Background: an optimization exercise with open tools, aiming at small area, a short achievable clock period and few clock cycles. Do not read the settings as production practice.
At most, simulation tests tie the RTL to the original design; equivalence was not proved.
Some runs may be left out. An edit can pass the tests and still lose a function that they never use.
The RTL of runs 2, 4 and 5 was laid out without a check of its function.
Power and IR drop assume default switching activity.

Figure 1. IR drop map (run 1).
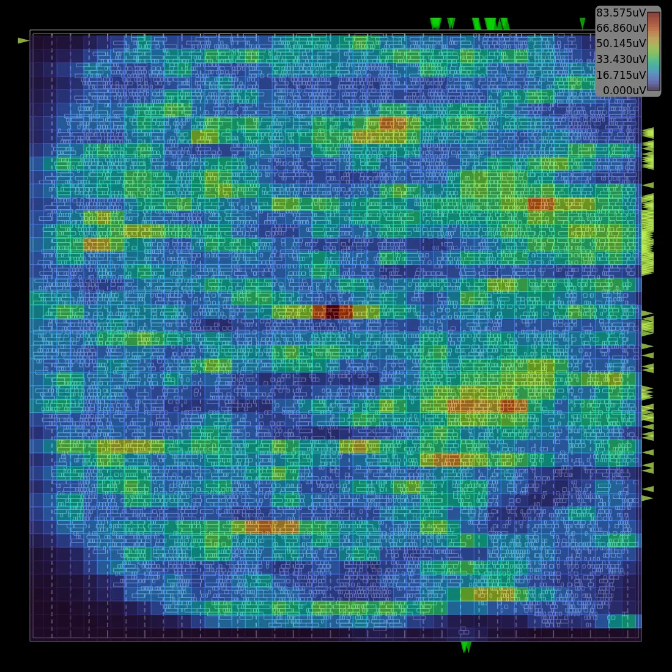
Figure 2. M2 wires (run 1).
The bar under the picture is 100 um long.
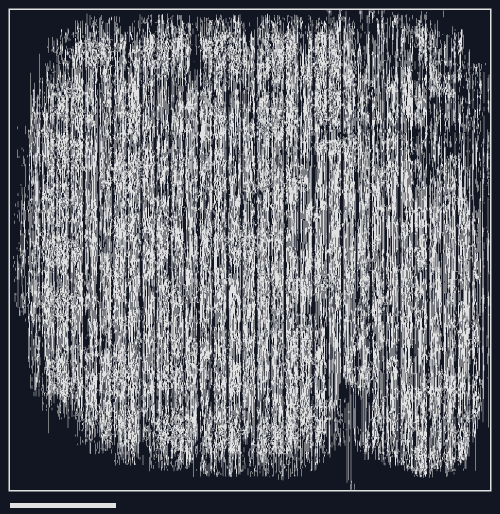
Figure 3. Selected gate families (run 1).
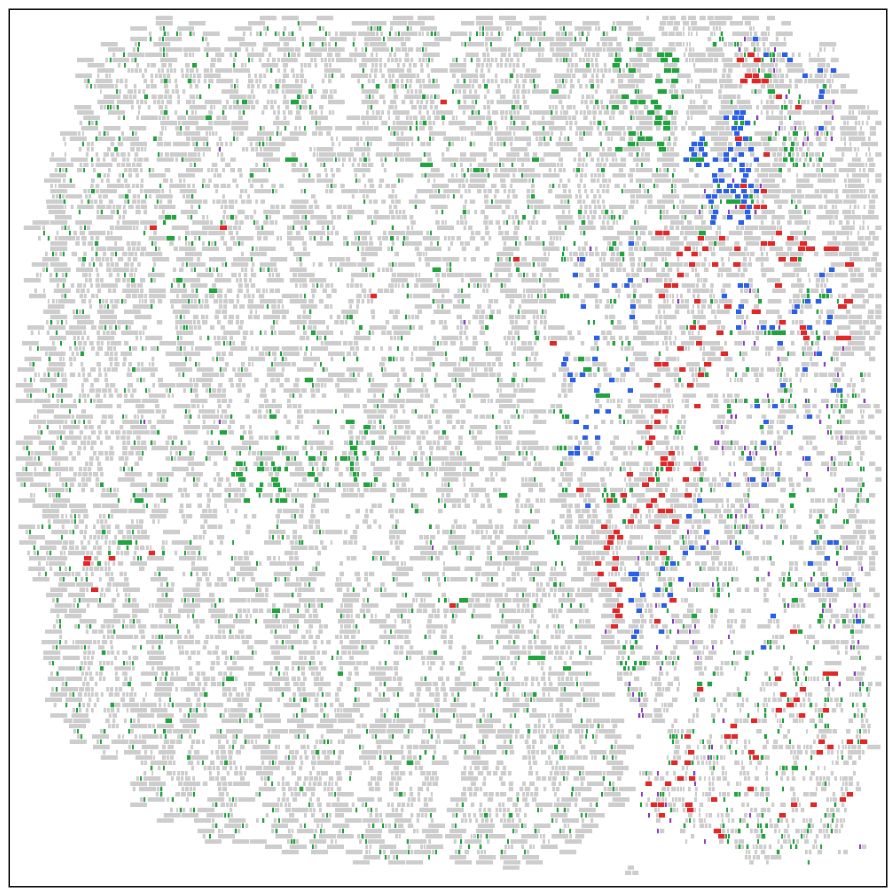
Figure 4. Cells colored by class (run 1).
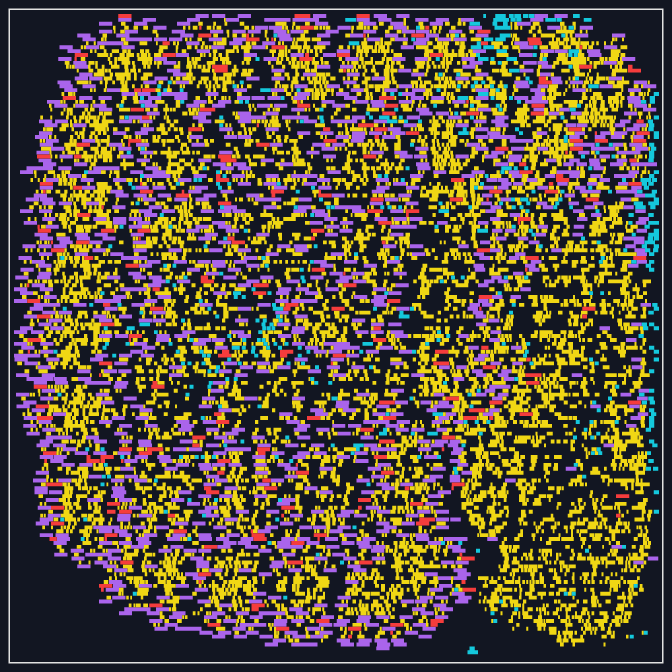
**config.mk**
```make
export PLATFORM = sky130hd
export DESIGN_NAME = Pipelined_CPU
export DESIGN_NICKNAME = Pipelined_CPU
export VERILOG_FILES = /design/flow/design.v
export SDC_FILE = /design/flow/constraint.sdc
export NUM_CORES = 8
export LEC_CHECK = 0
export CAP_MARGIN = 20
export CORE_MARGIN = 2
export CORE_UTILIZATION = 40
export SETUP_SLACK_MARGIN = 1.0
export SLEW_MARGIN = 20
```
**constraint.sdc**
```tcl
create_clock -name core_clock -period 22.0 [get_ports {clk}]
set_input_delay 4.4000 -clock core_clock [delete_from_list [all_inputs] [get_ports {clk}]]
set_output_delay 4.4000 -clock core_clock [all_outputs]
set_load 0.01 [all_outputs]
```
**design.v**
```verilog
`timescale 1ns / 1ps
module PC_Reg(
   input clk,
	input rst_n,
	input [6:0]PCin,
	input StallF,
	output reg [6:0]PCF
    );
always@(posedge clk or negedge rst_n)
begin
  if(~rst_n)
    PCF <= 7'd0;
  else
  begin
    if(~StallF)  PCF <= PCin;
  end
end
endmodule
`timescale 1ns / 1ps
module PC_Plus_Module(
   input signed [6:0]PC_Plus1D,
	input signed [6:0]ins_extend,
	output [6:0]PCBranchD
    );
 assign PCBranchD = PC_Plus1D + ins_extend;
endmodule
`timescale 1ns / 1ps
module PCSrcD_Mulselect(
   input [1:0]PCSrcD,
   input [6:0]PC_plus1F,
	input [6:0]PC_BranchD,
	input [6:0]ins_extend,
	input [6:0]JR,
	output [6:0]PC
    );
assign PC = (PCSrcD==2'd0)?PC_plus1F:(PCSrcD==2'd1)?PC_BranchD:(PCSrcD==2'd2)?JR:ins_extend;
endmodule
`timescale 1ns / 1ps
module D_RegFile(
  input clk,
  input rst_n,
  input [31:0]ins,
  input StallD,
  input [6:0]PC_plus1F,
  input [1:0]PCSrcD,
  output reg [31:0]insD,
  output reg [6:0]PC_plus1D
    );
always@(posedge clk or negedge rst_n)
begin
  if(~rst_n)
     begin
     insD <= 32'd0;
     PC_plus1D <= 7'd0;
     end
  else if(~StallD)
     begin
	  if(PCSrcD!=2'd0)
		  begin
        insD <= 32'd0;
		  PC_plus1D <= 7'd0;
		  end
     else
        begin
	     insD <= ins;
	     PC_plus1D <= PC_plus1F;
		  end
	  end
end
endmodule
`timescale 1ns / 1ps
module CU(
   input [5:0]Op,
	input [5:0]Funct,
	input rst_n,
	output reg RegWriteD,
	output reg MemtoRegD,
	output reg MemWriteD,
	output reg [3:0]ALUControlD,
	output reg ALUSrcD,
	output reg RegDstD
    );
always@(*)
begin
   if(~rst_n)
	  begin
	    RegWriteD = 0;
	    MemtoRegD = 0;
	    MemWriteD = 0;
		 ALUControlD = 4'd0;
		 ALUSrcD = 0;
		 RegDstD = 0;
	  end
	else
	  begin
	    case(Op)
	    6'h00:   
		    begin
			   case(Funct)
				  6'h20:  
				    begin
					   RegWriteD = 1;
	               MemtoRegD = 0;
	               MemWriteD = 0;
		            ALUControlD = 4'd1;
		            ALUSrcD = 0;
		            RegDstD = 1;
		    		 end
				  6'h21:  
				    begin
					   RegWriteD = 1;
	               MemtoRegD = 0;
	               MemWriteD = 0;
		            ALUControlD = 4'h7;
		            ALUSrcD = 0;
		            RegDstD = 1;
					 end
				  6'h22: 
				    begin
					   RegWriteD = 1;
	               MemtoRegD = 0;
	               MemWriteD = 0;
		            ALUControlD = 4'h2;
		            ALUSrcD = 0;
		            RegDstD = 1;
					 end
				  6'h23:  
				    begin
					   RegWriteD = 1;
	               MemtoRegD = 0;
	               MemWriteD = 0;
		            ALUControlD = 4'h8;
		            ALUSrcD = 0;
		            RegDstD = 1;
					 end
				  6'h24:  
				    begin
					   RegWriteD = 1;
	               MemtoRegD = 0;
	               MemWriteD = 0;
		            ALUControlD = 4'h3;
		            ALUSrcD = 0;
		            RegDstD = 1;
					 end
				  6'h25:  
				    begin
					   RegWriteD = 1;
	               MemtoRegD = 0;
	               MemWriteD = 0;
		            ALUControlD = 4'h4;
		            ALUSrcD = 0;
		            RegDstD = 1;
					 end
				  6'h27:  
				    begin
					   RegWriteD = 1;
	               MemtoRegD = 0;
	               MemWriteD = 0;
		            ALUControlD = 4'h6;
		            ALUSrcD = 0;
		            RegDstD = 1;
					 end
				  6'h26:  
				    begin
					   RegWriteD = 1;
	               MemtoRegD = 0;
	               MemWriteD = 0;
		            ALUControlD = 4'h5;
		            ALUSrcD = 0;
		            RegDstD = 1;
					 end
				  6'h04:  
				    begin
					   RegWriteD = 1;
	               MemtoRegD = 0;
	               MemWriteD = 0;
		            ALUControlD = 4'h9;
		            ALUSrcD = 0;
		            RegDstD = 1;
					 end
				  6'h07:  
				    begin
					   RegWriteD = 1;
	               MemtoRegD = 0;
	               MemWriteD = 0;
		            ALUControlD = 4'hA;
		            ALUSrcD = 0;
		            RegDstD = 1;
					 end
				  6'h06:  
				    begin
					   RegWriteD = 1;
	               MemtoRegD = 0;
	               MemWriteD = 0;
		            ALUControlD = 4'hB;
		            ALUSrcD = 0;
		            RegDstD = 1;
					 end
				  6'h2A:   
				    begin
					   RegWriteD = 1;
	               MemtoRegD = 0;
	               MemWriteD = 0;
		            ALUControlD = 4'hC;
		            ALUSrcD = 0;
		            RegDstD = 1;
					 end
				  6'h2B:   
				    begin
					   RegWriteD = 1;
	               MemtoRegD = 0;
	               MemWriteD = 0;
		            ALUControlD = 4'hD;
		            ALUSrcD = 0;
		            RegDstD = 1;
					 end
				  6'h08:  
				    begin
					   RegWriteD = 0;
	               MemtoRegD = 0;
	               MemWriteD = 0;
		            ALUControlD = 4'h0;
		            ALUSrcD = 0;
		            RegDstD = 0;
					 end
				  default:
				    begin
					   RegWriteD = 0;
	               MemtoRegD = 0;
	               MemWriteD = 0;
		            ALUControlD = 4'h0;
		            ALUSrcD = 0;
		            RegDstD = 0;
					 end
			   endcase
			 end
	    6'h08:   
		    begin
			   RegWriteD = 1;
	         MemtoRegD = 0;
	         MemWriteD = 0;
		      ALUControlD = 4'd1;
		      ALUSrcD = 1;
		      RegDstD = 0;
			 end
		 6'h0D:   
		    begin
			   RegWriteD = 1;
	         MemtoRegD = 0;
	         MemWriteD = 0;
		      ALUControlD = 4'd4;
		      ALUSrcD = 1;
		      RegDstD = 0;
			 end
		 6'h0E:   
		     begin
			   RegWriteD = 1;
	         MemtoRegD = 0;
	         MemWriteD = 0;
		      ALUControlD = 4'd5;
		      ALUSrcD = 1;
		      RegDstD = 0;
			 end
		 6'h0F:   
		     begin
			   RegWriteD = 1;
	         MemtoRegD = 0;
	         MemWriteD = 0;
		      ALUControlD = 4'hE;
		      ALUSrcD = 1;
		      RegDstD = 0;
			 end
		 6'h09:   
		     begin
			   RegWriteD = 1;
	         MemtoRegD = 0;
	         MemWriteD = 0;
		      ALUControlD = 4'd7;
		      ALUSrcD = 1;
		      RegDstD = 0;
			  end
	    6'h0C:  
		    begin
			   RegWriteD = 1;
	         MemtoRegD = 0;
	         MemWriteD = 0;
		      ALUControlD = 4'd3;
		      ALUSrcD = 1;
		      RegDstD = 0;
			 end
		 6'h04:  
		    begin
			   RegWriteD = 0;
	         MemtoRegD = 0;
	         MemWriteD = 0;
		      ALUControlD = 4'd0;
		      ALUSrcD = 0;
		      RegDstD = 0;
			 end
		 6'h01:  
		    begin
			   RegWriteD = 0;
	         MemtoRegD = 0;
	         MemWriteD = 0;
		      ALUControlD = 4'd0;
		      ALUSrcD = 0;
		      RegDstD = 0;
			 end
		 6'h06:  
		    begin
			   RegWriteD = 0;
	         MemtoRegD = 0;
	         MemWriteD = 0;
		      ALUControlD = 4'd0;
		      ALUSrcD = 0;
		      RegDstD = 0;
			 end
		 6'h07:  
		    begin
			   RegWriteD = 0;
	         MemtoRegD = 0;
	         MemWriteD = 0;
		      ALUControlD = 4'd0;
		      ALUSrcD = 0;
		      RegDstD = 0;
			 end
		 6'h05:  
		    begin
			   RegWriteD = 0;
	         MemtoRegD = 0;
	         MemWriteD = 0;
		      ALUControlD = 4'd0;
		      ALUSrcD = 0;
		      RegDstD = 0;
			 end
		 6'h02:   
		    begin
			   RegWriteD = 0;
	         MemtoRegD = 0;
	         MemWriteD = 0;
		      ALUControlD = 4'd0;
		      ALUSrcD = 0;
		      RegDstD = 0;
			 end
		 6'h0A:  
		    begin
			   RegWriteD = 1;
	         MemtoRegD = 0;
	         MemWriteD = 0;
		      ALUControlD = 4'hC;
		      ALUSrcD = 1;
		      RegDstD = 0;
			 end
		 6'h0B:  
		    begin
			   RegWriteD = 1;
	         MemtoRegD = 0;
	         MemWriteD = 0;
		      ALUControlD = 4'hD;
		      ALUSrcD = 1;
		      RegDstD = 0;
			 end
		 6'h23:  
		    begin
			   RegWriteD = 1;
	         MemtoRegD = 1;
	         MemWriteD = 0;
		      ALUControlD = 4'd1;
		      ALUSrcD = 1;
		      RegDstD = 0;
			 end
		 6'h2B:  
		    begin
			   RegWriteD = 0;
	         MemtoRegD = 0;
	         MemWriteD = 1;
		      ALUControlD = 4'd1;
		      ALUSrcD = 1;
		      RegDstD = 0;
			 end
	    default:
		    begin
			   RegWriteD = 0;
	         MemtoRegD = 0;
	         MemWriteD = 0;
		      ALUControlD = 4'd0;
		      ALUSrcD = 0;
		      RegDstD = 0;
			 end
		endcase
	  end
end
endmodule
`timescale 1ns / 1ps
module REG(
    input clk,
    input rst_n,
    input [4:0]   r1_addr,
    input [4:0]	r2_addr,
    input [4:0]	r3_addr,
    input [31:0]  r3_din,
    input r3_wr,
    output  [31:0]	r1_dout,	
    output  [31:0]	r2_dout
    );
  reg [31:0] mem [31:0];
  integer i;
  always @(negedge clk or negedge rst_n)
  begin 
    if(~rst_n)
	 begin
		for(i=0; i<=31;i=i+1)
		  mem[i]<=0;
	 end
	else
	   begin
		if(r3_wr)
	    mem[r3_addr]<= r3_din;
	   else
	    mem[r3_addr]<= mem[r3_addr];
		end
  end
	assign r1_dout = mem[r1_addr];
	assign r2_dout = mem[r2_addr];
endmodule
`timescale 1ns / 1ps
module ForwardAD_Mulselect(
    input [1:0]ForwardAD,
	 input [31:0]ALUOutM,
	 input [31:0]RD1,
	 input [31:0]ResultW,
	 output [31:0]r1_out
    );
 assign r1_out = (ForwardAD==2'd0)?RD1:(ForwardAD==2'd1)?ALUOutM:ResultW;
endmodule
`timescale 1ns / 1ps
module ForwardBD_Mulselect(
    input [1:0]ForwardBD,
	 input [31:0]ALUOutM,
	 input [31:0]RD2,
	 input [31:0]ResultW,
	 output [31:0]r2_out
    );
 assign r2_out = (ForwardBD==2'd0)?RD2:(ForwardBD==2'd1)?ALUOutM:ResultW;
endmodule
`timescale 1ns / 1ps
module PCSrc_Branch(
   input rst_n,
   input signed [31:0]r1_dout,
	input signed [31:0]r2_dout,
	input [5:0]ins,
	input [5:0]Funct,
	input [4:0]bgez,
	input StallF,
	output reg [1:0]PCSrc,
	output reg [1:0]BranchD
    );
 wire EqualD;
 assign EqualD = (r1_dout==r2_dout)?1:0;
 always@(*)
 begin
    if(~rst_n)  PCSrc = 2'd0;
	 else
	   begin
	    case(ins)
		 6'h01: begin if(StallF) PCSrc = 2'd0; else if((bgez==5'd1&&r1_dout>=32'sd0)||(bgez==5'd0&&r1_dout<32'sd0)) PCSrc = 2'd1; else PCSrc = 2'd0; end
		 6'h00: begin if(StallF) PCSrc = 2'd0; else if(Funct==6'h08)  PCSrc = 2'd2; else PCSrc = 2'd0; end
		 6'h04: begin if(StallF) PCSrc = 2'd0; else if(EqualD) PCSrc = 2'd1; else PCSrc = 2'd0; end
		 6'h05: begin if(StallF) PCSrc = 2'd0; else if(EqualD) PCSrc = 2'd0; else PCSrc = 2'd1; end
		 6'h06: begin if(StallF) PCSrc = 2'd0; else if(r1_dout<=32'sd0) PCSrc = 2'd1; else PCSrc = 2'd0; end
	    6'h07: begin if(StallF) PCSrc = 2'd0; else if(r1_dout>32'sd0) PCSrc = 2'd1; else PCSrc = 2'd0; end
		 6'h02: PCSrc = 2'd3;
		 default: PCSrc = 2'd0;
		 endcase
		end
 end
 always@(*)
 begin
   if(~rst_n)  BranchD = 2'd0;
	else
	 begin
    case(ins)
	 6'h01:  BranchD = 2'd1;
	 6'h04:  BranchD = 2'd1;
	 6'h05:  BranchD = 2'd1;
	 6'h06:  BranchD = 2'd1;
    6'h07:  BranchD = 2'd1;
	 6'h00: begin if(Funct==6'h08) BranchD = 2'd2; else BranchD = 2'd0; end
	 6'h02: BranchD = 2'd3;
    default: BranchD = 2'd0;
	 endcase
	 end
 end
endmodule
`timescale 1ns / 1ps
module E_RegFile(
   input clk,
	input FlushE,
	input RegWriteD,
	input MemtoRegD,
	input MemWriteD,
	input [3:0]ALUControlD,
	input ALUSrcD,
	input RegDstD,
	input [31:0]RD1,
	input [31:0]RD2,
	input [4:0]RsD,
	input [4:0]RtD,
	input [4:0]RdD,
	input [15:0]extend,
	output reg RegWriteE,
	output reg MemtoRegE,
	output reg MemWriteE,
	output reg [3:0]ALUControlE,
	output reg ALUSrcE,
	output reg RegDstE,
	output reg [31:0]RD1_out,
	output reg [31:0]RD2_out,
	output reg [4:0]RsE,
	output reg [4:0]RtE,
	output reg [4:0]RdE,
	output reg [15:0]extend_out
    );
	always@(posedge clk)
	begin
	   if(FlushE)
		  begin 
		    RegWriteE <= 0;
			 MemtoRegE <= 0;
		    MemWriteE <= 0;
			 ALUControlE <= 4'd0;
			 ALUSrcE   <= 0;
			 RegDstE   <= 0;
			 RD1_out   <= 32'd0;
			 RD2_out   <= 32'd0;
			 RsE       <= 5'd0;
			 RtE       <= 5'd0;
			 RdE       <= 5'd0;
			 extend_out<= 16'h0;
		  end
	  else
	     begin
		    RegWriteE <= RegWriteD;
			 MemtoRegE <= MemtoRegD;
		    MemWriteE <= MemWriteD;
			 ALUControlE <= ALUControlD;
			 ALUSrcE   <= ALUSrcD;
			 RegDstE   <= RegDstD;
			 RD1_out   <= RD1;
			 RD2_out   <= RD2;
			 RsE       <= RsD;
			 RtE       <= RtD;
			 RdE       <= RdD;
			 extend_out<= extend;
		  end
	end
endmodule
`timescale 1ns / 1ps
module RegDstE_Mulselect(
    input [4:0]RtE,
	 input [4:0]RdE,
	 input RegDstE,
	 output [4:0]WriteRegE
    );
  assign WriteRegE = (~RegDstE)?RtE:RdE;
endmodule
`timescale 1ns / 1ps
module ForwardAE_Mulselect(
   input [31:0]RD1_out,
	input [31:0]ALUOutM,
	input [31:0]ResultW,
   input [1:0]ForwardAE,
	output [31:0]SrcAE
);
  assign SrcAE = (ForwardAE==2'd0)?RD1_out:(ForwardAE==2'd1)?ResultW:ALUOutM;
endmodule
`timescale 1ns / 1ps
module ForwardBE_Mulselect(
   input [31:0]RD2_out,
	input [31:0]ALUOutM,
	input [31:0]ResultW,
   input [1:0]ForwardBE,
	output [31:0]RD2_outE
);
  assign RD2_outE = (ForwardBE==2'd0)?RD2_out:(ForwardBE==2'd1)?ResultW:ALUOutM;
endmodule
module ALUSrcE_Mulselect(
   input [31:0]RD2_outE,
	input [15:0]extend_out,
	input ALUSrcE,
	output [31:0]SrcBE
    );
assign SrcBE[15:0] = (~ALUSrcE)?RD2_outE[15:0]:extend_out;
assign SrcBE[31:16]= (~ALUSrcE)?RD2_outE[31:16]:(extend_out[15:15]==0)?16'h0000:16'hFFFF;
endmodule
`timescale 1ns / 1ps
module ALU(
  input  [31:0]alu_a,
  input  [31:0]alu_b,
  input        [4:0]alu_op,
  output   reg [31:0]alu_out
    );
 parameter A_NOP=5'h00;
 parameter A_ADD=5'h01;
 parameter A_SUB=5'h02;
 parameter A_AND=5'h03;
 parameter A_OR =5'h04;
 parameter A_XOR=5'h05;
 parameter A_NOR=5'h06;
 parameter A_ADDU=5'h07;
 parameter A_SUBU=5'h08;
 parameter A_LL  =5'h09;
 parameter A_RR  =5'h0A;
 parameter A_RRU =5'h0B;
 parameter A_SMALL=5'h0C;
 parameter A_SMALLU=5'h0D;
 parameter A_LUI  =5'h0E;
 wire signed [31:0]alu_A_signed;
 wire signed [31:0]alu_B_signed;
 assign alu_A_signed = alu_a;
 assign alu_B_signed = alu_b;
 always @(*)
 begin
 case(alu_op)
	A_ADD:  alu_out=alu_A_signed+alu_B_signed;
	A_SUB:  alu_out=alu_A_signed-alu_B_signed;
	A_AND:  alu_out=alu_a&alu_b;
	A_OR:   alu_out=alu_a|alu_b;
	A_XOR:  alu_out=alu_a^alu_b;
	A_NOR:  alu_out=~(alu_a|alu_b);
	A_ADDU: alu_out=alu_a+alu_b;
	A_SUBU: alu_out=alu_a-alu_b;
	A_LL:   alu_out=alu_b<<alu_a;
	A_RR:   alu_out=alu_B_signed>>>alu_a;
	A_RRU:  alu_out=alu_b>>alu_a;
	A_SMALL:alu_out=(alu_A_signed<alu_B_signed)?32'd1:32'd0;
	A_SMALLU:  alu_out=(alu_a<alu_b)?32'd1:32'd0;
	A_LUI:  alu_out=alu_b<<16;
	default: alu_out=32'b0;
 endcase
 end
endmodule
`timescale 1ns / 1ps
module M_RegFile(
   input clk,
	input RegWriteE,
	input MemtoRegE,
   input MemWriteE,
   input [31:0]alu_out,
   input [31:0]WriteDataE,
   input [4:0]WriteRegE,
   output reg RegWriteM,
	output reg MemtoRegM,
   output reg MemWriteM,
   output reg [31:0]ALUOutM,
   output reg [31:0]WriteDataM,
   output reg [4:0]WriteRegM
    );
always@(posedge clk)
begin
          RegWriteM <= RegWriteE;
			 MemtoRegM <= MemtoRegE;
		    MemWriteM <= MemWriteE;
			 ALUOutM   <= alu_out;
			 WriteDataM<= WriteDataE;
			 WriteRegM <= WriteRegE;
end
endmodule
`timescale 1ns / 1ps
module W_RegFile(
   input clk,
	input RegWriteM,
	input MemtoRegM,
	input [31:0]ALUOutM,
	input [4:0]WriteRegM,
	output reg RegWriteW,
	output reg MemtoRegW,
	output reg [31:0]ALUOutW,
	output reg [4:0]WriteRegW
    );
always@(posedge clk)
begin
   RegWriteW <= RegWriteM;
	MemtoRegW <= MemtoRegM;
	ALUOutW   <= ALUOutM;
	WriteRegW <= WriteRegM;
end
endmodule
`timescale 1ns / 1ps
module MemtoRegW_Mulselect(
   input MemtoRegW,
	input [31:0]ReadDataW,
	input [31:0]ALUOutW,
	output [31:0]ResultW
    );
 assign ResultW = (~MemtoRegW)?ALUOutW:ReadDataW;
endmodule
module HU(
   input rst_n,
   input [1:0]BranchD,
	input [4:0]RsD,
	input [4:0]RtD,
	input [4:0]RtE,
	input [4:0]RsE,
	input [4:0]WriteRegE,
	input MemtoRegE,
	input RegWriteE,
	input MemtoRegM,
	input RegWriteM,
	input RegWriteW,
	input [4:0]WriteRegM,
	input [4:0]WriteRegW,
	input [1:0]PCSrcD,
	output StallF,
	output StallD,
	output [1:0]ForwardAD,
	output [1:0]ForwardBD,
	output FlushE,
	output [1:0]ForwardAE,
	output [1:0]ForwardBE
    );
 assign ForwardAE = (RegWriteM&&WriteRegM==RsE)?2'b10:(RegWriteW&&WriteRegW==RsE)?2'b01:2'b00;
 assign ForwardBE = (RegWriteM&&WriteRegM==RtE)?2'b10:(RegWriteW&&WriteRegW==RtE)?2'b01:2'b00;
 assign StallF    = ((MemtoRegE&&(RtE==RsD||RtE==RtD))||((BranchD==2'd1||BranchD==2'd2)&&((RegWriteE&&(WriteRegE==RsD||WriteRegE==RtD))||(MemtoRegM&&RegWriteM&&(WriteRegM==RsD||WriteRegM==RtD)))))?1:0;
 assign StallD    =  (~rst_n||StallF)?1:0;
 assign FlushE    =  (PCSrcD==2'd0&&~StallF)?0:1;
 assign ForwardAD = ((BranchD==2'd1||BranchD==2'd2)&&RegWriteM&&WriteRegM==RsD)?2'd1:((BranchD==2'd1||BranchD==2'd2)&&RegWriteW&&WriteRegW==RsD)?2'd2:2'd0;
 assign ForwardBD = ((BranchD==2'd1||BranchD==2'd2)&&RegWriteM&&WriteRegM==RtD)?2'd1:((BranchD==2'd1||BranchD==2'd2)&&RegWriteW&&WriteRegW==RtD)?2'd2:2'd0;
endmodule
`timescale 1ns / 1ps
module Pipelined_CPU(
   input clk,
	input rst_n,
	output [6:0]imem_addr,
	input [31:0]imem_data,
	output [6:0]dmem_addr,
	output [31:0]dmem_wdata,
	output dmem_we,
	input [31:0]dmem_rdata
    );
  wire [1:0]PCSrcD;
  wire [6:0]PCF;
  wire [1:0]BranchD;
  wire [6:0]PCBranchD;
  wire [6:0]PCin;
  wire StallF;
  wire StallD;
  wire [31:0]ins;
  wire [31:0]insD;
  wire  [6:0]PC_plus1D;
  wire RegWriteD;
  wire MemtoRegD;
  wire MemWriteD;
  wire [3:0]ALUControlD;
  wire ALUSrcD;
  wire RegDstD;
  wire [4:0]WriteRegW;
  wire [31:0]ResultW;
  wire [31:0]RD1;
  wire [31:0]RD2;
  wire [31:0]r1_out;
  wire [31:0]r2_out;
  wire [1:0]ForwardAD;
  wire [1:0]ForwardBD;
  wire [1:0]ForwardAE;
  wire [1:0]ForwardBE;
  wire [31:0]ALUOutM;
  wire FlushE;
  wire RegWriteE;
  wire MemtoRegE;
  wire MemWriteE;
  wire [3:0]ALUControlE;
  wire ALUSrcE;
  wire RegDstE;
  wire [31:0]RD1_out;
  wire [31:0]RD2_out;
  wire [4:0]RsE;
  wire [4:0]RtE;
  wire [4:0]RdE;
  wire [15:0]extend_out;
  wire [4:0]WriteRegE;
  wire [31:0]SrcAE;
  wire [31:0]SrcBE;
  wire [31:0]RD2_outE;
  wire [31:0]alu_out;
  wire RegWriteM;
  wire MemtoRegM;
  wire MemWriteM;
  wire [31:0]WriteDataM;
  wire [4:0]WriteRegM;
  wire RegWriteW;
  wire [31:0]ReadDataW;
  wire [31:0]ALUOutW;
  wire MemtoRegW;
  wire [4:0]ALUControlE_modify;
  assign ALUControlE_modify[4:4] = 0;
  assign ALUControlE_modify[3:0] = ALUControlE;
  PCSrcD_Mulselect PCSrcD_Mulselect(.PCSrcD(PCSrcD),.PC_plus1F(PCF+7'b0000001),.PC_BranchD(PCBranchD),.ins_extend(insD[6:0]),.JR(r1_out[6:0]),.PC(PCin));
  PC_Reg PC_Reg(.clk(clk),.rst_n(rst_n),.PCin(PCin),.StallF(StallF),.PCF(PCF));
  assign imem_addr = (~rst_n) ? 7'd0 : (StallF ? PCF : PCin);
  assign ins = imem_data;
  D_RegFile D_RegFile(.clk(clk),.rst_n(rst_n),.ins(ins),.StallD(StallD),.PC_plus1F(PCF+7'd1),.PCSrcD(PCSrcD),.insD(insD),.PC_plus1D(PC_plus1D));
  CU CU(.Op(insD[31:26]),.rst_n(rst_n),.Funct(insD[5:0]),.RegWriteD(RegWriteD),.MemtoRegD(MemtoRegD),.MemWriteD(MemWriteD),.ALUControlD(ALUControlD),.ALUSrcD(ALUSrcD),.RegDstD(RegDstD));
  REG Reg(.clk(clk),.rst_n(rst_n),.r1_addr(insD[25:21]),.r2_addr(insD[20:16]),.r3_addr(WriteRegW),.r3_din(ResultW),.r3_wr(RegWriteW),.r1_dout(RD1),.r2_dout(RD2));
  ForwardAD_Mulselect ForwardAD_Mulselect(.ForwardAD(ForwardAD),.ALUOutM(ALUOutM),.RD1(RD1),.ResultW(ResultW),.r1_out(r1_out));
  ForwardBD_Mulselect ForwardBD_Mulselect(.ForwardBD(ForwardBD),.ALUOutM(ALUOutM),.RD2(RD2),.ResultW(ResultW),.r2_out(r2_out));
  PCSrc_Branch PCSrc_Branch(.rst_n(rst_n),.r1_dout(r1_out),.r2_dout(r2_out),.Funct(insD[5:0]),.bgez(insD[20:16]),.StallF(StallF),.ins(insD[31:26]),.PCSrc(PCSrcD),.BranchD(BranchD));
  PC_Plus_Module PC_Plus_Module(.PC_Plus1D(PC_plus1D),.ins_extend(insD[6:0]),.PCBranchD(PCBranchD));
  E_RegFile E_RegFile(.clk(clk),.FlushE(FlushE),.RegWriteD(RegWriteD),.MemtoRegD(MemtoRegD),.MemWriteD(MemWriteD),.ALUControlD(ALUControlD),.ALUSrcD(ALUSrcD),.RegDstD(RegDstD),.RD1(RD1),.RD2(RD2),.RsD(insD[25:21]),.RtD(insD[20:16]),.RdD(insD[15:11]),.extend(insD[15:0]),.RegWriteE(RegWriteE),.MemtoRegE(MemtoRegE),.MemWriteE(MemWriteE),.ALUControlE(ALUControlE),.ALUSrcE(ALUSrcE),.RegDstE(RegDstE),.RD1_out(RD1_out),.RD2_out(RD2_out),.RsE(RsE),.RtE(RtE),.RdE(RdE),.extend_out(extend_out));
  RegDstE_Mulselect RegDstE_Mulselect(.RtE(RtE),.RdE(RdE),.RegDstE(RegDstE),.WriteRegE(WriteRegE));
  ForwardAE_Mulselect ForwardAE_Mulselect(.RD1_out(RD1_out),.ALUOutM(ALUOutM),.ResultW(ResultW),.ForwardAE(ForwardAE),.SrcAE(SrcAE));
  ForwardBE_Mulselect ForwardBE_Mulselect(.RD2_out(RD2_out),.ALUOutM(ALUOutM),.ResultW(ResultW),.ForwardBE(ForwardBE),.RD2_outE(RD2_outE));
  ALUSrcE_Mulselect ALUSrcE_Mulselect(.RD2_outE(RD2_outE),.extend_out(extend_out),.ALUSrcE(ALUSrcE),.SrcBE(SrcBE));
  ALU ALU(.alu_a(SrcAE),.alu_b(SrcBE),.alu_op(ALUControlE_modify),.alu_out(alu_out));
  M_RegFile M_RegFile(.clk(clk),.RegWriteE(RegWriteE),.MemtoRegE(MemtoRegE),.MemWriteE(MemWriteE),.alu_out(alu_out),.WriteDataE(RD2_outE),.WriteRegE(WriteRegE),.RegWriteM(RegWriteM),.MemtoRegM(MemtoRegM),.MemWriteM(MemWriteM),.ALUOutM(ALUOutM),.WriteDataM(WriteDataM),.WriteRegM(WriteRegM));
  assign dmem_addr = ALUOutM[8:2];
  assign dmem_wdata = WriteDataM;
  assign dmem_we = MemWriteM;
  assign ReadDataW = dmem_rdata;
  W_RegFile W_RegFile(.clk(clk),.RegWriteM(RegWriteM),.MemtoRegM(MemtoRegM),.ALUOutM(ALUOutM),.WriteRegM(WriteRegM),.RegWriteW(RegWriteW),.MemtoRegW(MemtoRegW),.ALUOutW(ALUOutW),.WriteRegW(WriteRegW));
  MemtoRegW_Mulselect MemtoRegW_Mulselect(.MemtoRegW(MemtoRegW),.ReadDataW(ReadDataW),.ALUOutW(ALUOutW),.ResultW(ResultW));
  HU HU(.rst_n(rst_n),.BranchD(BranchD),.RsD(insD[25:21]),.RtD(insD[20:16]),.RtE(RtE),.RsE(RsE),.PCSrcD(PCSrcD),.WriteRegE(WriteRegE),.MemtoRegE(MemtoRegE),.RegWriteE(RegWriteE),.MemtoRegM(MemtoRegM),.RegWriteM(RegWriteM),.RegWriteW(RegWriteW),.WriteRegM(WriteRegM),.WriteRegW(WriteRegW),.StallF(StallF),.StallD(StallD),.ForwardAD(ForwardAD),.ForwardBD(ForwardBD),.FlushE(FlushE),.ForwardAE(ForwardAE),.ForwardBE(ForwardBE));
endmodule
```
**run.sh**
```bash
#!/bin/bash
# synth_recipe.tcl (not shown) runs the flow's synth.tcl, then flattens the netlist and writes it again
# the make line also repeats each setting of config.mk as NAME=value (left out here)
make -C /OpenROAD-flow-scripts/flow DESIGN_CONFIG=/design/flow/config.mk WORK_HOME=/design/flow/orfs CLKGATE_MAP_FILE= SYNTH_SCRIPT=/design/flow/synth_recipe.tcl finish
```
==> summary.txt, run 1 <==
via count of the first global-routing pass 87,100; area taken by multi-input logic gates 46,800 um2; fraction of power spent switching nets 49.2%; total clock buffers created by CTS 153; maximum number of pins on one net before global-route repair 151; total cell area at the placement stage 85,800 um2; peak supply drop 0.0937 mV; area share of fa/ha/maj cells after synthesis 2.21%; Final Max Tran Viols 0; class of the tightest hold or removal check reg -> reg; setup total negative slack 0 ns; routing layer with the top usage in global route met2; arrival time at the worst endpoint 16.79 ns; startpoint types flop; clock-pin slew reported for the worst setup and hold paths after clock tree synthesis 0.06 ns; syn nets 10,400; Top Family by Delay on Critical Path simple AND/OR/NAND/NOR gates; Non-clock buffers, area share 4.98%; first-pass GRT wire length 695,000 um; total placed cells including tap cells 12,300; setup clock skew after layout 0.113 ns; number of buffers added on ports 112; worst hold path depth 0; Remaining Overflow, GRT 0; power of the sequential group 4.74 mW; startpoint of the tightest hold check path E_RegFile.MemWriteE$_SDFF_PP0_; Initial DRT Pass Iterations 12; Sequential Area 31,000 um2; number of violations of the max-capacitance limit 0; count of sequential standard cells 1,280; CTS root buf sky130_fd_sc_hd__clkbuf_16; top cell category multi-input gates; count of cell types in the netlist 98; most frequent cell after synthesis sky130_fd_sc_hd__nor2_1; Met3 Routed Length 77,500 um; Yosys top cell area share 31.6%; total DRC errors in the routed layout 0; largest cells by area after synthesis sky130_fd_sc_hd__dfrtn_1 32%, sky130_fd_sc_hd__a21oi_1 6.8%, sky130_fd_sc_hd__nand3_1 5.9%, sky130_fd_sc_hd__nor2_1 5.8%, sky130_fd_sc_hd__dfxtp_1 5.2%; Slowest cell on crit path sky130_fd_sc_hd__nor4_1; proportion of power drawn by combinational gates 45.8%; portion of the post-synthesis area used by sequential elements 38.2%; end of the critical path imem_addr[2]; worst r2r dst E_RegFile.RD2_out[5]$_SDFF_PN0_; Die Footprint 206,000 um2; H-tree levels 4; Multi-Input Combinational 7,749; met1 layer wirelength in the final routing 176,000 um; status no timing/DRC/antenna violations; number of hold buffers added after CTS 0; count of non-CTS buffers in the layout 521; Layout Area Growth over Synthesis 13.0%; stages on the worst setup path 19; remaining number of nets flagged by the antenna check after routing 0; most used flip-flop cell after synthesis sky130_fd_sc_hd__dfrtn_1; GPL Wtd Cong 1.08; setup slack, reg-to-reg 5.41 ns; cell chain of the critical path nand2b_1 > nand3_1 > nand4_1 > nor4_1 > a21oi_1 > a22oi_1 > xnor2_1 > nand4_1 > nor4_4 > a31oi_4 > buf_4 > mux2i_1 > buf_6 > buf_12 > nor2_4 > mux2_2 > a22oi_1 > nor2_1 > clkdlybuf4s50_1; end point of the worst hold path M_RegFile.MemWriteM$_DFF_P_; number of flip-flops under the largest register name 1,024; number of endpoints failing setup at the final stage 0; Die Span Y 454 um; post-synthesis mux area share 2.27%
Testbench counts for the RTL of run 1, summed over its fixed seeds: cycles 49,596.
About Figure 1:
power density of the placed cells: 151 nW/um2
Power Internal: 7.02 mW
total chip power: 13.8 mW
net switching power: 6.80 mW

About Figure 2:
longest straight run: 141 um
share of all routed wire: 39%
wire length on this layer: 199 mm
main direction: vertical
nets with wire on the layer: 7,842
Total Routed Length: 507,000 um
via count of the routed design: 94,900
met2 demand-to-capacity share in global routing: 65.1%

About Figure 3:
legend:
  purple:
    family: inverters
    cells: 135
    most_used: inv_1
    where: a vertical strip on the right
  blue:
    family: XOR/XNOR gates
    cells: 170
    most_used: xnor2_1
  green:
    family: NOR gates
    cells: 1,527
    most_used: nor2_1
    where: all over the die
  red:
    family: multiplexers
    cells: 173
    most_used: mux2i_1
    where: a vertical strip on the right
multi-input combinational area share: 51.1%
final std cells w/o fill: 12,700

About Figure 4:
legend:
  yellow:
    class: all other logic
    cells: 7,884
    share_of_their_area: 54%
  purple:
    class: flops
    cells: 1,280
    share_of_their_area: 35%
  red:
    class: clock drivers and dummy loads
    cells: 274
    share_of_their_area: 6.0%
  cyan:
    class: other buffers and delay cells
    cells: 521
    share_of_their_area: 5.2%
Seq area share: 33.8%
final design area excluding fillers: 91,700 um2
area inside the core boundary: 202,000 um2

Figure 5. A small window of the routed layout (run 1).
The bar under the picture is 5 um long. Region (331, 104) to (351, 124) um. Cells in gray, sequential cells in the stronger gray; small squares are vias.
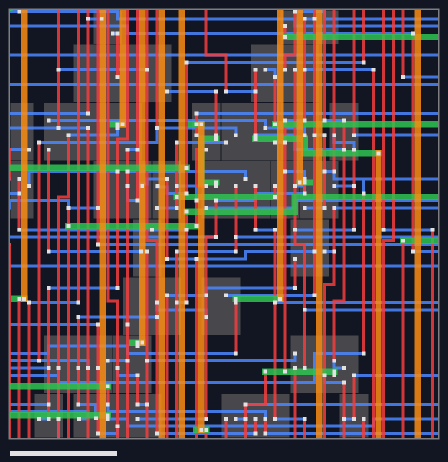

==> run 2: a larger rewrite; changed files in full <==
==> design.v <==
`timescale 1ns / 1ps
module Pipelined_CPU(
  input         clk,
  input         rst_n,
  output [6:0]  imem_addr,
  input  [31:0] imem_data,
  output [6:0]  dmem_addr,
  output [31:0] dmem_wdata,
  output        dmem_we,
  input  [31:0] dmem_rdata
);
  reg  [6:0]  FA;           
  reg  [6:0]  IA;           
  reg         AV;           
  reg  [31:0] IR;           
  reg  [6:0]  XPC;          
  reg         XV;           
  reg  [6:0]  EPC;          
  reg  [31:0] SA, SB;       
  reg  [6:0]  DA;           
  reg  [31:0] M_res;        
  reg  [31:0] M_wd;         
  reg  [4:0]  M_dst;
  reg         M_wr, M_ld, M_st;
  reg  [31:0] W_res;
  reg  [4:0]  W_dst;
  reg         W_wr, W_ld;
  reg  [31:0] rf [0:31];
  reg  [31:0] rv;           
  assign imem_addr  = FA;
  assign dmem_addr  = DA;
  assign dmem_wdata = M_wd;
  assign dmem_we    = M_st;
  wire [5:0] op = IR[31:26];
  wire [4:0] rs = IR[25:21];
  wire [4:0] rt = IR[20:16];
  wire [4:0] rd = IR[15:11];
  wire [5:0] fn = IR[5:0];
  wire [31:0] imm = {{16{IR[15]}}, IR[15:0]};
  wire rtype  = (op == 6'h00);
  wire f_add  = rtype & (fn[5:1] == 5'b10000);
  wire f_sub  = rtype & (fn[5:1] == 5'b10001);
  wire f_and  = rtype & (fn == 6'h24);
  wire f_or   = rtype & (fn == 6'h25);
  wire f_xor  = rtype & (fn == 6'h26);
  wire f_nor  = rtype & (fn == 6'h27);
  wire f_sll  = rtype & (fn == 6'h04);
  wire f_srl  = rtype & (fn == 6'h06);
  wire f_sra  = rtype & (fn == 6'h07);
  wire f_slt  = rtype & (fn == 6'h2A);
  wire f_sltu = rtype & (fn == 6'h2B);
  wire is_jr  = rtype & (fn == 6'h08);
  wire r_alu  = f_add | f_sub | f_and | f_or | f_xor | f_nor | f_sll | f_srl | f_sra | f_slt | f_sltu;
  wire i_add  = (op[5:1] == 5'b00100);
  wire i_slt  = (op == 6'h0A);
  wire i_sltu = (op == 6'h0B);
  wire i_and  = (op == 6'h0C);
  wire i_or   = (op == 6'h0D);
  wire i_xor  = (op == 6'h0E);
  wire i_lui  = (op == 6'h0F);
  wire is_lw  = (op == 6'h23);
  wire is_sw  = (op == 6'h2B);
  wire i_alu  = i_add | i_slt | i_sltu | i_and | i_or | i_xor;
  wire is_beq  = (op == 6'h04);
  wire is_bne  = (op == 6'h05);
  wire is_blez = (op == 6'h06);
  wire is_bgtz = (op == 6'h07);
  wire is_bltz = (op == 6'h01) & (rt == 5'd0);
  wire is_bgez = (op == 6'h01) & (rt == 5'd1);
  wire is_j    = (op == 6'h02);
  wire useA = r_alu | is_jr | i_alu | is_lw | is_sw | is_beq | is_bne | is_blez | is_bgtz | is_bltz | is_bgez;
  wire useB = r_alu | is_sw | is_beq | is_bne;
  wire wreg = r_alu | i_alu | i_lui | is_lw;
  wire [4:0] dst = rtype ? rd : rt;
  wire mA = M_wr & (M_dst == rs);
  wire mB = M_wr & (M_dst == rt);
  wire wA = W_wr & (W_dst == rs);
  wire wB = W_wr & (W_dst == rt);
  wire stall = XV & ((useA & (mA ? M_ld : (wA & W_ld))) |
                     (useB & (mB ? M_ld : (wB & W_ld))));
  wire xexec = XV & ~stall;
  reg  [31:0] rfA, rfB;
  integer k;
  always @(*) begin
    rfA = 32'd0;
    rfB = 32'd0;
    for (k = 0; k < 32; k = k + 1) begin
      rfA = rfA | ({32{SA[k]}} & rf[k]);
      rfB = rfB | ({32{SB[k]}} & rf[k]);
    end
  end
  wire rvA = |(SA & rv);
  wire rvB = |(SB & rv);
  wire sMA = mA;
  wire sWA = ~mA & wA;
  wire sRA = ~mA & ~wA & rvA;
  wire sMB = mB;
  wire sWB = ~mB & wB;
  wire sRB = ~mB & ~wB & rvB;
  wire [31:0] opA = ({32{sMA}} & M_res) | ({32{sWA}} & W_res) | ({32{sRA}} & rfA);
  wire [31:0] opB = ({32{sMB}} & M_res) | ({32{sWB}} & W_res) | ({32{sRB}} & rfB);
  wire        use_imm = ~rtype;
  wire [31:0] srcB = use_imm ? imm : opB;
  wire        sub  = f_sub | f_slt | f_sltu | i_slt | i_sltu;
  wire [32:0] sum  = {1'b0, opA} + {1'b0, srcB ^ {32{sub}}} + {32'd0, sub};
  wire        lt_s = (opA[31] ^ srcB[31]) ? opA[31] : sum[31];
  wire        lt_u = ~sum[32];
  function [31:0] rev32(input [31:0] x);
    integer k;
    begin
      for (k = 0; k < 32; k = k + 1) rev32[k] = x[31 - k];
    end
  endfunction
  wire [31:0] sh_in  = f_sll ? rev32(opB) : opB;
  wire        fill   = f_sra & opB[31];
  wire        sh_big = |opA[31:5];
  wire [63:0] sh_ext = {{32{fill}}, sh_in} >> opA[4:0];
  wire [31:0] sh_r   = sh_big ? {32{fill}} : sh_ext[31:0];
  wire [31:0] sh_out = f_sll ? rev32(sh_r) : sh_r;
  reg [31:0] alu;
  always @(*) begin
    if (f_and | i_and)        alu = opA & srcB;
    else if (f_or | i_or)     alu = opA | srcB;
    else if (f_xor | i_xor)   alu = opA ^ srcB;
    else if (f_nor)           alu = ~(opA | srcB);
    else if (f_slt | i_slt)   alu = {31'd0, lt_s};
    else if (f_sltu | i_sltu) alu = {31'd0, lt_u};
    else if (f_sll | f_srl | f_sra) alu = sh_out;
    else if (i_lui)           alu = {IR[15:0], 16'd0};
    else                      alu = sum[31:0];
  end
  wire eq   = (opA == opB);
  wire zer  = (opA == 32'd0);
  wire neg  = opA[31];
  wire taken = (is_beq & eq) | (is_bne & ~eq) | (is_blez & (neg | zer)) |
               (is_bgtz & ~(neg | zer)) | (is_bltz & neg) | (is_bgez & ~neg);
  wire [6:0] pc1  = XPC + 7'd1;
  wire [6:0] btgt = pc1 + IR[6:0];
  wire [6:0] xnext = is_jr ? opA[6:0] : is_j ? IR[6:0] : taken ? btgt : pc1;
  wire [6:0] expc   = XV ? (stall ? pc1 : xnext) : EPC;
  wire       accept = AV & ~stall & (IA == expc);
  wire [5:0] iop = imem_data[31:26];
  wire       ibr = (iop == 6'h04) | (iop == 6'h05) | (iop == 6'h06) | (iop == 6'h07) |
                   ((iop == 6'h01) & (imem_data[20:17] == 4'd0));
  wire       ij  = (iop == 6'h02);
  wire       ipt = ij | (ibr & imem_data[6]);
  wire [6:0] itgt = ij ? imem_data[6:0] : (IA + 7'd1 + imem_data[6:0]);
  localparam NB = 2;
  localparam NBB = (NB > 1) ? $clog2(NB) : 1;
  reg  [6:0] bt_tag [0:NB-1];
  reg  [6:0] bt_tgt [0:NB-1];
  reg  [NB-1:0] bt_v;
  wire [NBB-1:0] fidx = (NB > 1) ? FA[NBB-1:0] : 0;
  wire [NBB-1:0] xidx = (NB > 1) ? XPC[NBB-1:0] : 0;
  wire       bhit  = bt_v[fidx] & (bt_tag[fidx] == FA);
  wire [6:0] bpred = bhit ? bt_tgt[fidx] : FA + 7'd1;
  wire       xtk   = xexec & (is_jr | is_j | taken);
  wire [6:0] fa_next = accept ? ((ipt & (FA != itgt)) ? itgt : bpred)
                              : ((FA == expc) ? bpred : expc);
  always @(posedge clk or negedge rst_n) begin
    if (!rst_n) bt_v <= 0;
    else if (xtk) bt_v[xidx] <= 1'b1;
  end
  always @(posedge clk) begin
    if (xtk) begin
      bt_tag[xidx] <= XPC;
      bt_tgt[xidx] <= xnext;
    end
  end
  always @(posedge clk or negedge rst_n) begin
    if (!rst_n) begin
      FA  <= 7'd0;
      AV  <= 1'b0;
      XV  <= 1'b0;
      EPC <= 7'd0;
      M_wr <= 1'b0;
      M_st <= 1'b0;
      W_wr <= 1'b0;
    end else begin
      FA  <= fa_next;
      AV  <= 1'b1;
      if (!stall) XV <= accept;
      if (xexec) EPC <= xnext;
      M_wr <= xexec & wreg;
      M_st <= xexec & is_sw;
      W_wr <= M_wr;
    end
  end
  always @(posedge clk) begin
    IA <= FA;
    if (!stall) begin
      IR  <= imem_data;
      XPC <= IA;
      SA  <= 32'd1 << imem_data[25:21];
      SB  <= 32'd1 << imem_data[20:16];
    end
    if (xexec & (is_lw | is_sw)) DA <= sum[8:2];
    M_res <= alu;
    M_wd  <= opB;
    M_dst <= dst;
    M_ld  <= is_lw;
    W_res <= M_res;
    W_dst <= M_dst;
    W_ld  <= M_ld;
  end
  wire [31:0] wdata = W_ld ? dmem_rdata : W_res;
  always @(posedge clk) begin
    if (W_wr) rf[W_dst] <= wdata;
  end
  always @(posedge clk or negedge rst_n) begin
    if (!rst_n) rv <= 32'd0;
    else if (W_wr) rv[W_dst] <= 1'b1;
  end
endmodule
Figure 6. A small window of the routed layout (run 2).
The bar under the picture is 5 um long. Region (290, 90) to (310, 110) um. Cells in gray, sequential cells in the stronger gray; small squares are vias.
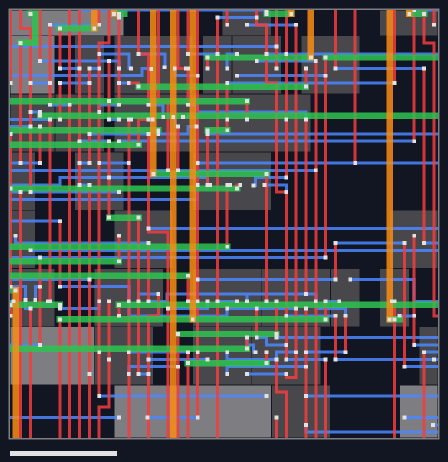
legend:
  blue:
    layer: met1
  green:
    layer: met3
  red:
    layer: met2
  orange:
    layer: met4
most frequent: a222oi_1 (4), a221oi_1 (4)
cells with their middle in the window: 25
sequential cells in the window: 2
netlist names of flops here include: W_res (2)

Figure 7. Selected gate families (run 2).
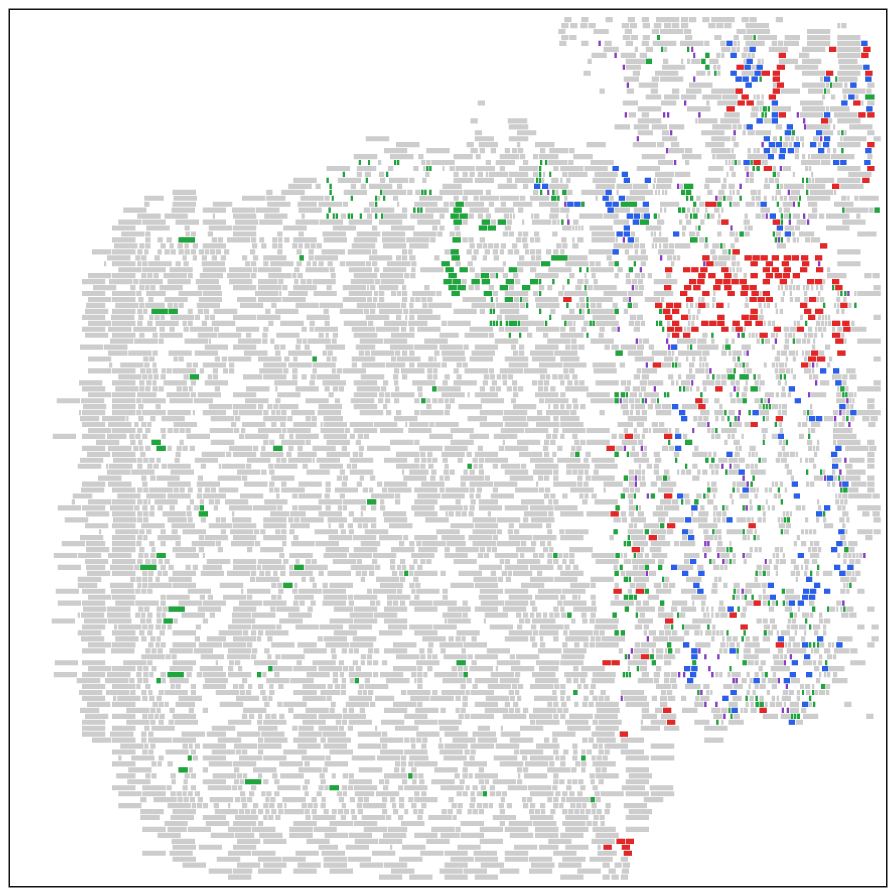
legend:
  purple:
    family: inverters
    cells: 120
    most_used: inv_1
    where: a vertical strip on the right
  green:
    family: NOR gates
    cells: 421
    most_used: nor2_1
  red:
    family: multiplexers
    cells: 177
    most_used: mux2i_1
  blue:
    family: XOR/XNOR gates
    cells: 160
    most_used: xnor2_1
    where: a vertical strip on the right
multi-input combinational area share: 31.9%
final std cells w/o fill: 7,394
commonest non-fill, non-tap cell in the layout: sky130_fd_sc_hd__edfxtp_1

==> run 2 against run 1 <==
Against the previous run: clock skew is 0.048 ns lower; highest routed layer unchanged; synthesized cell count is 50% lower; largest cell class is now registers; die area is 22% lower; critical path type is now reg -> reg; cell area is 21% lower; power is 56% lower; count of clock-buffer cells in the layout is 31 lower; final cell count is 42% lower; sequential power is 38% lower; global-route usage is 10 points lower; largest power group is now sequential cells; sequential share of layout area is 20 points higher; area after synthesis is 23% lower; critical endpoint is now M_res[22]$_DFF_P_.
==> summary.txt, run 2 <==
total DRC errors in the routed layout 0 (unchanged); number of flip-flops under the largest register name 1,024 (unchanged); end point of the worst hold path W_res[4]$_DFF_P_; via count of the first global-routing pass 51,300 (-41%); worst hold path depth 0 (unchanged); area inside the core boundary 156,000 um2 (-23%); startpoint types flop; Worst setup EP type flop; net switching power 1.68 mW (-75%); top cells by count, synth 1,162 x sky130_fd_sc_hd__edfxtp_1, 1,073 x sky130_fd_sc_hd__a22oi_1, 296 x sky130_fd_sc_hd__clkbuf_1; Final WS setup 13.30 ns; Total Routed Length 308,000 um (-39%); count of sequential standard cells 1,330 (+3.9%); Site Rows 145; met2 demand-to-capacity share in global routing 53.4% (-12 points); count of cell types in the netlist 90 (-8.2%); longest individual stage delay on the worst path 0.91 ns; iteration-0 DRC count of the detailed router 13,500; Sequential Area 38,500 um2 (+24%); Layout Area Growth over Synthesis 15.0%; ANT cells 18; WP data required 22.73 ns; top cell category registers; share of layout cells above drive strength 1 11.3%; met1 layer wirelength in the final routing 101,000 um (-43%); class of the tightest hold or removal check reg -> reg; fraction of power spent switching nets 27.4% (-22 points); H-tree levels 4 (unchanged); remaining number of nets flagged by the antenna check after routing 0 (unchanged); setup total negative slack 0 ns (unchanged); peak supply drop 0.0751 mV (-20%); Die Footprint 160,000 um2 (-22%); portion of the post-synthesis area used by sequential elements 61.4% (+23 points); Final nets 5,346; routing layer with the top usage in global route met2; Slowest cell on crit path sky130_fd_sc_hd__nor4_1; startpoint of the tightest hold check path M_res[4]$_DFF_P_; register containing the most flip-flops in the final layout rf; TritonCTS clock tree built; most frequent cell after synthesis sky130_fd_sc_hd__edfxtp_1; number of buffers on the longest clock path 3; post-synthesis mux area share 2.91% (+0.63 points); Synth Area in XOR/XNOR 2.23%; total clock buffers created by CTS 143 (-6.5%); number of violations of the max-capacitance limit 0 (unchanged); Initial DRT Pass Iterations 14 (+2); number of buffers added on ports 112 (unchanged); total placed cells including tap cells 7,117 (-42%); Final Max Tran Viols 0 (unchanged); power of the clock network 2.45 mW; end of the critical path M_res[22]$_DFF_P_; Met3 Routed Length 52,500 um (-32%); via count of the routed design 55,400 (-42%); GPL Wtd Cong 1.03 (-4.9%); count of non-CTS buffers in the layout 340 (-35%); number of endpoints failing setup at the final stage 0 (unchanged); Yosys top cell area share 55.6% (+24 points); total number of tap cells 2,058; Seq area share 53.4% (+20 points); setup repair after global routing missed its margin false; Multi-Input Combinational 3,269 (-58%); arrival time at the worst endpoint 9.43 ns (-7.36 ns); most used flip-flop cell after synthesis sky130_fd_sc_hd__edfxtp_1; combinational-cell power consumption 755 uW; area taken by multi-input logic gates 23,000 um2 (-51%); clock-pin slew reported for the worst setup and hold paths after clock tree synthesis 0.06 ns (about the same); Remaining Overflow, GRT 0 (unchanged); Non-clock buffers, area share 3.92% (-1.1 points); first-pass GRT wire length 414,000 um (-40%); maximum number of pins on one net before global-route repair 86 (-43%); setup clock skew after layout 0.0654 ns (-0.0478 ns); total cell area at the placement stage 67,400 um2 (-21%); status no timing/DRC/antenna violations; worst r2r dst M_res[22]$_DFF_P_; proportion of power drawn by combinational gates 12.3% (-34 points); cell accounting for the most synthesized area sky130_fd_sc_hd__edfxtp_1; power of the sequential group 2.93 mW (-38%); setup slack, reg-to-reg 13.30 ns (+7.89 ns); CTS root buf sky130_fd_sc_hd__clkbuf_16; Top Family by Delay on Critical Path compound AO/OA/AOI/OAI gates; syn nets 5,207 (-50%); post-layout minimum cycle time 8.70 ns; number of hold buffers added after CTS 0 (unchanged); largest cells by area after synthesis sky130_fd_sc_hd__edfxtp_1 56%, sky130_fd_sc_hd__a22oi_1 13%, sky130_fd_sc_hd__dfxtp_1 3.7%, sky130_fd_sc_hd__nand4_1 2.9%, sky130_fd_sc_hd__mux2i_1 2.2%; stages on the worst setup path 28 (+9); area share of fa/ha/maj cells after synthesis 1.69% (-0.52 points); Die Span Y 400 um (-12%)
Figure 8. IR drop map (run 2).
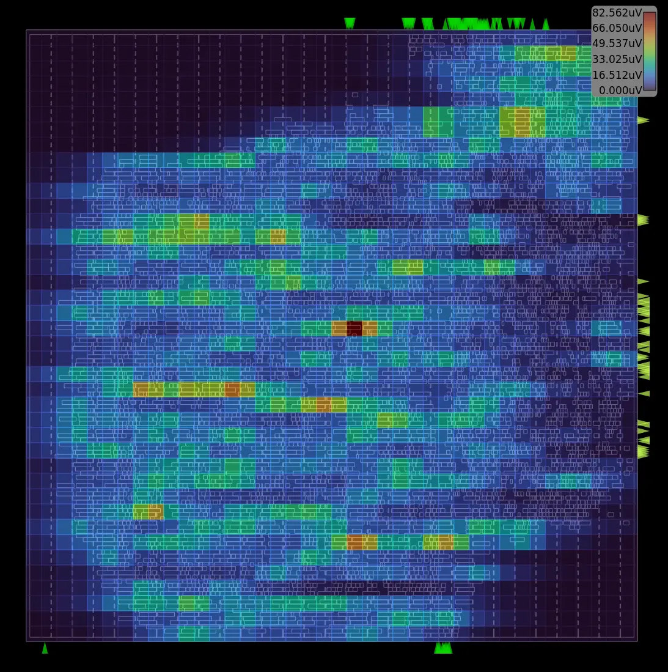
total chip power: 6.13 mW
Power Internal: 4.45 mW
power density of the placed cells: 85.0 nW/um2

Figure 9. Cells colored by class (run 2).
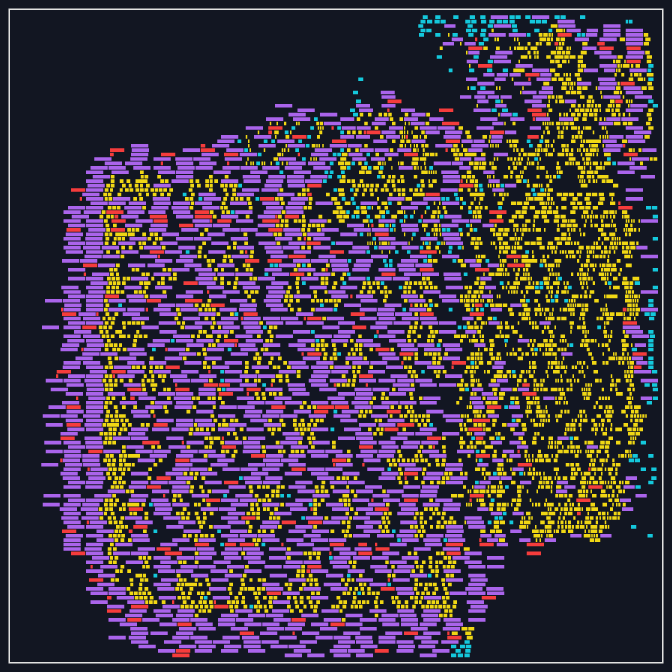
final design area excluding fillers: 72,200 um2
final core occ: 46.3%

Figure 10. M2 wires (run 2).
The bar under the picture is 100 um long.
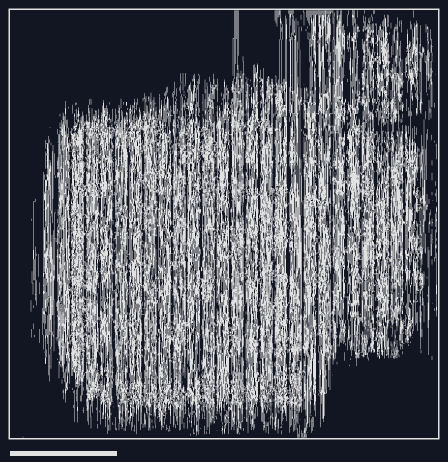

==> run 3, diff against run 2 <==
--- a/design.v
+++ b/design.v
@@ -16,8 +16,6 @@
   reg  [6:0]  XPC;          
   reg         XV;           
   reg  [6:0]  EPC;          
-  reg  [31:0] SA, SB;       
-  reg  [6:0]  DA;           
   reg  [31:0] M_res;        
   reg  [31:0] M_wd;         
   reg  [4:0]  M_dst;
@@ -28,7 +26,7 @@
   reg  [31:0] rf [0:31];
   reg  [31:0] rv;           
   assign imem_addr  = FA;
-  assign dmem_addr  = DA;
+  assign dmem_addr  = M_res[8:2];
   assign dmem_wdata = M_wd;
   assign dmem_we    = M_st;
   wire [5:0] op = IR[31:26];
@@ -79,26 +77,10 @@
   wire stall = XV & ((useA & (mA ? M_ld : (wA & W_ld))) |
                      (useB & (mB ? M_ld : (wB & W_ld))));
   wire xexec = XV & ~stall;
-  reg  [31:0] rfA, rfB;
-  integer k;
-  always @(*) begin
-    rfA = 32'd0;
-    rfB = 32'd0;
-    for (k = 0; k < 32; k = k + 1) begin
-      rfA = rfA | ({32{SA[k]}} & rf[k]);
-      rfB = rfB | ({32{SB[k]}} & rf[k]);
-    end
-  end
-  wire rvA = |(SA & rv);
-  wire rvB = |(SB & rv);
-  wire sMA = mA;
-  wire sWA = ~mA & wA;
-  wire sRA = ~mA & ~wA & rvA;
-  wire sMB = mB;
-  wire sWB = ~mB & wB;
-  wire sRB = ~mB & ~wB & rvB;
-  wire [31:0] opA = ({32{sMA}} & M_res) | ({32{sWA}} & W_res) | ({32{sRA}} & rfA);
-  wire [31:0] opB = ({32{sMB}} & M_res) | ({32{sWB}} & W_res) | ({32{sRB}} & rfB);
+  wire [31:0] rfA = rv[rs] ? rf[rs] : 32'd0;
+  wire [31:0] rfB = rv[rt] ? rf[rt] : 32'd0;
+  wire [31:0] opA = mA ? M_res : (wA ? W_res : rfA);
+  wire [31:0] opB = mB ? M_res : (wB ? W_res : rfB);
   wire        use_imm = ~rtype;
   wire [31:0] srcB = use_imm ? imm : opB;
   wire        sub  = f_sub | f_slt | f_sltu | i_slt | i_sltu;
@@ -145,28 +127,8 @@
   wire       ij  = (iop == 6'h02);
   wire       ipt = ij | (ibr & imem_data[6]);
   wire [6:0] itgt = ij ? imem_data[6:0] : (IA + 7'd1 + imem_data[6:0]);
-  localparam NB = 2;
-  localparam NBB = (NB > 1) ? $clog2(NB) : 1;
-  reg  [6:0] bt_tag [0:NB-1];
-  reg  [6:0] bt_tgt [0:NB-1];
-  reg  [NB-1:0] bt_v;
-  wire [NBB-1:0] fidx = (NB > 1) ? FA[NBB-1:0] : 0;
-  wire [NBB-1:0] xidx = (NB > 1) ? XPC[NBB-1:0] : 0;
-  wire       bhit  = bt_v[fidx] & (bt_tag[fidx] == FA);
-  wire [6:0] bpred = bhit ? bt_tgt[fidx] : FA + 7'd1;
-  wire       xtk   = xexec & (is_jr | is_j | taken);
-  wire [6:0] fa_next = accept ? ((ipt & (FA != itgt)) ? itgt : bpred)
-                              : ((FA == expc) ? bpred : expc);
-  always @(posedge clk or negedge rst_n) begin
-    if (!rst_n) bt_v <= 0;
-    else if (xtk) bt_v[xidx] <= 1'b1;
-  end
-  always @(posedge clk) begin
-    if (xtk) begin
-      bt_tag[xidx] <= XPC;
-      bt_tgt[xidx] <= xnext;
-    end
-  end
+  wire [6:0] fa_next = accept ? (ipt ? itgt : FA + 7'd1)
+                              : ((FA == expc) ? FA + 7'd1 : expc);
   always @(posedge clk or negedge rst_n) begin
     if (!rst_n) begin
       FA  <= 7'd0;
@@ -191,10 +153,7 @@
     if (!stall) begin
       IR  <= imem_data;
       XPC <= IA;
-      SA  <= 32'd1 << imem_data[25:21];
-      SB  <= 32'd1 << imem_data[20:16];
     end
-    if (xexec & (is_lw | is_sw)) DA <= sum[8:2];
     M_res <= alu;
     M_wd  <= opB;
     M_dst <= dst;
Figure 11. M2 wires (run 3).
The bar under the picture is 100 um long.
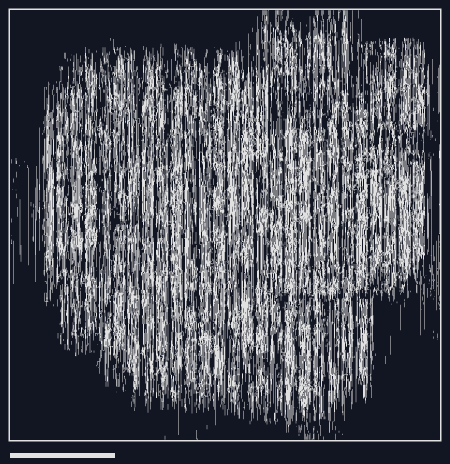
via count of the routed design: 48,400
Total Routed Length: 256,000 um
met2 demand-to-capacity share in global routing: 44.9%

Figure 12. Cells colored by class (run 3).
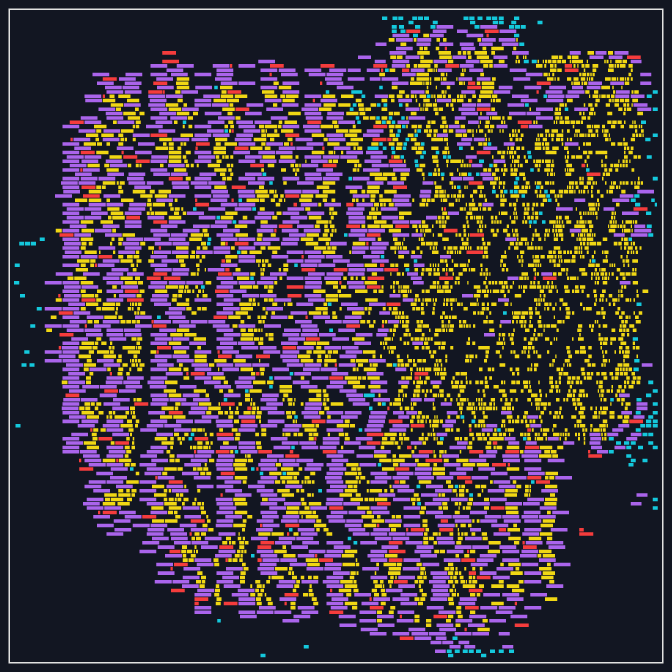
legend:
  yellow:
    class: all other logic
    cells: 3,246
    share_of_their_area: 41%
  purple:
    class: flops
    cells: 1,239
    share_of_their_area: 50%
  cyan:
    class: other buffers and delay cells
    cells: 247
    share_of_their_area: 3.0%
  red:
    class: clock drivers and dummy loads
    cells: 252
    share_of_their_area: 6.3%
Seq area share: 48.3%
final core occ: 45.4%
area inside the core boundary: 163,000 um2

Figure 13. IR drop map (run 3).
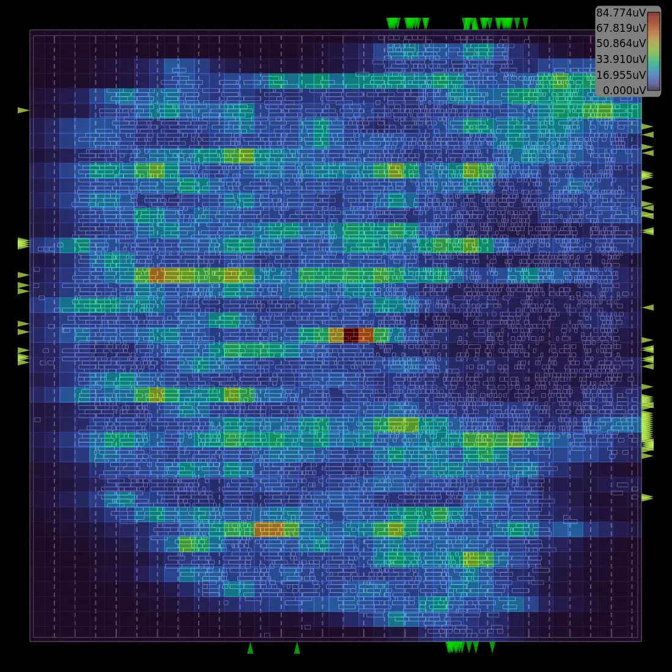
total chip power: 6.16 mW
Power Internal: 4.41 mW
power density of the placed cells: 83.2 nW/um2
net switching power: 1.75 mW

Figure 14. A small window of the routed layout (run 3).
The bar under the picture is 5 um long. Region (297, 92) to (317, 112) um. Cells in gray, sequential cells in the stronger gray; small squares are vias.
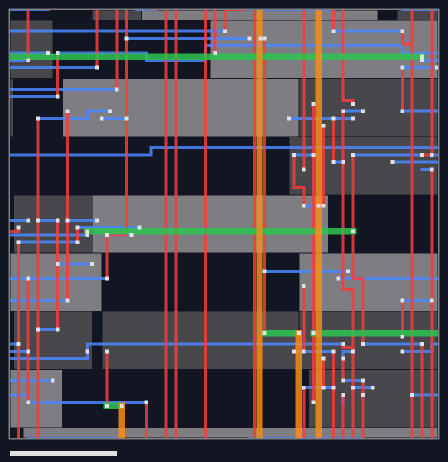
legend:
  red:
    layer: met2
  green:
    layer: met3
  orange:
    layer: met4
  blue:
    layer: met1
most frequent: mux4_2 (4), edfxtp_1 (4), mux2i_1 (3)
netlist names of flops here include: rf (4)
cells with their middle in the window: 12
sequential cells in the window: 4

==> run 3 against run 2 <==
Against the previous run: wire length down 17%; largest cell class unchanged; fmax down 3.9%; still clean on timing, DRC and antenna; global-route usage down 7.5 points; final cell count down 3.2%; clock power down 4%; sequential share of layout area down 5.1 points; largest power group unchanged; die area up 4.5%; highest routed layer unchanged; non-clock buffer count down 93; combinational power up 31%; critical path type unchanged; sequential power down 3%; critical endpoint is now FA[1]$_DFF_PN0_.
==> summary.txt, run 3 <==
status no timing/DRC/antenna violations; class of the tightest hold or removal check reg -> reg; commonest non-fill, non-tap cell in the layout sky130_fd_sc_hd__edfxtp_1; total cell area at the placement stage 69,500 um2 (+3.1%); number of hold buffers added after CTS 0 (unchanged); Slowest cell on crit path sky130_fd_sc_hd__buf_4; Multi-Input Combinational 3,135 (-4.1%); multi-input combinational area share 38.4% (+6.5 points); fraction of power spent switching nets 28.4% (+0.99 points); number of violations of the max-capacitance limit 0 (unchanged); count of non-CTS buffers in the layout 247 (-27%); top cell category registers; total DRC errors in the routed layout 0 (unchanged); clock buffer count 176; via count of the first global-routing pass 46,900 (-8.6%); GPL Wtd Cong 1.03 (about the same); end of the critical path FA[1]$_DFF_PN0_; number of buffers added on ports 112 (unchanged); combinational-cell power consumption 992 uW (+31%); TritonCTS clock tree built; Final WS setup 12.94 ns (-0.356 ns); Non-clock buffers, area share 2.93% (-0.99 points); first-pass GRT wire length 357,000 um (-14%); setup total negative slack 0 ns (unchanged); count of sequential standard cells 1,239 (-6.8%); peak supply drop 0.0732 mV (-2.5%); iteration-0 DRC count of the detailed router 7,672 (-43%); Final nets 5,055 (-5.4%); Layout Area Growth over Synthesis 12.7%; cell accounting for the most synthesized area sky130_fd_sc_hd__edfxtp_1; worst r2r dst FA[1]$_DFF_PN0_; ANT cells 1 (-17); register containing the most flip-flops in the final layout rf; Initial DRT Pass Iterations 8 (-6); Final Hold Viols 0; Met3 Routed Length 32,500 um (-38%); met1 layer wirelength in the final routing 95,200 um (-5.5%); power of the sequential group 2.83 mW (-3%); top cells by count, synth 1,063 x sky130_fd_sc_hd__edfxtp_1, 436 x sky130_fd_sc_hd__mux2i_1, 365 x sky130_fd_sc_hd__mux4_2; maximum number of pins on one net before global-route repair 117 (+36%); Die Span Y 409 um (+2.2%); remaining number of nets flagged by the antenna check after routing 0 (unchanged); cell chain of the critical path buf_12 > buf_4 > mux4_2 > a22oi_1 > nand4_1 > a222oi_1 > nand3_1 > a211oi_1 > nand4_1 > nor4_4 > mux2i_1 > o21ai_0 > a2111oi_0 > nand4bb_1 > a41oi_1 > a2111o_1 > a2111oi_0 > a211oi_2; Worst setup EP type flop; final design area excluding fillers 74,000 um2 (+2.5%); setup slack, reg-to-reg 12.94 ns (-0.36 ns); number of endpoints failing setup at the final stage 0 (unchanged); longest individual stage delay on the worst path 0.93 ns (+0.02 ns); power of the clock network 2.34 mW (-4%); Site Rows 148 (+2.1%); H-tree levels 4 (unchanged); Sequential Area 35,700 um2 (-7.3%); end point of the worst hold path W_res[31]$_DFF_P_; clock-pin slew reported for the worst setup and hold paths after clock tree synthesis 0.06 ns (about the same); syn nets 5,030 (-3.4%); area taken by multi-input logic gates 28,400 um2 (+23%); largest family of logic cells by synthesized area multiplexers; Synth Area in XOR/XNOR 1.49% (-0.74 points); Yosys top cell area share 48.6% (-6.9 points); routing layer with the top usage in global route met2; worst hold path depth 0 (unchanged); total number of tap cells 2,175 (+5.7%); count of cell types in the netlist 92 (+2.2%); largest cells by area after synthesis sky130_fd_sc_hd__edfxtp_1 49%, sky130_fd_sc_hd__mux4_2 13%, sky130_fd_sc_hd__mux2i_1 6.6%, sky130_fd_sc_hd__dfxtp_1 3.8%, sky130_fd_sc_hd__a22oi_1 3.1%; startpoint types flop; area share of fa/ha/maj cells after synthesis 2.25% (+0.55 points); post-synthesis mux area share 20.3% (+17 points); most frequent cell after synthesis sky130_fd_sc_hd__edfxtp_1; Die Footprint 167,000 um2 (+4.5%); stages on the worst setup path 18 (-36%); number of buffers on the longest clock path 3 (unchanged); post-layout minimum cycle time 9.06 ns (+0.356 ns); setup repair after global routing missed its margin false; WP data required 22.65 ns (-0.08 ns)
Testbench counts for the RTL of run 3, summed over its fixed seeds: cycles 48,083.
Figure 15. Selected gate families (run 3).
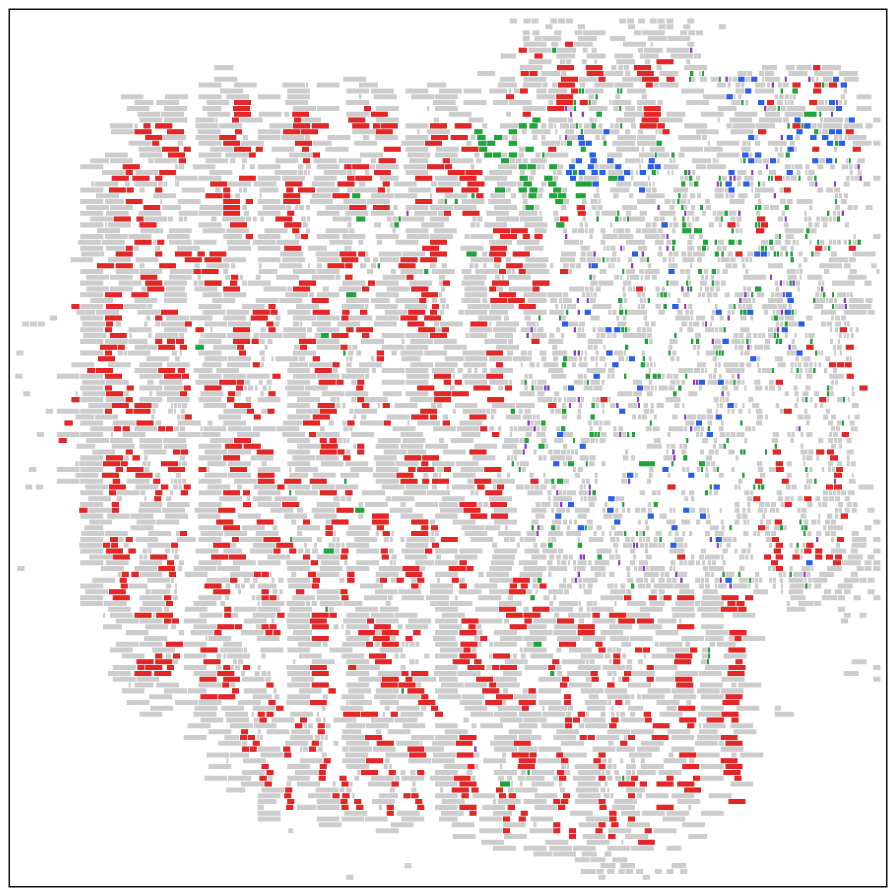

--- run 4 (changed files replaced; the others as in run 3) ---
removed: run.sh
==> design.v <==
`timescale 1ns / 1ps
module Pipelined_CPU(
  input         clk,
  input         rst_n,
  output [6:0]  imem_addr,
  input  [31:0] imem_data,
  output [6:0]  dmem_addr,
  output [31:0] dmem_wdata,
  output        dmem_we,
  input  [31:0] dmem_rdata
);
  reg  [6:0]  FA;           
  reg  [6:0]  IA;           
  reg  [6:0]  IA1;          
  reg         AV;           
  reg  [31:0] IR;           
  reg  [6:0]  XPC;          
  reg         XV;           
  reg  [6:0]  EPC;          
  reg  [31:0] SA, SB;       
  reg  [6:0]  DA;           
  reg  [6:0]  FAO;          
  reg  [31:0] M_res;        
  reg  [31:0] M_wd;         
  reg  [4:0]  M_dst;
  reg         M_wr, M_ld, M_st;
  reg  [31:0] W_res;
  reg  [4:0]  W_dst;
  reg         W_wr, W_ld;
  reg  [31:0] rf [0:31];
  reg  [31:0] rv;           
  assign imem_addr  = FAO;
  assign dmem_addr  = DA;
  assign dmem_wdata = M_wd;
  assign dmem_we    = M_st;
  localparam C_SUB = 0, C_RT = 1, C_AND = 2, C_OR = 3, C_XOR = 4, C_NOR = 5,
             C_SLT = 6, C_STU = 7, C_SH = 8, C_LUI = 9, C_SUM = 10, C_SLL = 11,
             C_SRA = 12, C_UA = 13, C_UB = 14, NCTL = 15;
  function [NCTL-1:0] decode(input [31:0] w);
    reg [5:0] o, f;
    reg rt0, fadd, fsub, fand, f_or, fxor, fnor, fsll, fsrl, fsra, fslt, fstu, fjr, ralu;
    reg iadd, islt, istu, iand, i_or, ixor, ilui, ilw, isw, ialu, ibr2, ibr1;
    begin
      o = w[31:26];
      f = w[5:0];
      rt0  = (o == 6'h00);
      fadd = rt0 & (f[5:1] == 5'b10000);
      fsub = rt0 & (f[5:1] == 5'b10001);
      fand = rt0 & (f == 6'h24);
      f_or = rt0 & (f == 6'h25);
      fxor = rt0 & (f == 6'h26);
      fnor = rt0 & (f == 6'h27);
      fsll = rt0 & (f == 6'h04);
      fsrl = rt0 & (f == 6'h06);
      fsra = rt0 & (f == 6'h07);
      fslt = rt0 & (f == 6'h2A);
      fstu = rt0 & (f == 6'h2B);
      fjr  = rt0 & (f == 6'h08);
      ralu = fadd | fsub | fand | f_or | fxor | fnor | fsll | fsrl | fsra | fslt | fstu;
      iadd = (o[5:1] == 5'b00100);
      islt = (o == 6'h0A);
      istu = (o == 6'h0B);
      iand = (o == 6'h0C);
      i_or = (o == 6'h0D);
      ixor = (o == 6'h0E);
      ilui = (o == 6'h0F);
      ilw  = (o == 6'h23);
      isw  = (o == 6'h2B);
      ialu = iadd | islt | istu | iand | i_or | ixor;
      ibr2 = (o == 6'h04) | (o == 6'h05);
      ibr1 = (o == 6'h06) | (o == 6'h07) | ((o == 6'h01) & (w[20:17] == 4'd0));
      decode[C_SUB] = fsub | fslt | fstu | islt | istu;
      decode[C_RT]  = rt0;
      decode[C_AND] = fand | iand;
      decode[C_OR]  = f_or | i_or;
      decode[C_XOR] = fxor | ixor;
      decode[C_NOR] = fnor;
      decode[C_SLT] = fslt | islt;
      decode[C_STU] = fstu | istu;
      decode[C_SH]  = fsll | fsrl | fsra;
      decode[C_LUI] = ilui;
      decode[C_SUM] = ~(fand | iand | f_or | i_or | fxor | ixor | fnor | fslt | islt |
                        fstu | istu | fsll | fsrl | fsra | ilui);
      decode[C_SLL] = fsll;
      decode[C_SRA] = fsra;
      decode[C_UA]  = ralu | fjr | ialu | ilw | isw | ibr2 | ibr1;
      decode[C_UB]  = ralu | isw | ibr2;
    end
  endfunction
  reg [NCTL-1:0] CTL;
  wire [5:0] op = IR[31:26];
  wire [4:0] rs = IR[25:21];
  wire [4:0] rt = IR[20:16];
  wire [4:0] rd = IR[15:11];
  wire [5:0] fn = IR[5:0];
  wire [31:0] imm = {{16{IR[15]}}, IR[15:0]};
  wire rtype   = CTL[C_RT];
  wire is_jr   = (op == 6'h00) & (fn == 6'h08);
  wire r_alu   = (op == 6'h00) & ((fn[5:3] == 3'b100) | (fn[5:1] == 5'b10101) |
                                  (fn == 6'h04) | (fn == 6'h06) | (fn == 6'h07));
  wire i_alu   = (op[5:3] == 3'b001) & (op != 6'h0F);
  wire i_lui   = CTL[C_LUI];
  wire is_lw   = (op == 6'h23);
  wire is_sw   = (op == 6'h2B);
  wire is_beq  = (op == 6'h04);
  wire is_bne  = (op == 6'h05);
  wire is_blez = (op == 6'h06);
  wire is_bgtz = (op == 6'h07);
  wire is_bltz = (op == 6'h01) & (rt == 5'd0);
  wire is_bgez = (op == 6'h01) & (rt == 5'd1);
  wire is_j    = (op == 6'h02);
  wire useA = CTL[C_UA];
  wire useB = CTL[C_UB];
  wire wreg = r_alu | i_alu | i_lui | is_lw;
  wire [4:0] dst = rtype ? rd : rt;
  wire mA = M_wr & (M_dst == rs);
  wire mB = M_wr & (M_dst == rt);
  wire wA = W_wr & (W_dst == rs);
  wire wB = W_wr & (W_dst == rt);
  wire stall = XV & ((useA & (mA ? M_ld : (wA & W_ld))) |
                     (useB & (mB ? M_ld : (wB & W_ld))));
  wire xexec = XV & ~stall;
  reg  [31:0] rfA, rfB;
  integer k;
  always @(*) begin
    rfA = 32'd0;
    rfB = 32'd0;
    for (k = 0; k < 32; k = k + 1) begin
      rfA = rfA | ({32{SA[k]}} & rf[k]);
      rfB = rfB | ({32{SB[k]}} & rf[k]);
    end
  end
  wire rvA = |(SA & rv);
  wire rvB = |(SB & rv);
  wire sMA = mA;
  wire sWA = ~mA & wA;
  wire sRA = ~mA & ~wA & rvA;
  wire sMB = mB;
  wire sWB = ~mB & wB;
  wire sRB = ~mB & ~wB & rvB;
  wire [31:0] opA = ({32{sMA}} & M_res) | ({32{sWA}} & W_res) | ({32{sRA}} & rfA);
  wire [31:0] opB = ({32{sMB}} & M_res) | ({32{sWB}} & W_res) | ({32{sRB}} & rfB);
  wire        use_imm = ~rtype;
  wire [31:0] srcB = ({32{sMB & rtype}} & M_res) | ({32{sWB & rtype}} & W_res) |
                     ({32{sRB & rtype}} & rfB) | ({32{use_imm}} & imm);
  wire        sub = CTL[C_SUB];
  wire [31:0] bx  = srcB ^ {32{sub}};
  function [31:0] carries(input [31:0] g, input [31:0] p, input cin);
    reg [31:0] G, P, Gn, Pn;
    integer l, i, j;
    begin
      G = g;
      P = p;
      G[0] = g[0] | (p[0] & cin);
      for (l = 0; l < 5; l = l + 1) begin
        Gn = G;
        Pn = P;
        for (i = 0; i < 32; i = i + 1) begin
          if ((i >> l) & 1) begin
            j = ((i >> (l + 1)) << (l + 1)) + (1 << l) - 1;
            Gn[i] = G[i] | (P[i] & G[j]);
            Pn[i] = P[i] & P[j];
          end
        end
        G = Gn;
        P = Pn;
      end
      carries = G;
    end
  endfunction
  wire [31:0] pg = opA & bx;
  wire [31:0] pp = opA ^ bx;
  wire [31:0] cy = carries(pg, pp, sub);
  wire [31:0] sum  = pp ^ {cy[30:0], sub};
  wire        lt_s = (opA[31] ^ srcB[31]) ? opA[31] : sum[31];
  wire        lt_u = ~cy[31];
  function [31:0] rev32(input [31:0] x);
    integer k;
    begin
      for (k = 0; k < 32; k = k + 1) rev32[k] = x[31 - k];
    end
  endfunction
  wire        f_sll  = CTL[C_SLL];
  wire [31:0] sh_in  = f_sll ? rev32(opB) : opB;
  wire        fill   = CTL[C_SRA] & opB[31];
  wire        sh_big = |opA[31:5];
  wire [63:0] sh_ext = {{32{fill}}, sh_in} >> opA[4:0];
  wire [31:0] sh_r   = sh_big ? {32{fill}} : sh_ext[31:0];
  wire [31:0] sh_out = f_sll ? rev32(sh_r) : sh_r;
  wire r_and = CTL[C_AND];
  wire r_or  = CTL[C_OR];
  wire r_xor = CTL[C_XOR];
  wire f_nor = CTL[C_NOR];
  wire r_slt = CTL[C_SLT];
  wire r_stu = CTL[C_STU];
  wire r_sh  = CTL[C_SH];
  wire r_sum = CTL[C_SUM];
  wire [31:0] alu = ({32{r_and}} & pg) | ({32{r_or}} & (pg | pp)) | ({32{r_xor}} & pp) |
                    ({32{f_nor}} & ~(pg | pp)) | ({32{r_sh}} & sh_out) |
                    ({32{i_lui}} & {IR[15:0], 16'd0}) | ({32{r_sum}} & sum) |
                    {31'd0, (r_slt & lt_s) | (r_stu & lt_u)};
  wire eq   = (opA == opB);
  wire zer  = (opA == 32'd0);
  wire neg  = opA[31];
  wire taken = (is_beq & eq) | (is_bne & ~eq) | (is_blez & (neg | zer)) |
               (is_bgtz & ~(neg | zer)) | (is_bltz & neg) | (is_bgez & ~neg);
  wire [6:0] pc1  = XPC + 7'd1;
  wire [6:0] btgt = pc1 + IR[6:0];
  wire [6:0] xnext = is_jr ? opA[6:0] : is_j ? IR[6:0] : taken ? btgt : pc1;
  wire s_epc = ~XV;
  wire s_jr  = XV & ~stall & is_jr;
  wire s_j   = XV & ~stall & is_j;
  wire s_bt  = XV & ~stall & ~is_jr & ~is_j & taken;
  wire s_pc1 = XV & ~(s_jr | s_j | s_bt);
  wire [6:0] expc = ({7{s_epc}} & EPC) | ({7{s_jr}} & opA[6:0]) | ({7{s_j}} & IR[6:0]) |
                    ({7{s_bt}} & btgt) | ({7{s_pc1}} & pc1);
  wire ia_hit = (s_epc & (IA == EPC)) | (s_jr & (IA == opA[6:0])) | (s_j & (IA == IR[6:0])) |
                (s_bt & (IA == btgt)) | (s_pc1 & (IA == pc1));
  wire fa_hit = (s_epc & (FA == EPC)) | (s_jr & (FA == opA[6:0])) | (s_j & (FA == IR[6:0])) |
                (s_bt & (FA == btgt)) | (s_pc1 & (FA == pc1));
  wire accept = AV & ~stall & ia_hit;
  wire [5:0] iop = imem_data[31:26];
  wire       ibr = (iop == 6'h04) | (iop == 6'h05) | (iop == 6'h06) | (iop == 6'h07) |
                   ((iop == 6'h01) & (imem_data[20:17] == 4'd0));
  wire       ij  = (iop == 6'h02);
  wire       ipt = ij | (ibr & imem_data[6]);
  wire [6:0] itgt = ij ? imem_data[6:0] : (IA1 + imem_data[6:0]);
  localparam NB = 2;
  localparam NBB = (NB > 1) ? $clog2(NB) : 1;
  reg  [6:0] bt_tag [0:NB-1];
  reg  [6:0] bt_tgt [0:NB-1];
  reg  [NB-1:0] bt_v;
  wire [NBB-1:0] fidx = (NB > 1) ? FA[NBB-1:0] : 0;
  wire [NBB-1:0] xidx = (NB > 1) ? XPC[NBB-1:0] : 0;
  wire       bhit  = bt_v[fidx] & (bt_tag[fidx] == FA);
  wire [6:0] bpred = bhit ? bt_tgt[fidx] : FA + 7'd1;
  wire       xtk   = xexec & (is_jr | is_j | taken);
  wire [6:0] fdist   = FA - IA1;
  wire       fa_same = ij ? (imem_data[6:0] == FA) : (imem_data[6:0] == fdist);
  wire       redir   = ipt & ~fa_same;
  wire [6:0] fa_next = accept ? (redir ? itgt : bpred) : (fa_hit ? bpred : expc);
  always @(posedge clk or negedge rst_n) begin
    if (!rst_n) bt_v <= 0;
    else if (xtk) bt_v[xidx] <= 1'b1;
  end
  always @(posedge clk) begin
    if (xtk) begin
      bt_tag[xidx] <= XPC;
      bt_tgt[xidx] <= xnext;
    end
  end
  always @(posedge clk or negedge rst_n) begin
    if (!rst_n) begin
      FA  <= 7'd0;
      AV  <= 1'b0;
      XV  <= 1'b0;
      EPC <= 7'd0;
      M_wr <= 1'b0;
      W_wr <= 1'b0;
    end else begin
      FA  <= fa_next;
      AV  <= 1'b1;
      if (!stall) XV <= accept;
      if (xexec) EPC <= xnext;
      M_wr <= xexec & wreg;
      W_wr <= M_wr;
    end
  end
  always @(posedge clk) begin
    IA  <= FA;
    IA1 <= FA + 7'd1;
    IR  <= ir_n;
    CTL <= decode(ir_n);
    SA  <= 32'd1 << ir_n[25:21];
    SB  <= 32'd1 << ir_n[20:16];
    if (!stall) XPC <= IA;
    DA  <= sum[8:2];
    FAO  <= rst_n ? fa_next : 7'd0;
    M_st <= rst_n & xexec & is_sw;
    M_res <= alu;
    M_wd  <= opB;
    M_dst <= dst;
    M_ld  <= is_lw;
    W_res <= M_res;
    W_dst <= M_dst;
    W_ld  <= M_ld;
  end
  wire [31:0] ir_n = stall ? IR : imem_data;
  wire [31:0] wdata = W_ld ? dmem_rdata : W_res;
  always @(posedge clk) begin
    if (W_wr) rf[W_dst] <= wdata;
  end
  always @(posedge clk or negedge rst_n) begin
    if (!rst_n) rv <= 32'd0;
    else if (W_wr) rv[W_dst] <= 1'b1;
  end
endmodule
==> flow/run.sh <==
#!/bin/bash
# Layout flow for this design: the standard ORFS flow (standard.sh, with
# the standard synthesis and the design's constraint.sdc unchanged), with
#  - the setup repair steps (floorplan, CTS, global route) asked for a larger
#    setup margin, so that they size and buffer the logic for speed instead of
#    stopping as soon as the 22 ns constraint is met;
#  - a plain buf_4 as the port buffer on every input and output;
#  - larger clock-tree sink clusters (fewer clock buffers).
# Each tool's full output is in orfs/logs/...; the make output is in flow.log.
set -euo pipefail
bash standard.sh \
  SETUP_SLACK_MARGIN=16.3 \
  "BUFFER_PORTS_ARGS=-buffer_cell sky130_fd_sc_hd__buf_4" \
  CTS_CLUSTER_SIZE=24 \
  CTS_CLUSTER_DIAMETER=150 \
  finish > flow.log 2>&1
==> standard.sh <==
#!/bin/bash
# synth_recipe.tcl (not shown) runs the flow's synth.tcl, then flattens the netlist and writes it again
# the make line also repeats each setting of config.mk as NAME=value (left out here)
make -C /OpenROAD-flow-scripts/flow DESIGN_CONFIG=/design/flow/config.mk WORK_HOME=/design/flow/orfs CLKGATE_MAP_FILE= SYNTH_SCRIPT=/design/flow/synth_recipe.tcl "${@:-finish}"
Figure 16. Selected gate families (run 4).
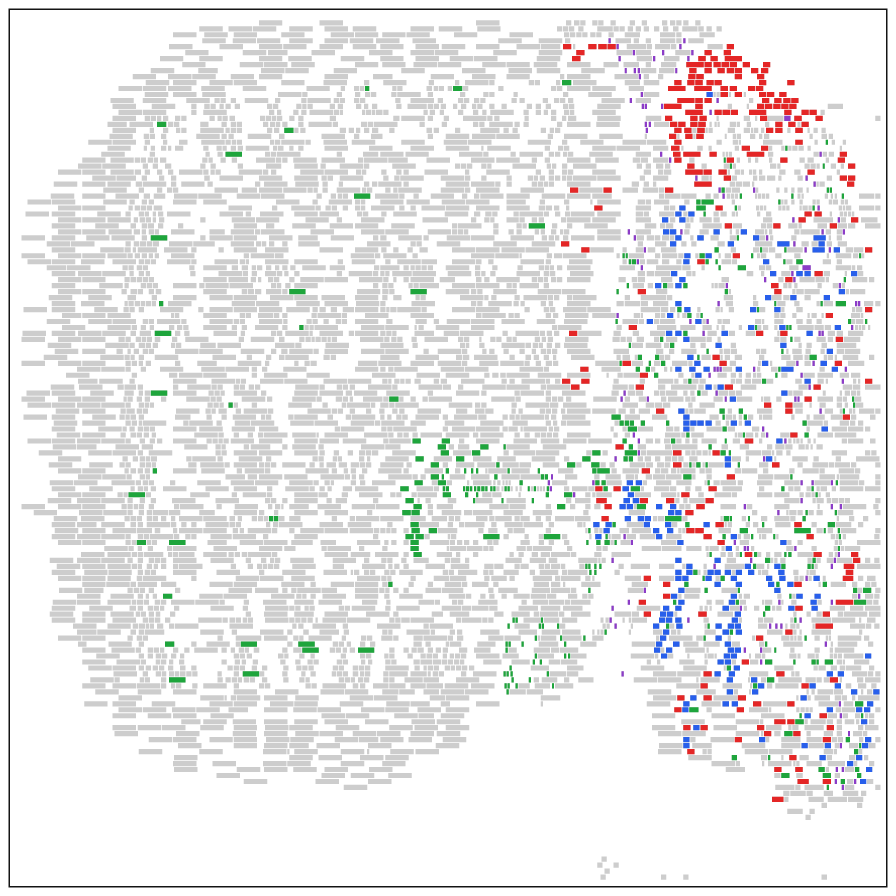
multi-input combinational area share: 32.5%
final std cells w/o fill: 7,295

Figure 17. A small window of the routed layout (run 4).
The bar under the picture is 5 um long. Region (289, 90) to (309, 110) um. Cells in gray, sequential cells in the stronger gray; small squares are vias.
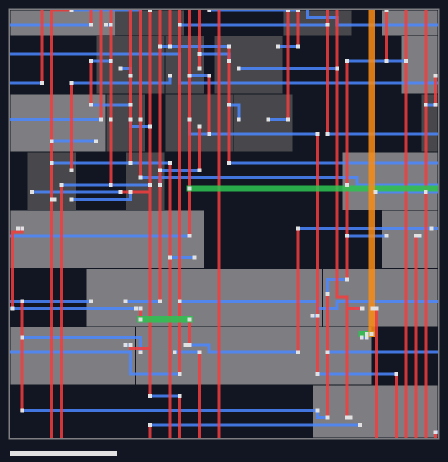

==> run 4 against run 3 <==
Against the previous run: still clean; power is 11% lower; via count rose by 13%; area after synthesis down 5.0%; sequential power up 5%; non-clock buffer count is 327 higher; clock power is 38% lower; first-iteration DRC count increased by 69%; wire length is 26% higher; clock skew shrank 0.0032 ns; die area decreased by 4.9%; critical path depth rose by 4; sequential share of layout area increased by 4.2 points; critical path type unchanged; critical endpoint is now M_res[30]$_DFF_P_; highest routed layer unchanged.
==> summary.txt, run 4 <==
status no timing/DRC/antenna violations; Worst setup EP type flop; compound-cell area share of the yosys netlist 18.4%; first-pass GRT wire length 424,000 um (+19%); Initial DRT Pass Iterations 15 (+7); ANT cells 9 (+8); Gate Count Post-Synth 4,904; Die Footprint 159,000 um2 (-4.9%); setup total negative slack 0 ns (unchanged); Layout Area Growth over Synthesis 17.1%; total cell area at the placement stage 66,700 um2 (-4.0%); TritonCTS clock tree built; Non-clock buffers, area share 8.02% (+5.1 points); longest individual stage delay on the worst path 0.60 ns (-0.33 ns); Power Internal 3.85 mW (-13%); Synth Area in XOR/XNOR 3.09% (+1.6 points); met3 track demand over resource in global routing 19.0%; power of the clock network 1.46 mW (-38%); number of endpoints failing setup at the final stage 0 (unchanged); area taken by multi-input logic gates 23,700 um2 (-16%); syn nets 5,050 (+0.40%); setup repair after global routing missed its margin true; worst r2r dst M_res[30]$_DFF_P_; insertion delay to the later sink of the worst-skew pair 0.77 ns; total number of tap cells 2,044 (-6.0%); H-tree levels 3 (-1); Yosys top cell area share 51.5% (+2.8 points); Site Rows 144 (-2.7%); top cells by count, synth 1,069 x sky130_fd_sc_hd__edfxtp_1, 1,008 x sky130_fd_sc_hd__a22oi_1, 255 x sky130_fd_sc_hd__nand4_1; fraction of power spent switching nets 29.4% (+0.97 points); Met3 Routed Length 55,100 um (+70%); WP data required 22.65 ns (about the same); clock buffer count 94 (-47%); commonest non-fill, non-tap cell in the layout sky130_fd_sc_hd__edfxtp_1; number of buffers added on ports 112 (unchanged); Sequential Area 38,300 um2 (+7.3%); via count of the first global-routing pass 50,400 (+7.5%); most frequent cell after synthesis sky130_fd_sc_hd__edfxtp_1; Multi-Input Combinational 3,061 (-2.4%); Final WS setup 16.07 ns (+3.13 ns); Final Hold Viols 0 (unchanged); number of hold buffers added after CTS 0 (unchanged); count of sequential standard cells 1,359 (+9.7%); startpoint of the tightest hold check path M_res[19]$_DFF_P_; iteration-0 DRC count of the detailed router 13,000 (+69%); number of violations of the max-capacitance limit 0 (unchanged); number of buffers on the longest clock path 3 (unchanged); Slowest cell on crit path sky130_fd_sc_hd__or4_1; Remaining Overflow, GRT 0; setup slack, reg-to-reg 16.07 ns (+3.13 ns); Final nets 5,356 (+6.0%); peak supply drop 0.0615 mV (-16%); largest cells by area after synthesis sky130_fd_sc_hd__edfxtp_1 51%, sky130_fd_sc_hd__a22oi_1 12%, sky130_fd_sc_hd__dfxtp_1 7.6%, sky130_fd_sc_hd__mux2i_1 2.8%, sky130_fd_sc_hd__nand4_1 2.6%; routing layer with the top usage in global route met2; startpoint types flop; cell accounting for the most synthesized area sky130_fd_sc_hd__edfxtp_1; top cell category registers; end point of the worst hold path W_res[19]$_DFF_P_; power of the sequential group 2.98 mW (+5%); area share of fa/ha/maj cells after synthesis 1.68% (-0.57 points); Die Span Y 399 um (-2.5%); class of the tightest hold or removal check reg -> reg; count of non-CTS buffers in the layout 574 (+130%); met1 layer wirelength in the final routing 108,000 um (+13%); remaining number of nets flagged by the antenna check after routing 0 (unchanged); total DRC errors in the routed layout 0 (unchanged); worst-case reg-to-reg path depth 22; combinational-cell power consumption 1.01 mW (about the same); arrival time at the worst endpoint 6.58 ns; maximum number of pins on one net before global-route repair 62 (-47%); cell chain of the critical path buf_6 > a22oi_1 > nand4_1 > or4_1 > a222oi_1 > bufbuf_16 > fa_2 > nor2b_2 > o21ai_2 > a21boi_2 > o21ai_2 > a211oi_2 > o211ai_1 > o311a_1 > nand4b_1 > a221o_1 > a21o_1 > a31oi_4 > o31ai_4 > a311oi_2 > a21oi_1 > a211o_1; clock-pin slew reported for the worst setup and hold paths after clock tree synthesis 0.11 ns (+0.05 ns); end of the critical path M_res[30]$_DFF_P_; count of cell types in the netlist 85 (-7.6%); total chip power 5.46 mW (-11%); GPL Wtd Cong 1.02 (-0.41%); Mapped Area 62,400 um2; post-layout minimum cycle time 5.93 ns (-3.13 ns); post-synthesis mux area share 4.27% (-16 points); final design area excluding fillers 73,000 um2 (-1.3%); transition time at the pin with the least slew margin 1.19 ns; area inside the core boundary 154,000 um2 (-5.1%); largest family of logic cells by synthesized area compound AO/OA/AOI/OAI gates; net switching power 1.60 mW (-8.3%)
Figure 18. M2 wires (run 4).
The bar under the picture is 100 um long.
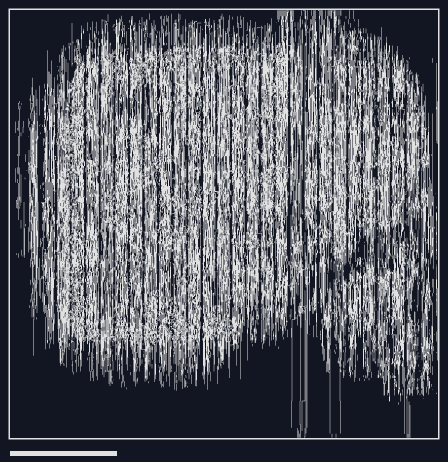
nets with wire on the layer: 4,735
main direction: vertical
met2 demand-to-capacity share in global routing: 54.4%
Total Routed Length: 322,000 um
via count of the routed design: 54,800

Figure 19. Cells colored by class (run 4).
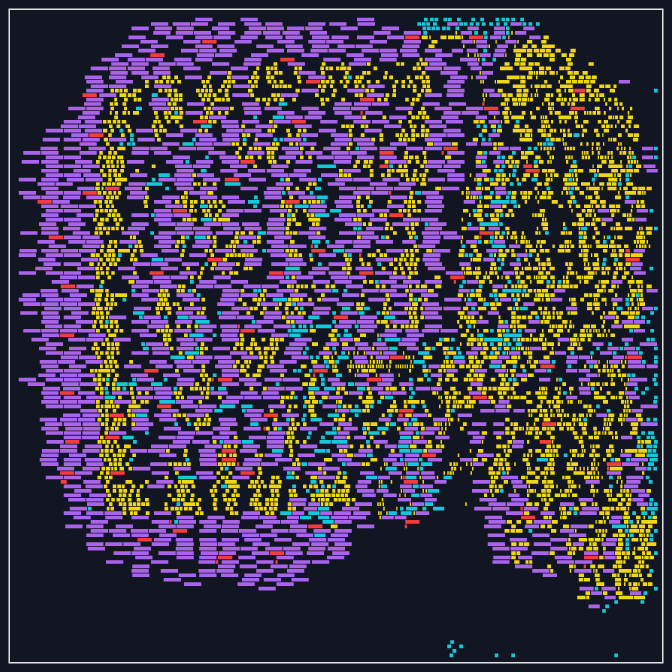
legend:
  yellow:
    class: all other logic
    cells: 3,208
    share_of_their_area: 35%
  red:
    class: clock drivers and dummy loads
    cells: 101
    share_of_their_area: 2.7%
  purple:
    class: flops
    cells: 1,359
    share_of_their_area: 54%
  cyan:
    class: other buffers and delay cells
    cells: 574
    share_of_their_area: 8.3%
Seq area share: 52.5%
final core occ: 47.3%

Figure 20. IR drop map (run 4).
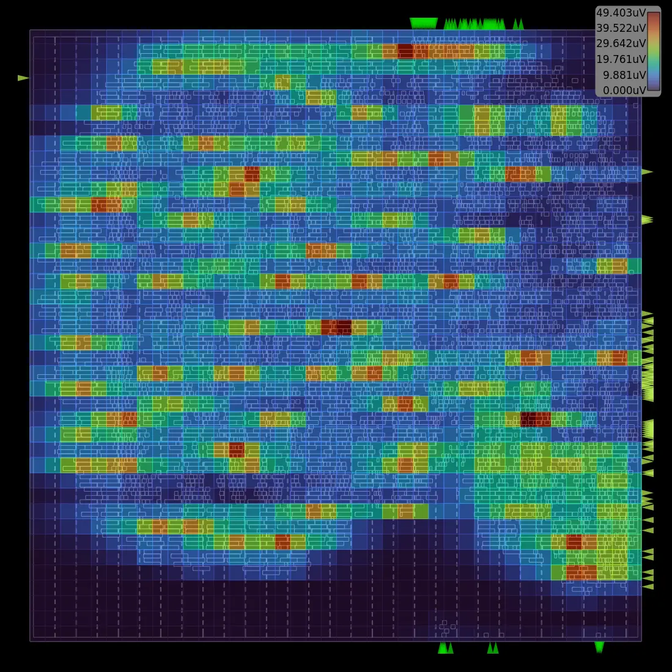

==> run 5, diff against run 4 <==
--- a/design.v
+++ b/design.v
@@ -19,7 +19,6 @@
   reg  [6:0]  EPC;          
   reg  [31:0] SA, SB;       
   reg  [6:0]  DA;           
-  reg  [6:0]  FAO;          
   reg  [31:0] M_res;        
   reg  [31:0] M_wd;         
   reg  [4:0]  M_dst;
@@ -29,7 +28,7 @@
   reg         W_wr, W_ld;
   reg  [31:0] rf [0:31];
   reg  [31:0] rv;           
-  assign imem_addr  = FAO;
+  assign imem_addr  = FA;
   assign dmem_addr  = DA;
   assign dmem_wdata = M_wd;
   assign dmem_we    = M_st;
@@ -256,6 +255,7 @@
       XV  <= 1'b0;
       EPC <= 7'd0;
       M_wr <= 1'b0;
+      M_st <= 1'b0;
       W_wr <= 1'b0;
     end else begin
       FA  <= fa_next;
@@ -263,6 +263,7 @@
       if (!stall) XV <= accept;
       if (xexec) EPC <= xnext;
       M_wr <= xexec & wreg;
+      M_st <= xexec & is_sw;
       W_wr <= M_wr;
     end
   end
@@ -274,9 +275,7 @@
     SA  <= 32'd1 << ir_n[25:21];
     SB  <= 32'd1 << ir_n[20:16];
     if (!stall) XPC <= IA;
-    DA  <= sum[8:2];
-    FAO  <= rst_n ? fa_next : 7'd0;
-    M_st <= rst_n & xexec & is_sw;
+    if (xexec & (is_lw | is_sw)) DA <= sum[8:2];
     M_res <= alu;
     M_wd  <= opB;
     M_dst <= dst;
==> run.sh (new file) <==
#!/bin/bash
# synth_recipe.tcl (not shown) runs the flow's synth.tcl, then flattens the netlist and writes it again
# the make line also repeats each setting of config.mk as NAME=value (left out here)
make -C /OpenROAD-flow-scripts/flow DESIGN_CONFIG=/design/flow/config.mk WORK_HOME=/design/flow/orfs CLKGATE_MAP_FILE= SYNTH_SCRIPT=/design/flow/synth_recipe.tcl finish
removed: flow/run.sh
removed: standard.sh
Figure 21. IR drop map (run 5).
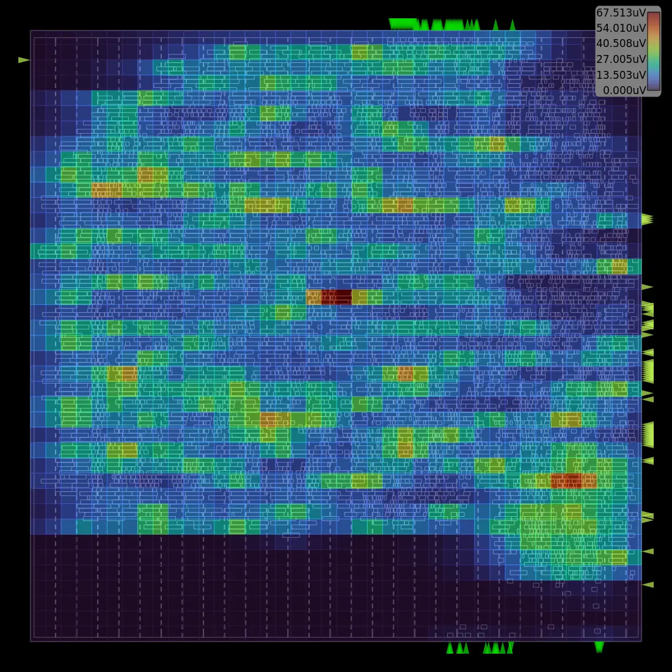
net switching power: 1.82 mW
power density of the placed cells: 89.5 nW/um2
total chip power: 6.41 mW
Power Internal: 4.59 mW

Figure 22. Selected gate families (run 5).
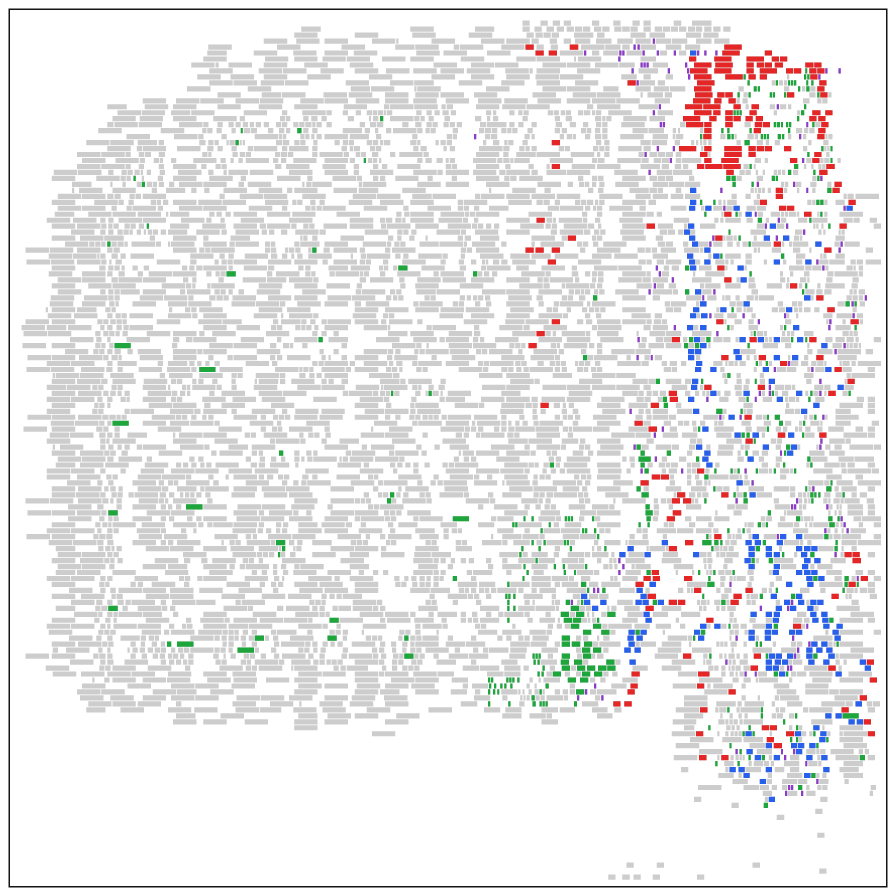
legend:
  green:
    family: NOR gates
    cells: 393
    most_used: nor2_1
  blue:
    family: XOR/XNOR gates
    cells: 220
    most_used: xnor2_1
  red:
    family: multiplexers
    cells: 212
    most_used: mux2i_1
    where: a vertical strip on the right
  purple:
    family: inverters
    cells: 154
    most_used: inv_1
    where: a vertical strip on the right
final std cells w/o fill: 7,210
multi-input combinational area share: 31.9%

Figure 23. Cells colored by class (run 5).
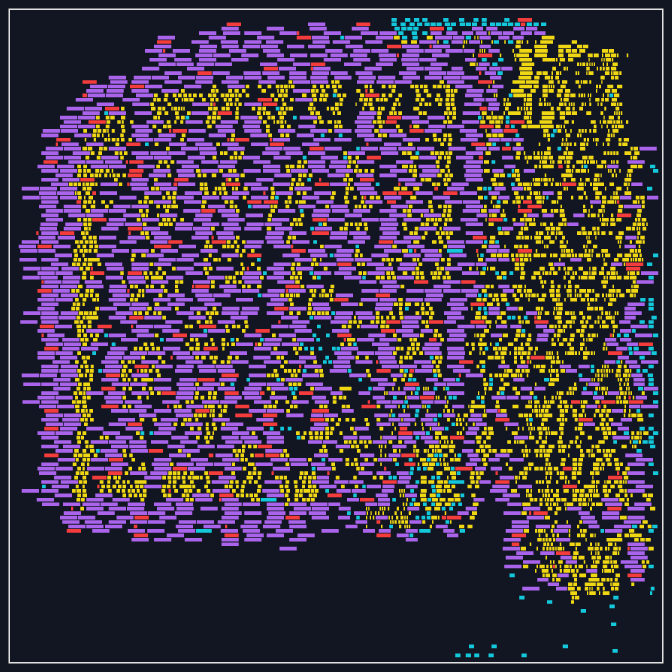
legend:
  purple:
    class: flops
    cells: 1,352
    share_of_their_area: 55%
  yellow:
    class: all other logic
    cells: 3,224
    share_of_their_area: 34%
  red:
    class: clock drivers and dummy loads
    cells: 252
    share_of_their_area: 6.7%
  cyan:
    class: other buffers and delay cells
    cells: 328
    share_of_their_area: 4.1%
final design area excluding fillers: 71,600 um2
Site Rows: 144
area inside the core boundary: 155,000 um2
Seq area share: 53.3%
final core occ: 46.3%

Figure 24. M2 wires (run 5).
The bar under the picture is 100 um long.
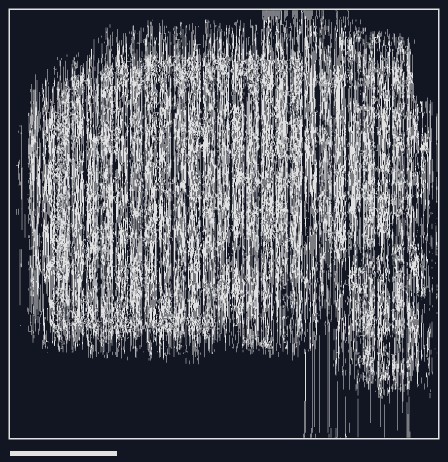
wire length on this layer: 123 mm
main direction: vertical
Total Routed Length: 309,000 um
via count of the routed design: 54,200

==> run 5 against run 4 <==
Against the previous run: cell area shrank 1.9%; area after synthesis is essentially flat; die area is essentially flat; setup slack lost 2.4 ns; register-to-register slack lost 2.4 ns; via count shrank 1.1%; synthesized cell count grew 0.20%; clock power grew 68%; sequential cell count shrank 7; first-iteration DRC count grew 1.7%; sequential share of layout area grew 0.79 points; critical endpoint is now M_res[31]$_DFF_P_.
==> summary.txt, run 5 <==
number of hold buffers added after CTS 0 (unchanged); WP data required 22.70 ns (+0.05 ns); Gate Count Post-Synth 4,914 (+0.20%); peak supply drop 0.0912 mV (+48%); GPL Wtd Cong 1.01 (-1.3%); longest individual stage delay on the worst path 0.99 ns (+0.39 ns); power of the sequential group 2.99 mW (about the same); count of cell types in the netlist 90 (+5.9%); commonest non-fill, non-tap cell in the layout sky130_fd_sc_hd__edfxtp_1; met2 demand-to-capacity share in global routing 52.3% (-2.1 points); compound-cell area share of the yosys netlist 18.9% (+0.52 points); transition time at the pin with the least slew margin 1.33 ns (+0.143 ns); met3 track demand over resource in global routing 18.5% (-0.43 points); Remaining Overflow, GRT 0 (unchanged); worst-case reg-to-reg path depth 26 (+18%); post-synthesis mux area share 4.04% (-0.24 points); fraction of power spent switching nets 28.4% (-1.0 points); Yosys top cell area share 51.8% (+0.29 points); routing layer with the top usage in global route met2; clock buffer count 174 (+85%); clock-pin slew reported for the worst setup and hold paths after clock tree synthesis 0.06 ns (-0.05 ns); Final WS setup 13.69 ns (-2.38 ns); antenna violations before repair 20; cell accounting for the most synthesized area sky130_fd_sc_hd__edfxtp_1; class of the tightest hold or removal check reg -> reg; remaining number of nets flagged by the antenna check after routing 0 (unchanged); Non-clock buffers, area share 3.94% (-4.1 points); Die Footprint 159,000 um2 (about the same); TritonCTS clock tree built; number of violations of the max-capacitance limit 0 (unchanged); Die Span Y 399 um (about the same); total DRC errors in the routed layout 0 (unchanged); Final nets 5,194 (-3.0%); largest cells by area after synthesis sky130_fd_sc_hd__edfxtp_1 52%, sky130_fd_sc_hd__a22oi_1 11%, sky130_fd_sc_hd__dfxtp_1 7.2%, sky130_fd_sc_hd__nand4_1 2.2%, sky130_fd_sc_hd__xnor2_1 2.2%; largest family of logic cells by synthesized area compound AO/OA/AOI/OAI gates; Slowest cell on crit path sky130_fd_sc_hd__a222oi_1; startpoint of the tightest hold check path M_res[1]$_DFF_P_; number of endpoints failing setup at the final stage 0 (unchanged); top cells by count, synth 1,076 x sky130_fd_sc_hd__edfxtp_1, 930 x sky130_fd_sc_hd__a22oi_1, 263 x sky130_fd_sc_hd__nor2_1; power of the clock network 2.45 mW (+68%); end of the critical path M_res[31]$_DFF_P_; most used flip-flop cell after synthesis sky130_fd_sc_hd__edfxtp_1; Final Hold Viols 0 (unchanged); via count of the first global-routing pass 50,300 (-0.34%); arrival time at the worst endpoint 9.01 ns (+2.43 ns); Post-synth EDFFs 1,076; final-layout fill cell count 13,600; syn nets 5,060 (+0.20%); insertion delay to the later sink of the worst-skew pair 0.81 ns (+0.04 ns); total number of tap cells 2,044 (unchanged); Mapped Area 62,400 um2 (about the same); iteration-0 DRC count of the detailed router 13,200 (+1.7%); startpoint types flop; top cell category registers; most frequent cell after synthesis sky130_fd_sc_hd__edfxtp_1; ANT cells 10 (+1); first-pass GRT wire length 413,000 um (-2.5%); worst slack, placed 13.78 ns; combinational-cell power consumption 972 uW (-4%); Sequential Area 38,200 um2 (-0.41%); Met3 Routed Length 54,800 um (-0.55%); H-tree levels 4 (+1); total cell area at the placement stage 66,900 um2 (+0.36%); setup slack, reg-to-reg 13.69 ns (-2.38 ns); maximum number of pins on one net before global-route repair 54 (-13%); setup repair after global routing missed its margin false; number of buffers added on ports 112 (unchanged); per-cell routed wire length 42.8 um; Layout Area Growth over Synthesis 14.8%; Synth Area in XOR/XNOR 3.09% (about the same); area taken by multi-input logic gates 22,900 um2 (-3.8%); area share of fa/ha/maj cells after synthesis 1.69% (+0.015 points); number of buffers on the longest clock path 3 (unchanged); count of sequential standard cells 1,352 (-0.52%); Initial DRT Pass Iterations 12 (-3); worst r2r dst M_res[31]$_DFF_P_; status no timing/DRC/antenna violations
Figure 25. A small window of the routed layout (run 5).
The bar under the picture is 5 um long. Region (289, 90) to (309, 110) um. Cells in gray, sequential cells in the stronger gray; small squares are vias.
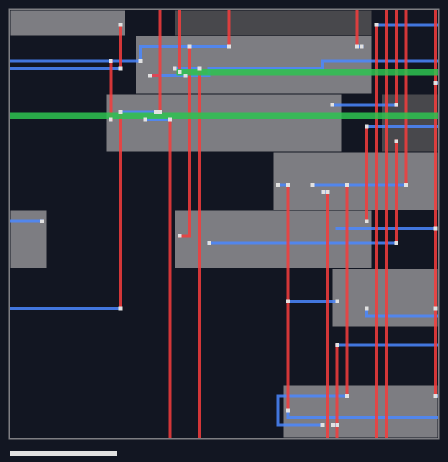

==> run 6, diff against run 5 <==
--- a/design.v
+++ b/design.v
@@ -12,6 +12,7 @@
   reg  [6:0]  FA;           
   reg  [6:0]  IA;           
   reg  [6:0]  IA1;          
+  reg         BH;           
   reg         AV;           
   reg  [31:0] IR;           
   reg  [6:0]  XPC;          
@@ -19,6 +20,7 @@
   reg  [6:0]  EPC;          
   reg  [31:0] SA, SB;       
   reg  [6:0]  DA;           
+  reg  [6:0]  FAO;          
   reg  [31:0] M_res;        
   reg  [31:0] M_wd;         
   reg  [4:0]  M_dst;
@@ -28,7 +30,7 @@
   reg         W_wr, W_ld;
   reg  [31:0] rf [0:31];
   reg  [31:0] rv;           
-  assign imem_addr  = FA;
+  assign imem_addr  = FAO;
   assign dmem_addr  = DA;
   assign dmem_wdata = M_wd;
   assign dmem_we    = M_st;
@@ -144,32 +146,15 @@
                      ({32{sRB & rtype}} & rfB) | ({32{use_imm}} & imm);
   wire        sub = CTL[C_SUB];
   wire [31:0] bx  = srcB ^ {32{sub}};
-  function [31:0] carries(input [31:0] g, input [31:0] p, input cin);
-    reg [31:0] G, P, Gn, Pn;
-    integer l, i, j;
-    begin
-      G = g;
-      P = p;
-      G[0] = g[0] | (p[0] & cin);
-      for (l = 0; l < 5; l = l + 1) begin
-        Gn = G;
-        Pn = P;
-        for (i = 0; i < 32; i = i + 1) begin
-          if ((i >> l) & 1) begin
-            j = ((i >> (l + 1)) << (l + 1)) + (1 << l) - 1;
-            Gn[i] = G[i] | (P[i] & G[j]);
-            Pn[i] = P[i] & P[j];
-          end
-        end
-        G = Gn;
-        P = Pn;
-      end
-      carries = G;
-    end
-  endfunction
   wire [31:0] pg = opA & bx;
   wire [31:0] pp = opA ^ bx;
-  wire [31:0] cy = carries(pg, pp, sub);
+  wire [31:0] g0 = {pg[31:1], pg[0] | (pp[0] & sub)};
+  wire [31:0] g1, g2, g3, g4, cy, p1, p2, p3, p4, p5;
+  pfx_level #(0) pl0 (.g(g0), .p(pp), .go(g1), .po(p1));
+  pfx_level #(1) pl1 (.g(g1), .p(p1), .go(g2), .po(p2));
+  pfx_level #(2) pl2 (.g(g2), .p(p2), .go(g3), .po(p3));
+  pfx_level #(3) pl3 (.g(g3), .p(p3), .go(g4), .po(p4));
+  pfx_level #(4) pl4 (.g(g4), .p(p4), .go(cy), .po(p5));
   wire [31:0] sum  = pp ^ {cy[30:0], sub};
   wire        lt_s = (opA[31] ^ srcB[31]) ? opA[31] : sum[31];
   wire        lt_u = ~cy[31];
@@ -224,20 +209,17 @@
   wire       ij  = (iop == 6'h02);
   wire       ipt = ij | (ibr & imem_data[6]);
   wire [6:0] itgt = ij ? imem_data[6:0] : (IA1 + imem_data[6:0]);
-  localparam NB = 2;
-  localparam NBB = (NB > 1) ? $clog2(NB) : 1;
-  reg  [6:0] bt_tag [0:NB-1];
-  reg  [6:0] bt_tgt [0:NB-1];
-  reg  [NB-1:0] bt_v;
-  wire [NBB-1:0] fidx = (NB > 1) ? FA[NBB-1:0] : 0;
-  wire [NBB-1:0] xidx = (NB > 1) ? XPC[NBB-1:0] : 0;
+  reg  [6:0] bt_tag [0:1];
+  reg  [6:0] bt_tgt [0:1];
+  reg  [1:0] bt_v;
+  wire       fidx = FA[0];
+  wire       xidx = XPC[0];
   wire       bhit  = bt_v[fidx] & (bt_tag[fidx] == FA);
   wire [6:0] bpred = bhit ? bt_tgt[fidx] : FA + 7'd1;
   wire       xtk   = xexec & (is_jr | is_j | taken);
-  wire [6:0] fdist   = FA - IA1;
-  wire       fa_same = ij ? (imem_data[6:0] == FA) : (imem_data[6:0] == fdist);
-  wire       redir   = ipt & ~fa_same;
+  wire       redir   = ipt & ~BH;
   wire [6:0] fa_next = accept ? (redir ? itgt : bpred) : (fa_hit ? bpred : expc);
+  wire       bh_next = bhit & (accept ? ~redir : fa_hit);
   always @(posedge clk or negedge rst_n) begin
     if (!rst_n) bt_v <= 0;
     else if (xtk) bt_v[xidx] <= 1'b1;
@@ -251,19 +233,19 @@
   always @(posedge clk or negedge rst_n) begin
     if (!rst_n) begin
       FA  <= 7'd0;
+      BH  <= 1'b0;
       AV  <= 1'b0;
       XV  <= 1'b0;
       EPC <= 7'd0;
       M_wr <= 1'b0;
-      M_st <= 1'b0;
       W_wr <= 1'b0;
     end else begin
       FA  <= fa_next;
+      BH  <= bh_next;
       AV  <= 1'b1;
       if (!stall) XV <= accept;
       if (xexec) EPC <= xnext;
       M_wr <= xexec & wreg;
-      M_st <= xexec & is_sw;
       W_wr <= M_wr;
     end
   end
@@ -275,7 +257,9 @@
     SA  <= 32'd1 << ir_n[25:21];
     SB  <= 32'd1 << ir_n[20:16];
     if (!stall) XPC <= IA;
-    if (xexec & (is_lw | is_sw)) DA <= sum[8:2];
+    DA  <= sum[8:2];
+    FAO  <= rst_n ? fa_next : 7'd0;
+    M_st <= rst_n & xexec & is_sw;
     M_res <= alu;
     M_wd  <= opB;
     M_dst <= dst;
@@ -294,3 +278,23 @@
     else if (W_wr) rv[W_dst] <= 1'b1;
   end
 endmodule
+module pfx_level #(parameter L = 0) (
+  input  [31:0] g,
+  input  [31:0] p,
+  output [31:0] go,
+  output [31:0] po
+);
+  genvar i;
+  generate
+    for (i = 0; i < 32; i = i + 1) begin : b
+      if (((i >> L) & 1) == 1) begin : c
+        localparam integer J = ((i >> (L + 1)) << (L + 1)) + (1 << L) - 1;
+        assign go[i] = g[i] | (p[i] & g[J]);
+        assign po[i] = p[i] & p[J];
+      end else begin : n
+        assign go[i] = g[i];
+        assign po[i] = p[i];
+      end
+    end
+  endgenerate
+endmodule
--- a/config.mk
+++ b/config.mk
@@ -8,5 +8,7 @@
 export CAP_MARGIN = 20
 export CORE_MARGIN = 2
 export CORE_UTILIZATION = 40
+export CTS_CLUSTER_DIAMETER = 120
+export CTS_CLUSTER_SIZE = 20
 export SETUP_SLACK_MARGIN = 1.0
 export SLEW_MARGIN = 20
Figure 26. A small window of the routed layout (run 6).
The bar under the picture is 5 um long. Region (289, 90) to (309, 110) um. Cells in gray, sequential cells in the stronger gray; small squares are vias.
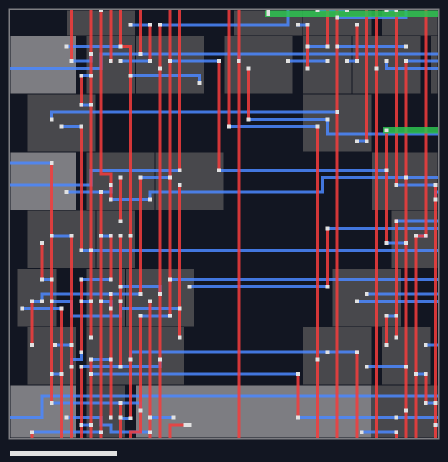
legend:
  red:
    layer: met2
  green:
    layer: met3
  blue:
    layer: met1
netlist names of flops here include: bt_tag (1)
sequential cells in the window: 1
most frequent: xnor2_1 (10), nand3_1 (4), xor2_1 (4)
cells with their middle in the window: 24

Figure 27. Selected gate families (run 6).
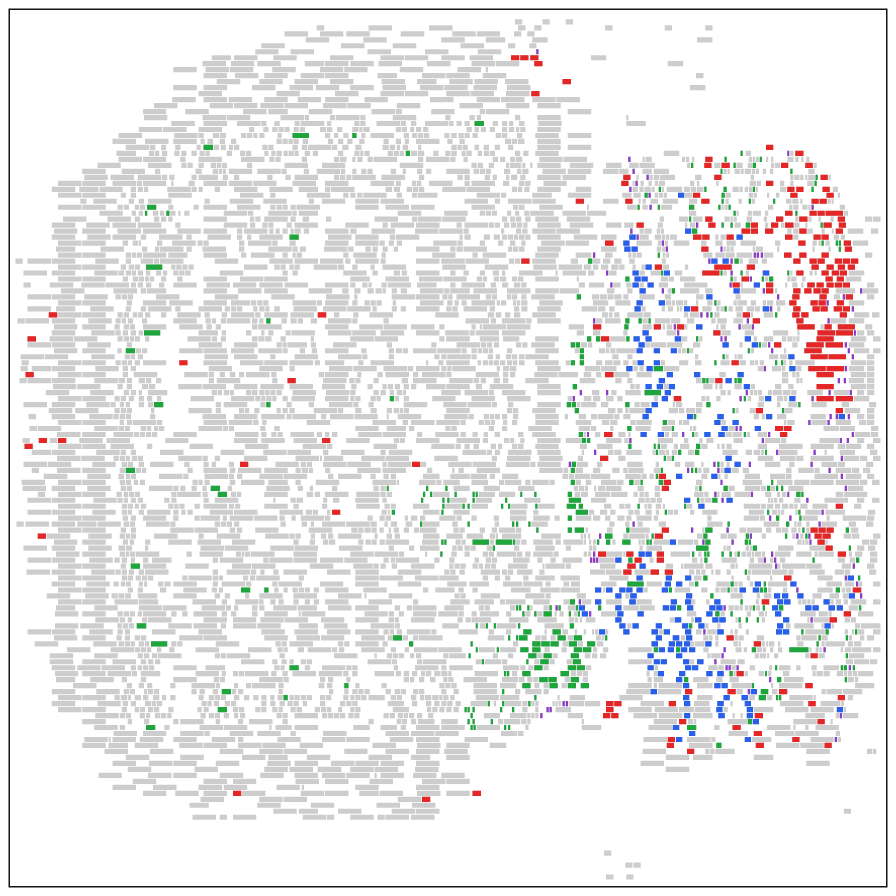
legend:
  green:
    family: NOR gates
    cells: 378
    most_used: nor2_1
  blue:
    family: XOR/XNOR gates
    cells: 202
    most_used: xnor2_1
  purple:
    family: inverters
    cells: 148
    most_used: inv_1
  red:
    family: multiplexers
    cells: 222
    most_used: mux2i_1
final std cells w/o fill: 6,997
multi-input combinational area share: 32.9%

Figure 28. Cells colored by class (run 6).
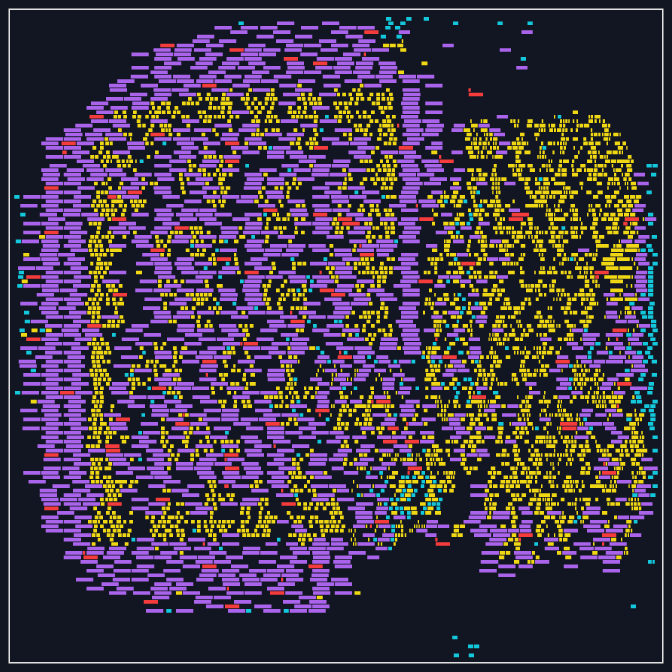
legend:
  yellow:
    class: all other logic
    cells: 3,171
    share_of_their_area: 35%
  purple:
    class: flops
    cells: 1,360
    share_of_their_area: 58%
  cyan:
    class: other buffers and delay cells
    cells: 292
    share_of_their_area: 3.7%
  red:
    class: clock drivers and dummy loads
    cells: 119
    share_of_their_area: 3.4%
final core occ: 44.6%
Seq area share: 55.7%
final design area excluding fillers: 68,700 um2
area inside the core boundary: 154,000 um2

Figure 29. M2 wires (run 6).
The bar under the picture is 100 um long.
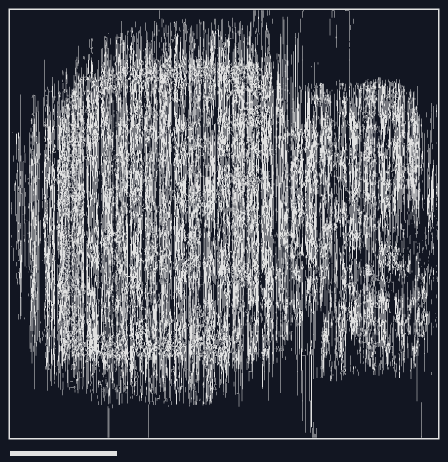
Total Routed Length: 303,000 um
met2 demand-to-capacity share in global routing: 51.7%

==> run 6 against run 5 <==
Against the previous run: sequential power rose by 2%; critical path type unchanged; setup slack improved by 0.71 ns; non-clock buffer count down 36; sequential share of layout area grew 2.4 points; largest cell class unchanged; count of clock-buffer cells in the layout fell by 65; global-route usage is 0.65 points lower; final cell count is 3.0% lower; still clean on timing, DRC and antenna.
==> summary.txt, run 6 <==
status no timing/DRC/antenna violations; Die Footprint 159,000 um2 (-0.31%); maximum number of pins on one net before global-route repair 82 (+52%); TritonCTS clock tree built; total chip power 5.49 mW (-14%); number of buffers inserted by post-CTS setup repair 0; compound-cell area share of the yosys netlist 18.7% (-0.24 points); per-cell routed wire length 43.2 um (+0.96%); end of the critical path M_res[0]$_DFF_P_; GPL Wtd Cong 1.04 (+3.1%); startpoint types flop; CP bufs+invs 1; Non-clock buffers, area share 3.59% (-0.36 points); met3 track demand over resource in global routing 18.6% (+0.038 points); Met3 Routed Length 53,700 um (-2.0%); total cell area at the placement stage 66,400 um2 (-0.81%); final-layout fill cell count 14,000 (+2.8%); net switching power 1.61 mW (-12%); Final WS setup 14.40 ns (+0.709 ns); transition time at the pin with the least slew margin 1.31 ns (-0.0259 ns); Initial DRT Pass Iterations 13 (+1); count of warnings emitted by yosys 1; number of hold buffers added after CTS 0 (unchanged); clock buffer count 109 (-37%); H-tree levels 3 (-1); startpoint of the tightest hold check path M_res[1]$_DFF_P_; combinational-cell power consumption 885 uW (-9.0%); top cell category registers; first-pass GRT wire length 406,000 um (-1.8%); top cells by count, synth 1,069 x sky130_fd_sc_hd__edfxtp_1, 978 x sky130_fd_sc_hd__a22oi_1, 263 x sky130_fd_sc_hd__clkbuf_1; peak supply drop 0.0736 mV (-19%); clock sink count 1,360; syn nets 5,012 (-0.95%); worst r2r dst M_res[0]$_DFF_P_; class of the tightest hold or removal check reg -> reg; HPWL Detailed 177,000 um; worst-case reg-to-reg path depth 25 (-3.8%); combined global-route utilization of all metal layers 37.0%; setup slack, reg-to-reg 14.40 ns (+0.71 ns); Die Span Y 398 um (-0.15%); fraction of power spent switching nets 29.3% (+0.90 points); number of storage elements in the synthesis netlist 1,360; area taken by multi-input logic gates 22,600 um2 (-1.2%); WP data required 22.62 ns (-0.08 ns); most used flip-flop cell after synthesis sky130_fd_sc_hd__edfxtp_1; power density of the placed cells 79.9 nW/um2 (-11%); longest individual stage delay on the worst path 0.96 ns (-0.03 ns); power of the clock network 1.57 mW (-36%); iteration-0 DRC count of the detailed router 13,600 (+3.2%); Worst Setup Path Type reg -> reg; commonest non-fill, non-tap cell in the layout sky130_fd_sc_hd__edfxtp_1; cell accounting for the most synthesized area sky130_fd_sc_hd__edfxtp_1; arrival time at the worst endpoint 8.22 ns (-0.79 ns); remaining number of nets flagged by the antenna check after routing 0 (unchanged); Layout Area Growth over Synthesis 10.4%; power share of the sequential group 55.3%; Critical Path Fanout Max 26; area share of fa/ha/maj cells after synthesis 1.53% (-0.16 points); most frequent cell after synthesis sky130_fd_sc_hd__edfxtp_1; post-synthesis mux area share 4.07% (+0.033 points); Post-synth EDFFs 1,069 (-0.65%); antenna violations before repair 18 (-10%); simple logic cell fraction of the synthesized area 8.44%; worst slack, placed 14.68 ns (+0.907 ns); setup repair after global routing missed its margin false; number of buffers on the longest clock path 3 (unchanged); Gate Count Post-Synth 4,873 (-0.83%); Sequential Area 38,300 um2 (+0.24%); proportion of register bits with asynchronous set or reset after synthesis 3.90%; via count of the first global-routing pass 49,100 (-2.4%); number of endpoints failing setup at the final stage 0 (unchanged); total DRC errors in the routed layout 0 (unchanged); largest cells by area after synthesis sky130_fd_sc_hd__edfxtp_1 52%, sky130_fd_sc_hd__a22oi_1 12%, sky130_fd_sc_hd__dfxtp_1 7.7%, sky130_fd_sc_hd__nand4_1 2.5%, sky130_fd_sc_hd__mux2i_1 2.3%; count of cell types in the netlist 97 (+7.8%); power of the sequential group 3.04 mW (+2%); number of violations of the max-capacitance limit 0 (unchanged); Site Rows 144 (unchanged); clock-pin slew reported for the worst setup and hold paths after clock tree synthesis 0.10 ns (+0.04 ns); count of sequential standard cells 1,360 (+0.59%); number of buffers added on ports 112 (unchanged); Yosys top cell area share 51.6% (-0.18 points); routing layer with the top usage in global route met2; Mapped Area 62,200 um2 (-0.31%); ANT cells 11 (+1); Remaining Overflow, GRT 0 (unchanged); insertion delay to the later sink of the worst-skew pair 0.76 ns (-0.05 ns); count of non-CTS buffers in the layout 292; Power Internal 3.88 mW (-15%); Final nets 5,042 (-2.9%)
Testbench counts for the RTL of run 6, summed over its fixed seeds: cycles 45,979.

[re-timing with driven ports]
The flow's constraints put no driver on any port. The routed layouts listed below were extracted and timed again, unchanged, in two steps. Step 1 sets driving cells, clkbuf_16 on the clock port and buf_2 on the other inputs (assumed; they add their load-dependent delay and slew). Step 2 also shifts input and output timing later by t, the mid clock arrival at the registers, as if the neighbouring blocks saw the same clock. Slacks: ideal / step 1 / step 2; pairs: ideal / step 1.
run	shift t [ns]	setup slack, ns	slew at the worst register clock pin (ns)	pins driven straight from the clock port
run 2	0.893	13.296 / 13.296 / 13.296	0.07 / 0.07	1
run 3	0.849	12.940 / 12.940 / 12.940	0.07 / 0.07	1
run 4	0.826	16.070 / 16.070 / 15.323	0.12 / 0.12	1
run 5	0.873	13.690 / 13.690 / 13.690	0.07 / 0.07	1
run 6	0.805	14.399 / 14.399 / 14.399	0.10 / 0.10	1
After both steps every run listed still meets setup and hold. For run 4, which loses most, drivers alone change the setup slack by 0.000 ns; drivers and shift together by -0.747 ns.
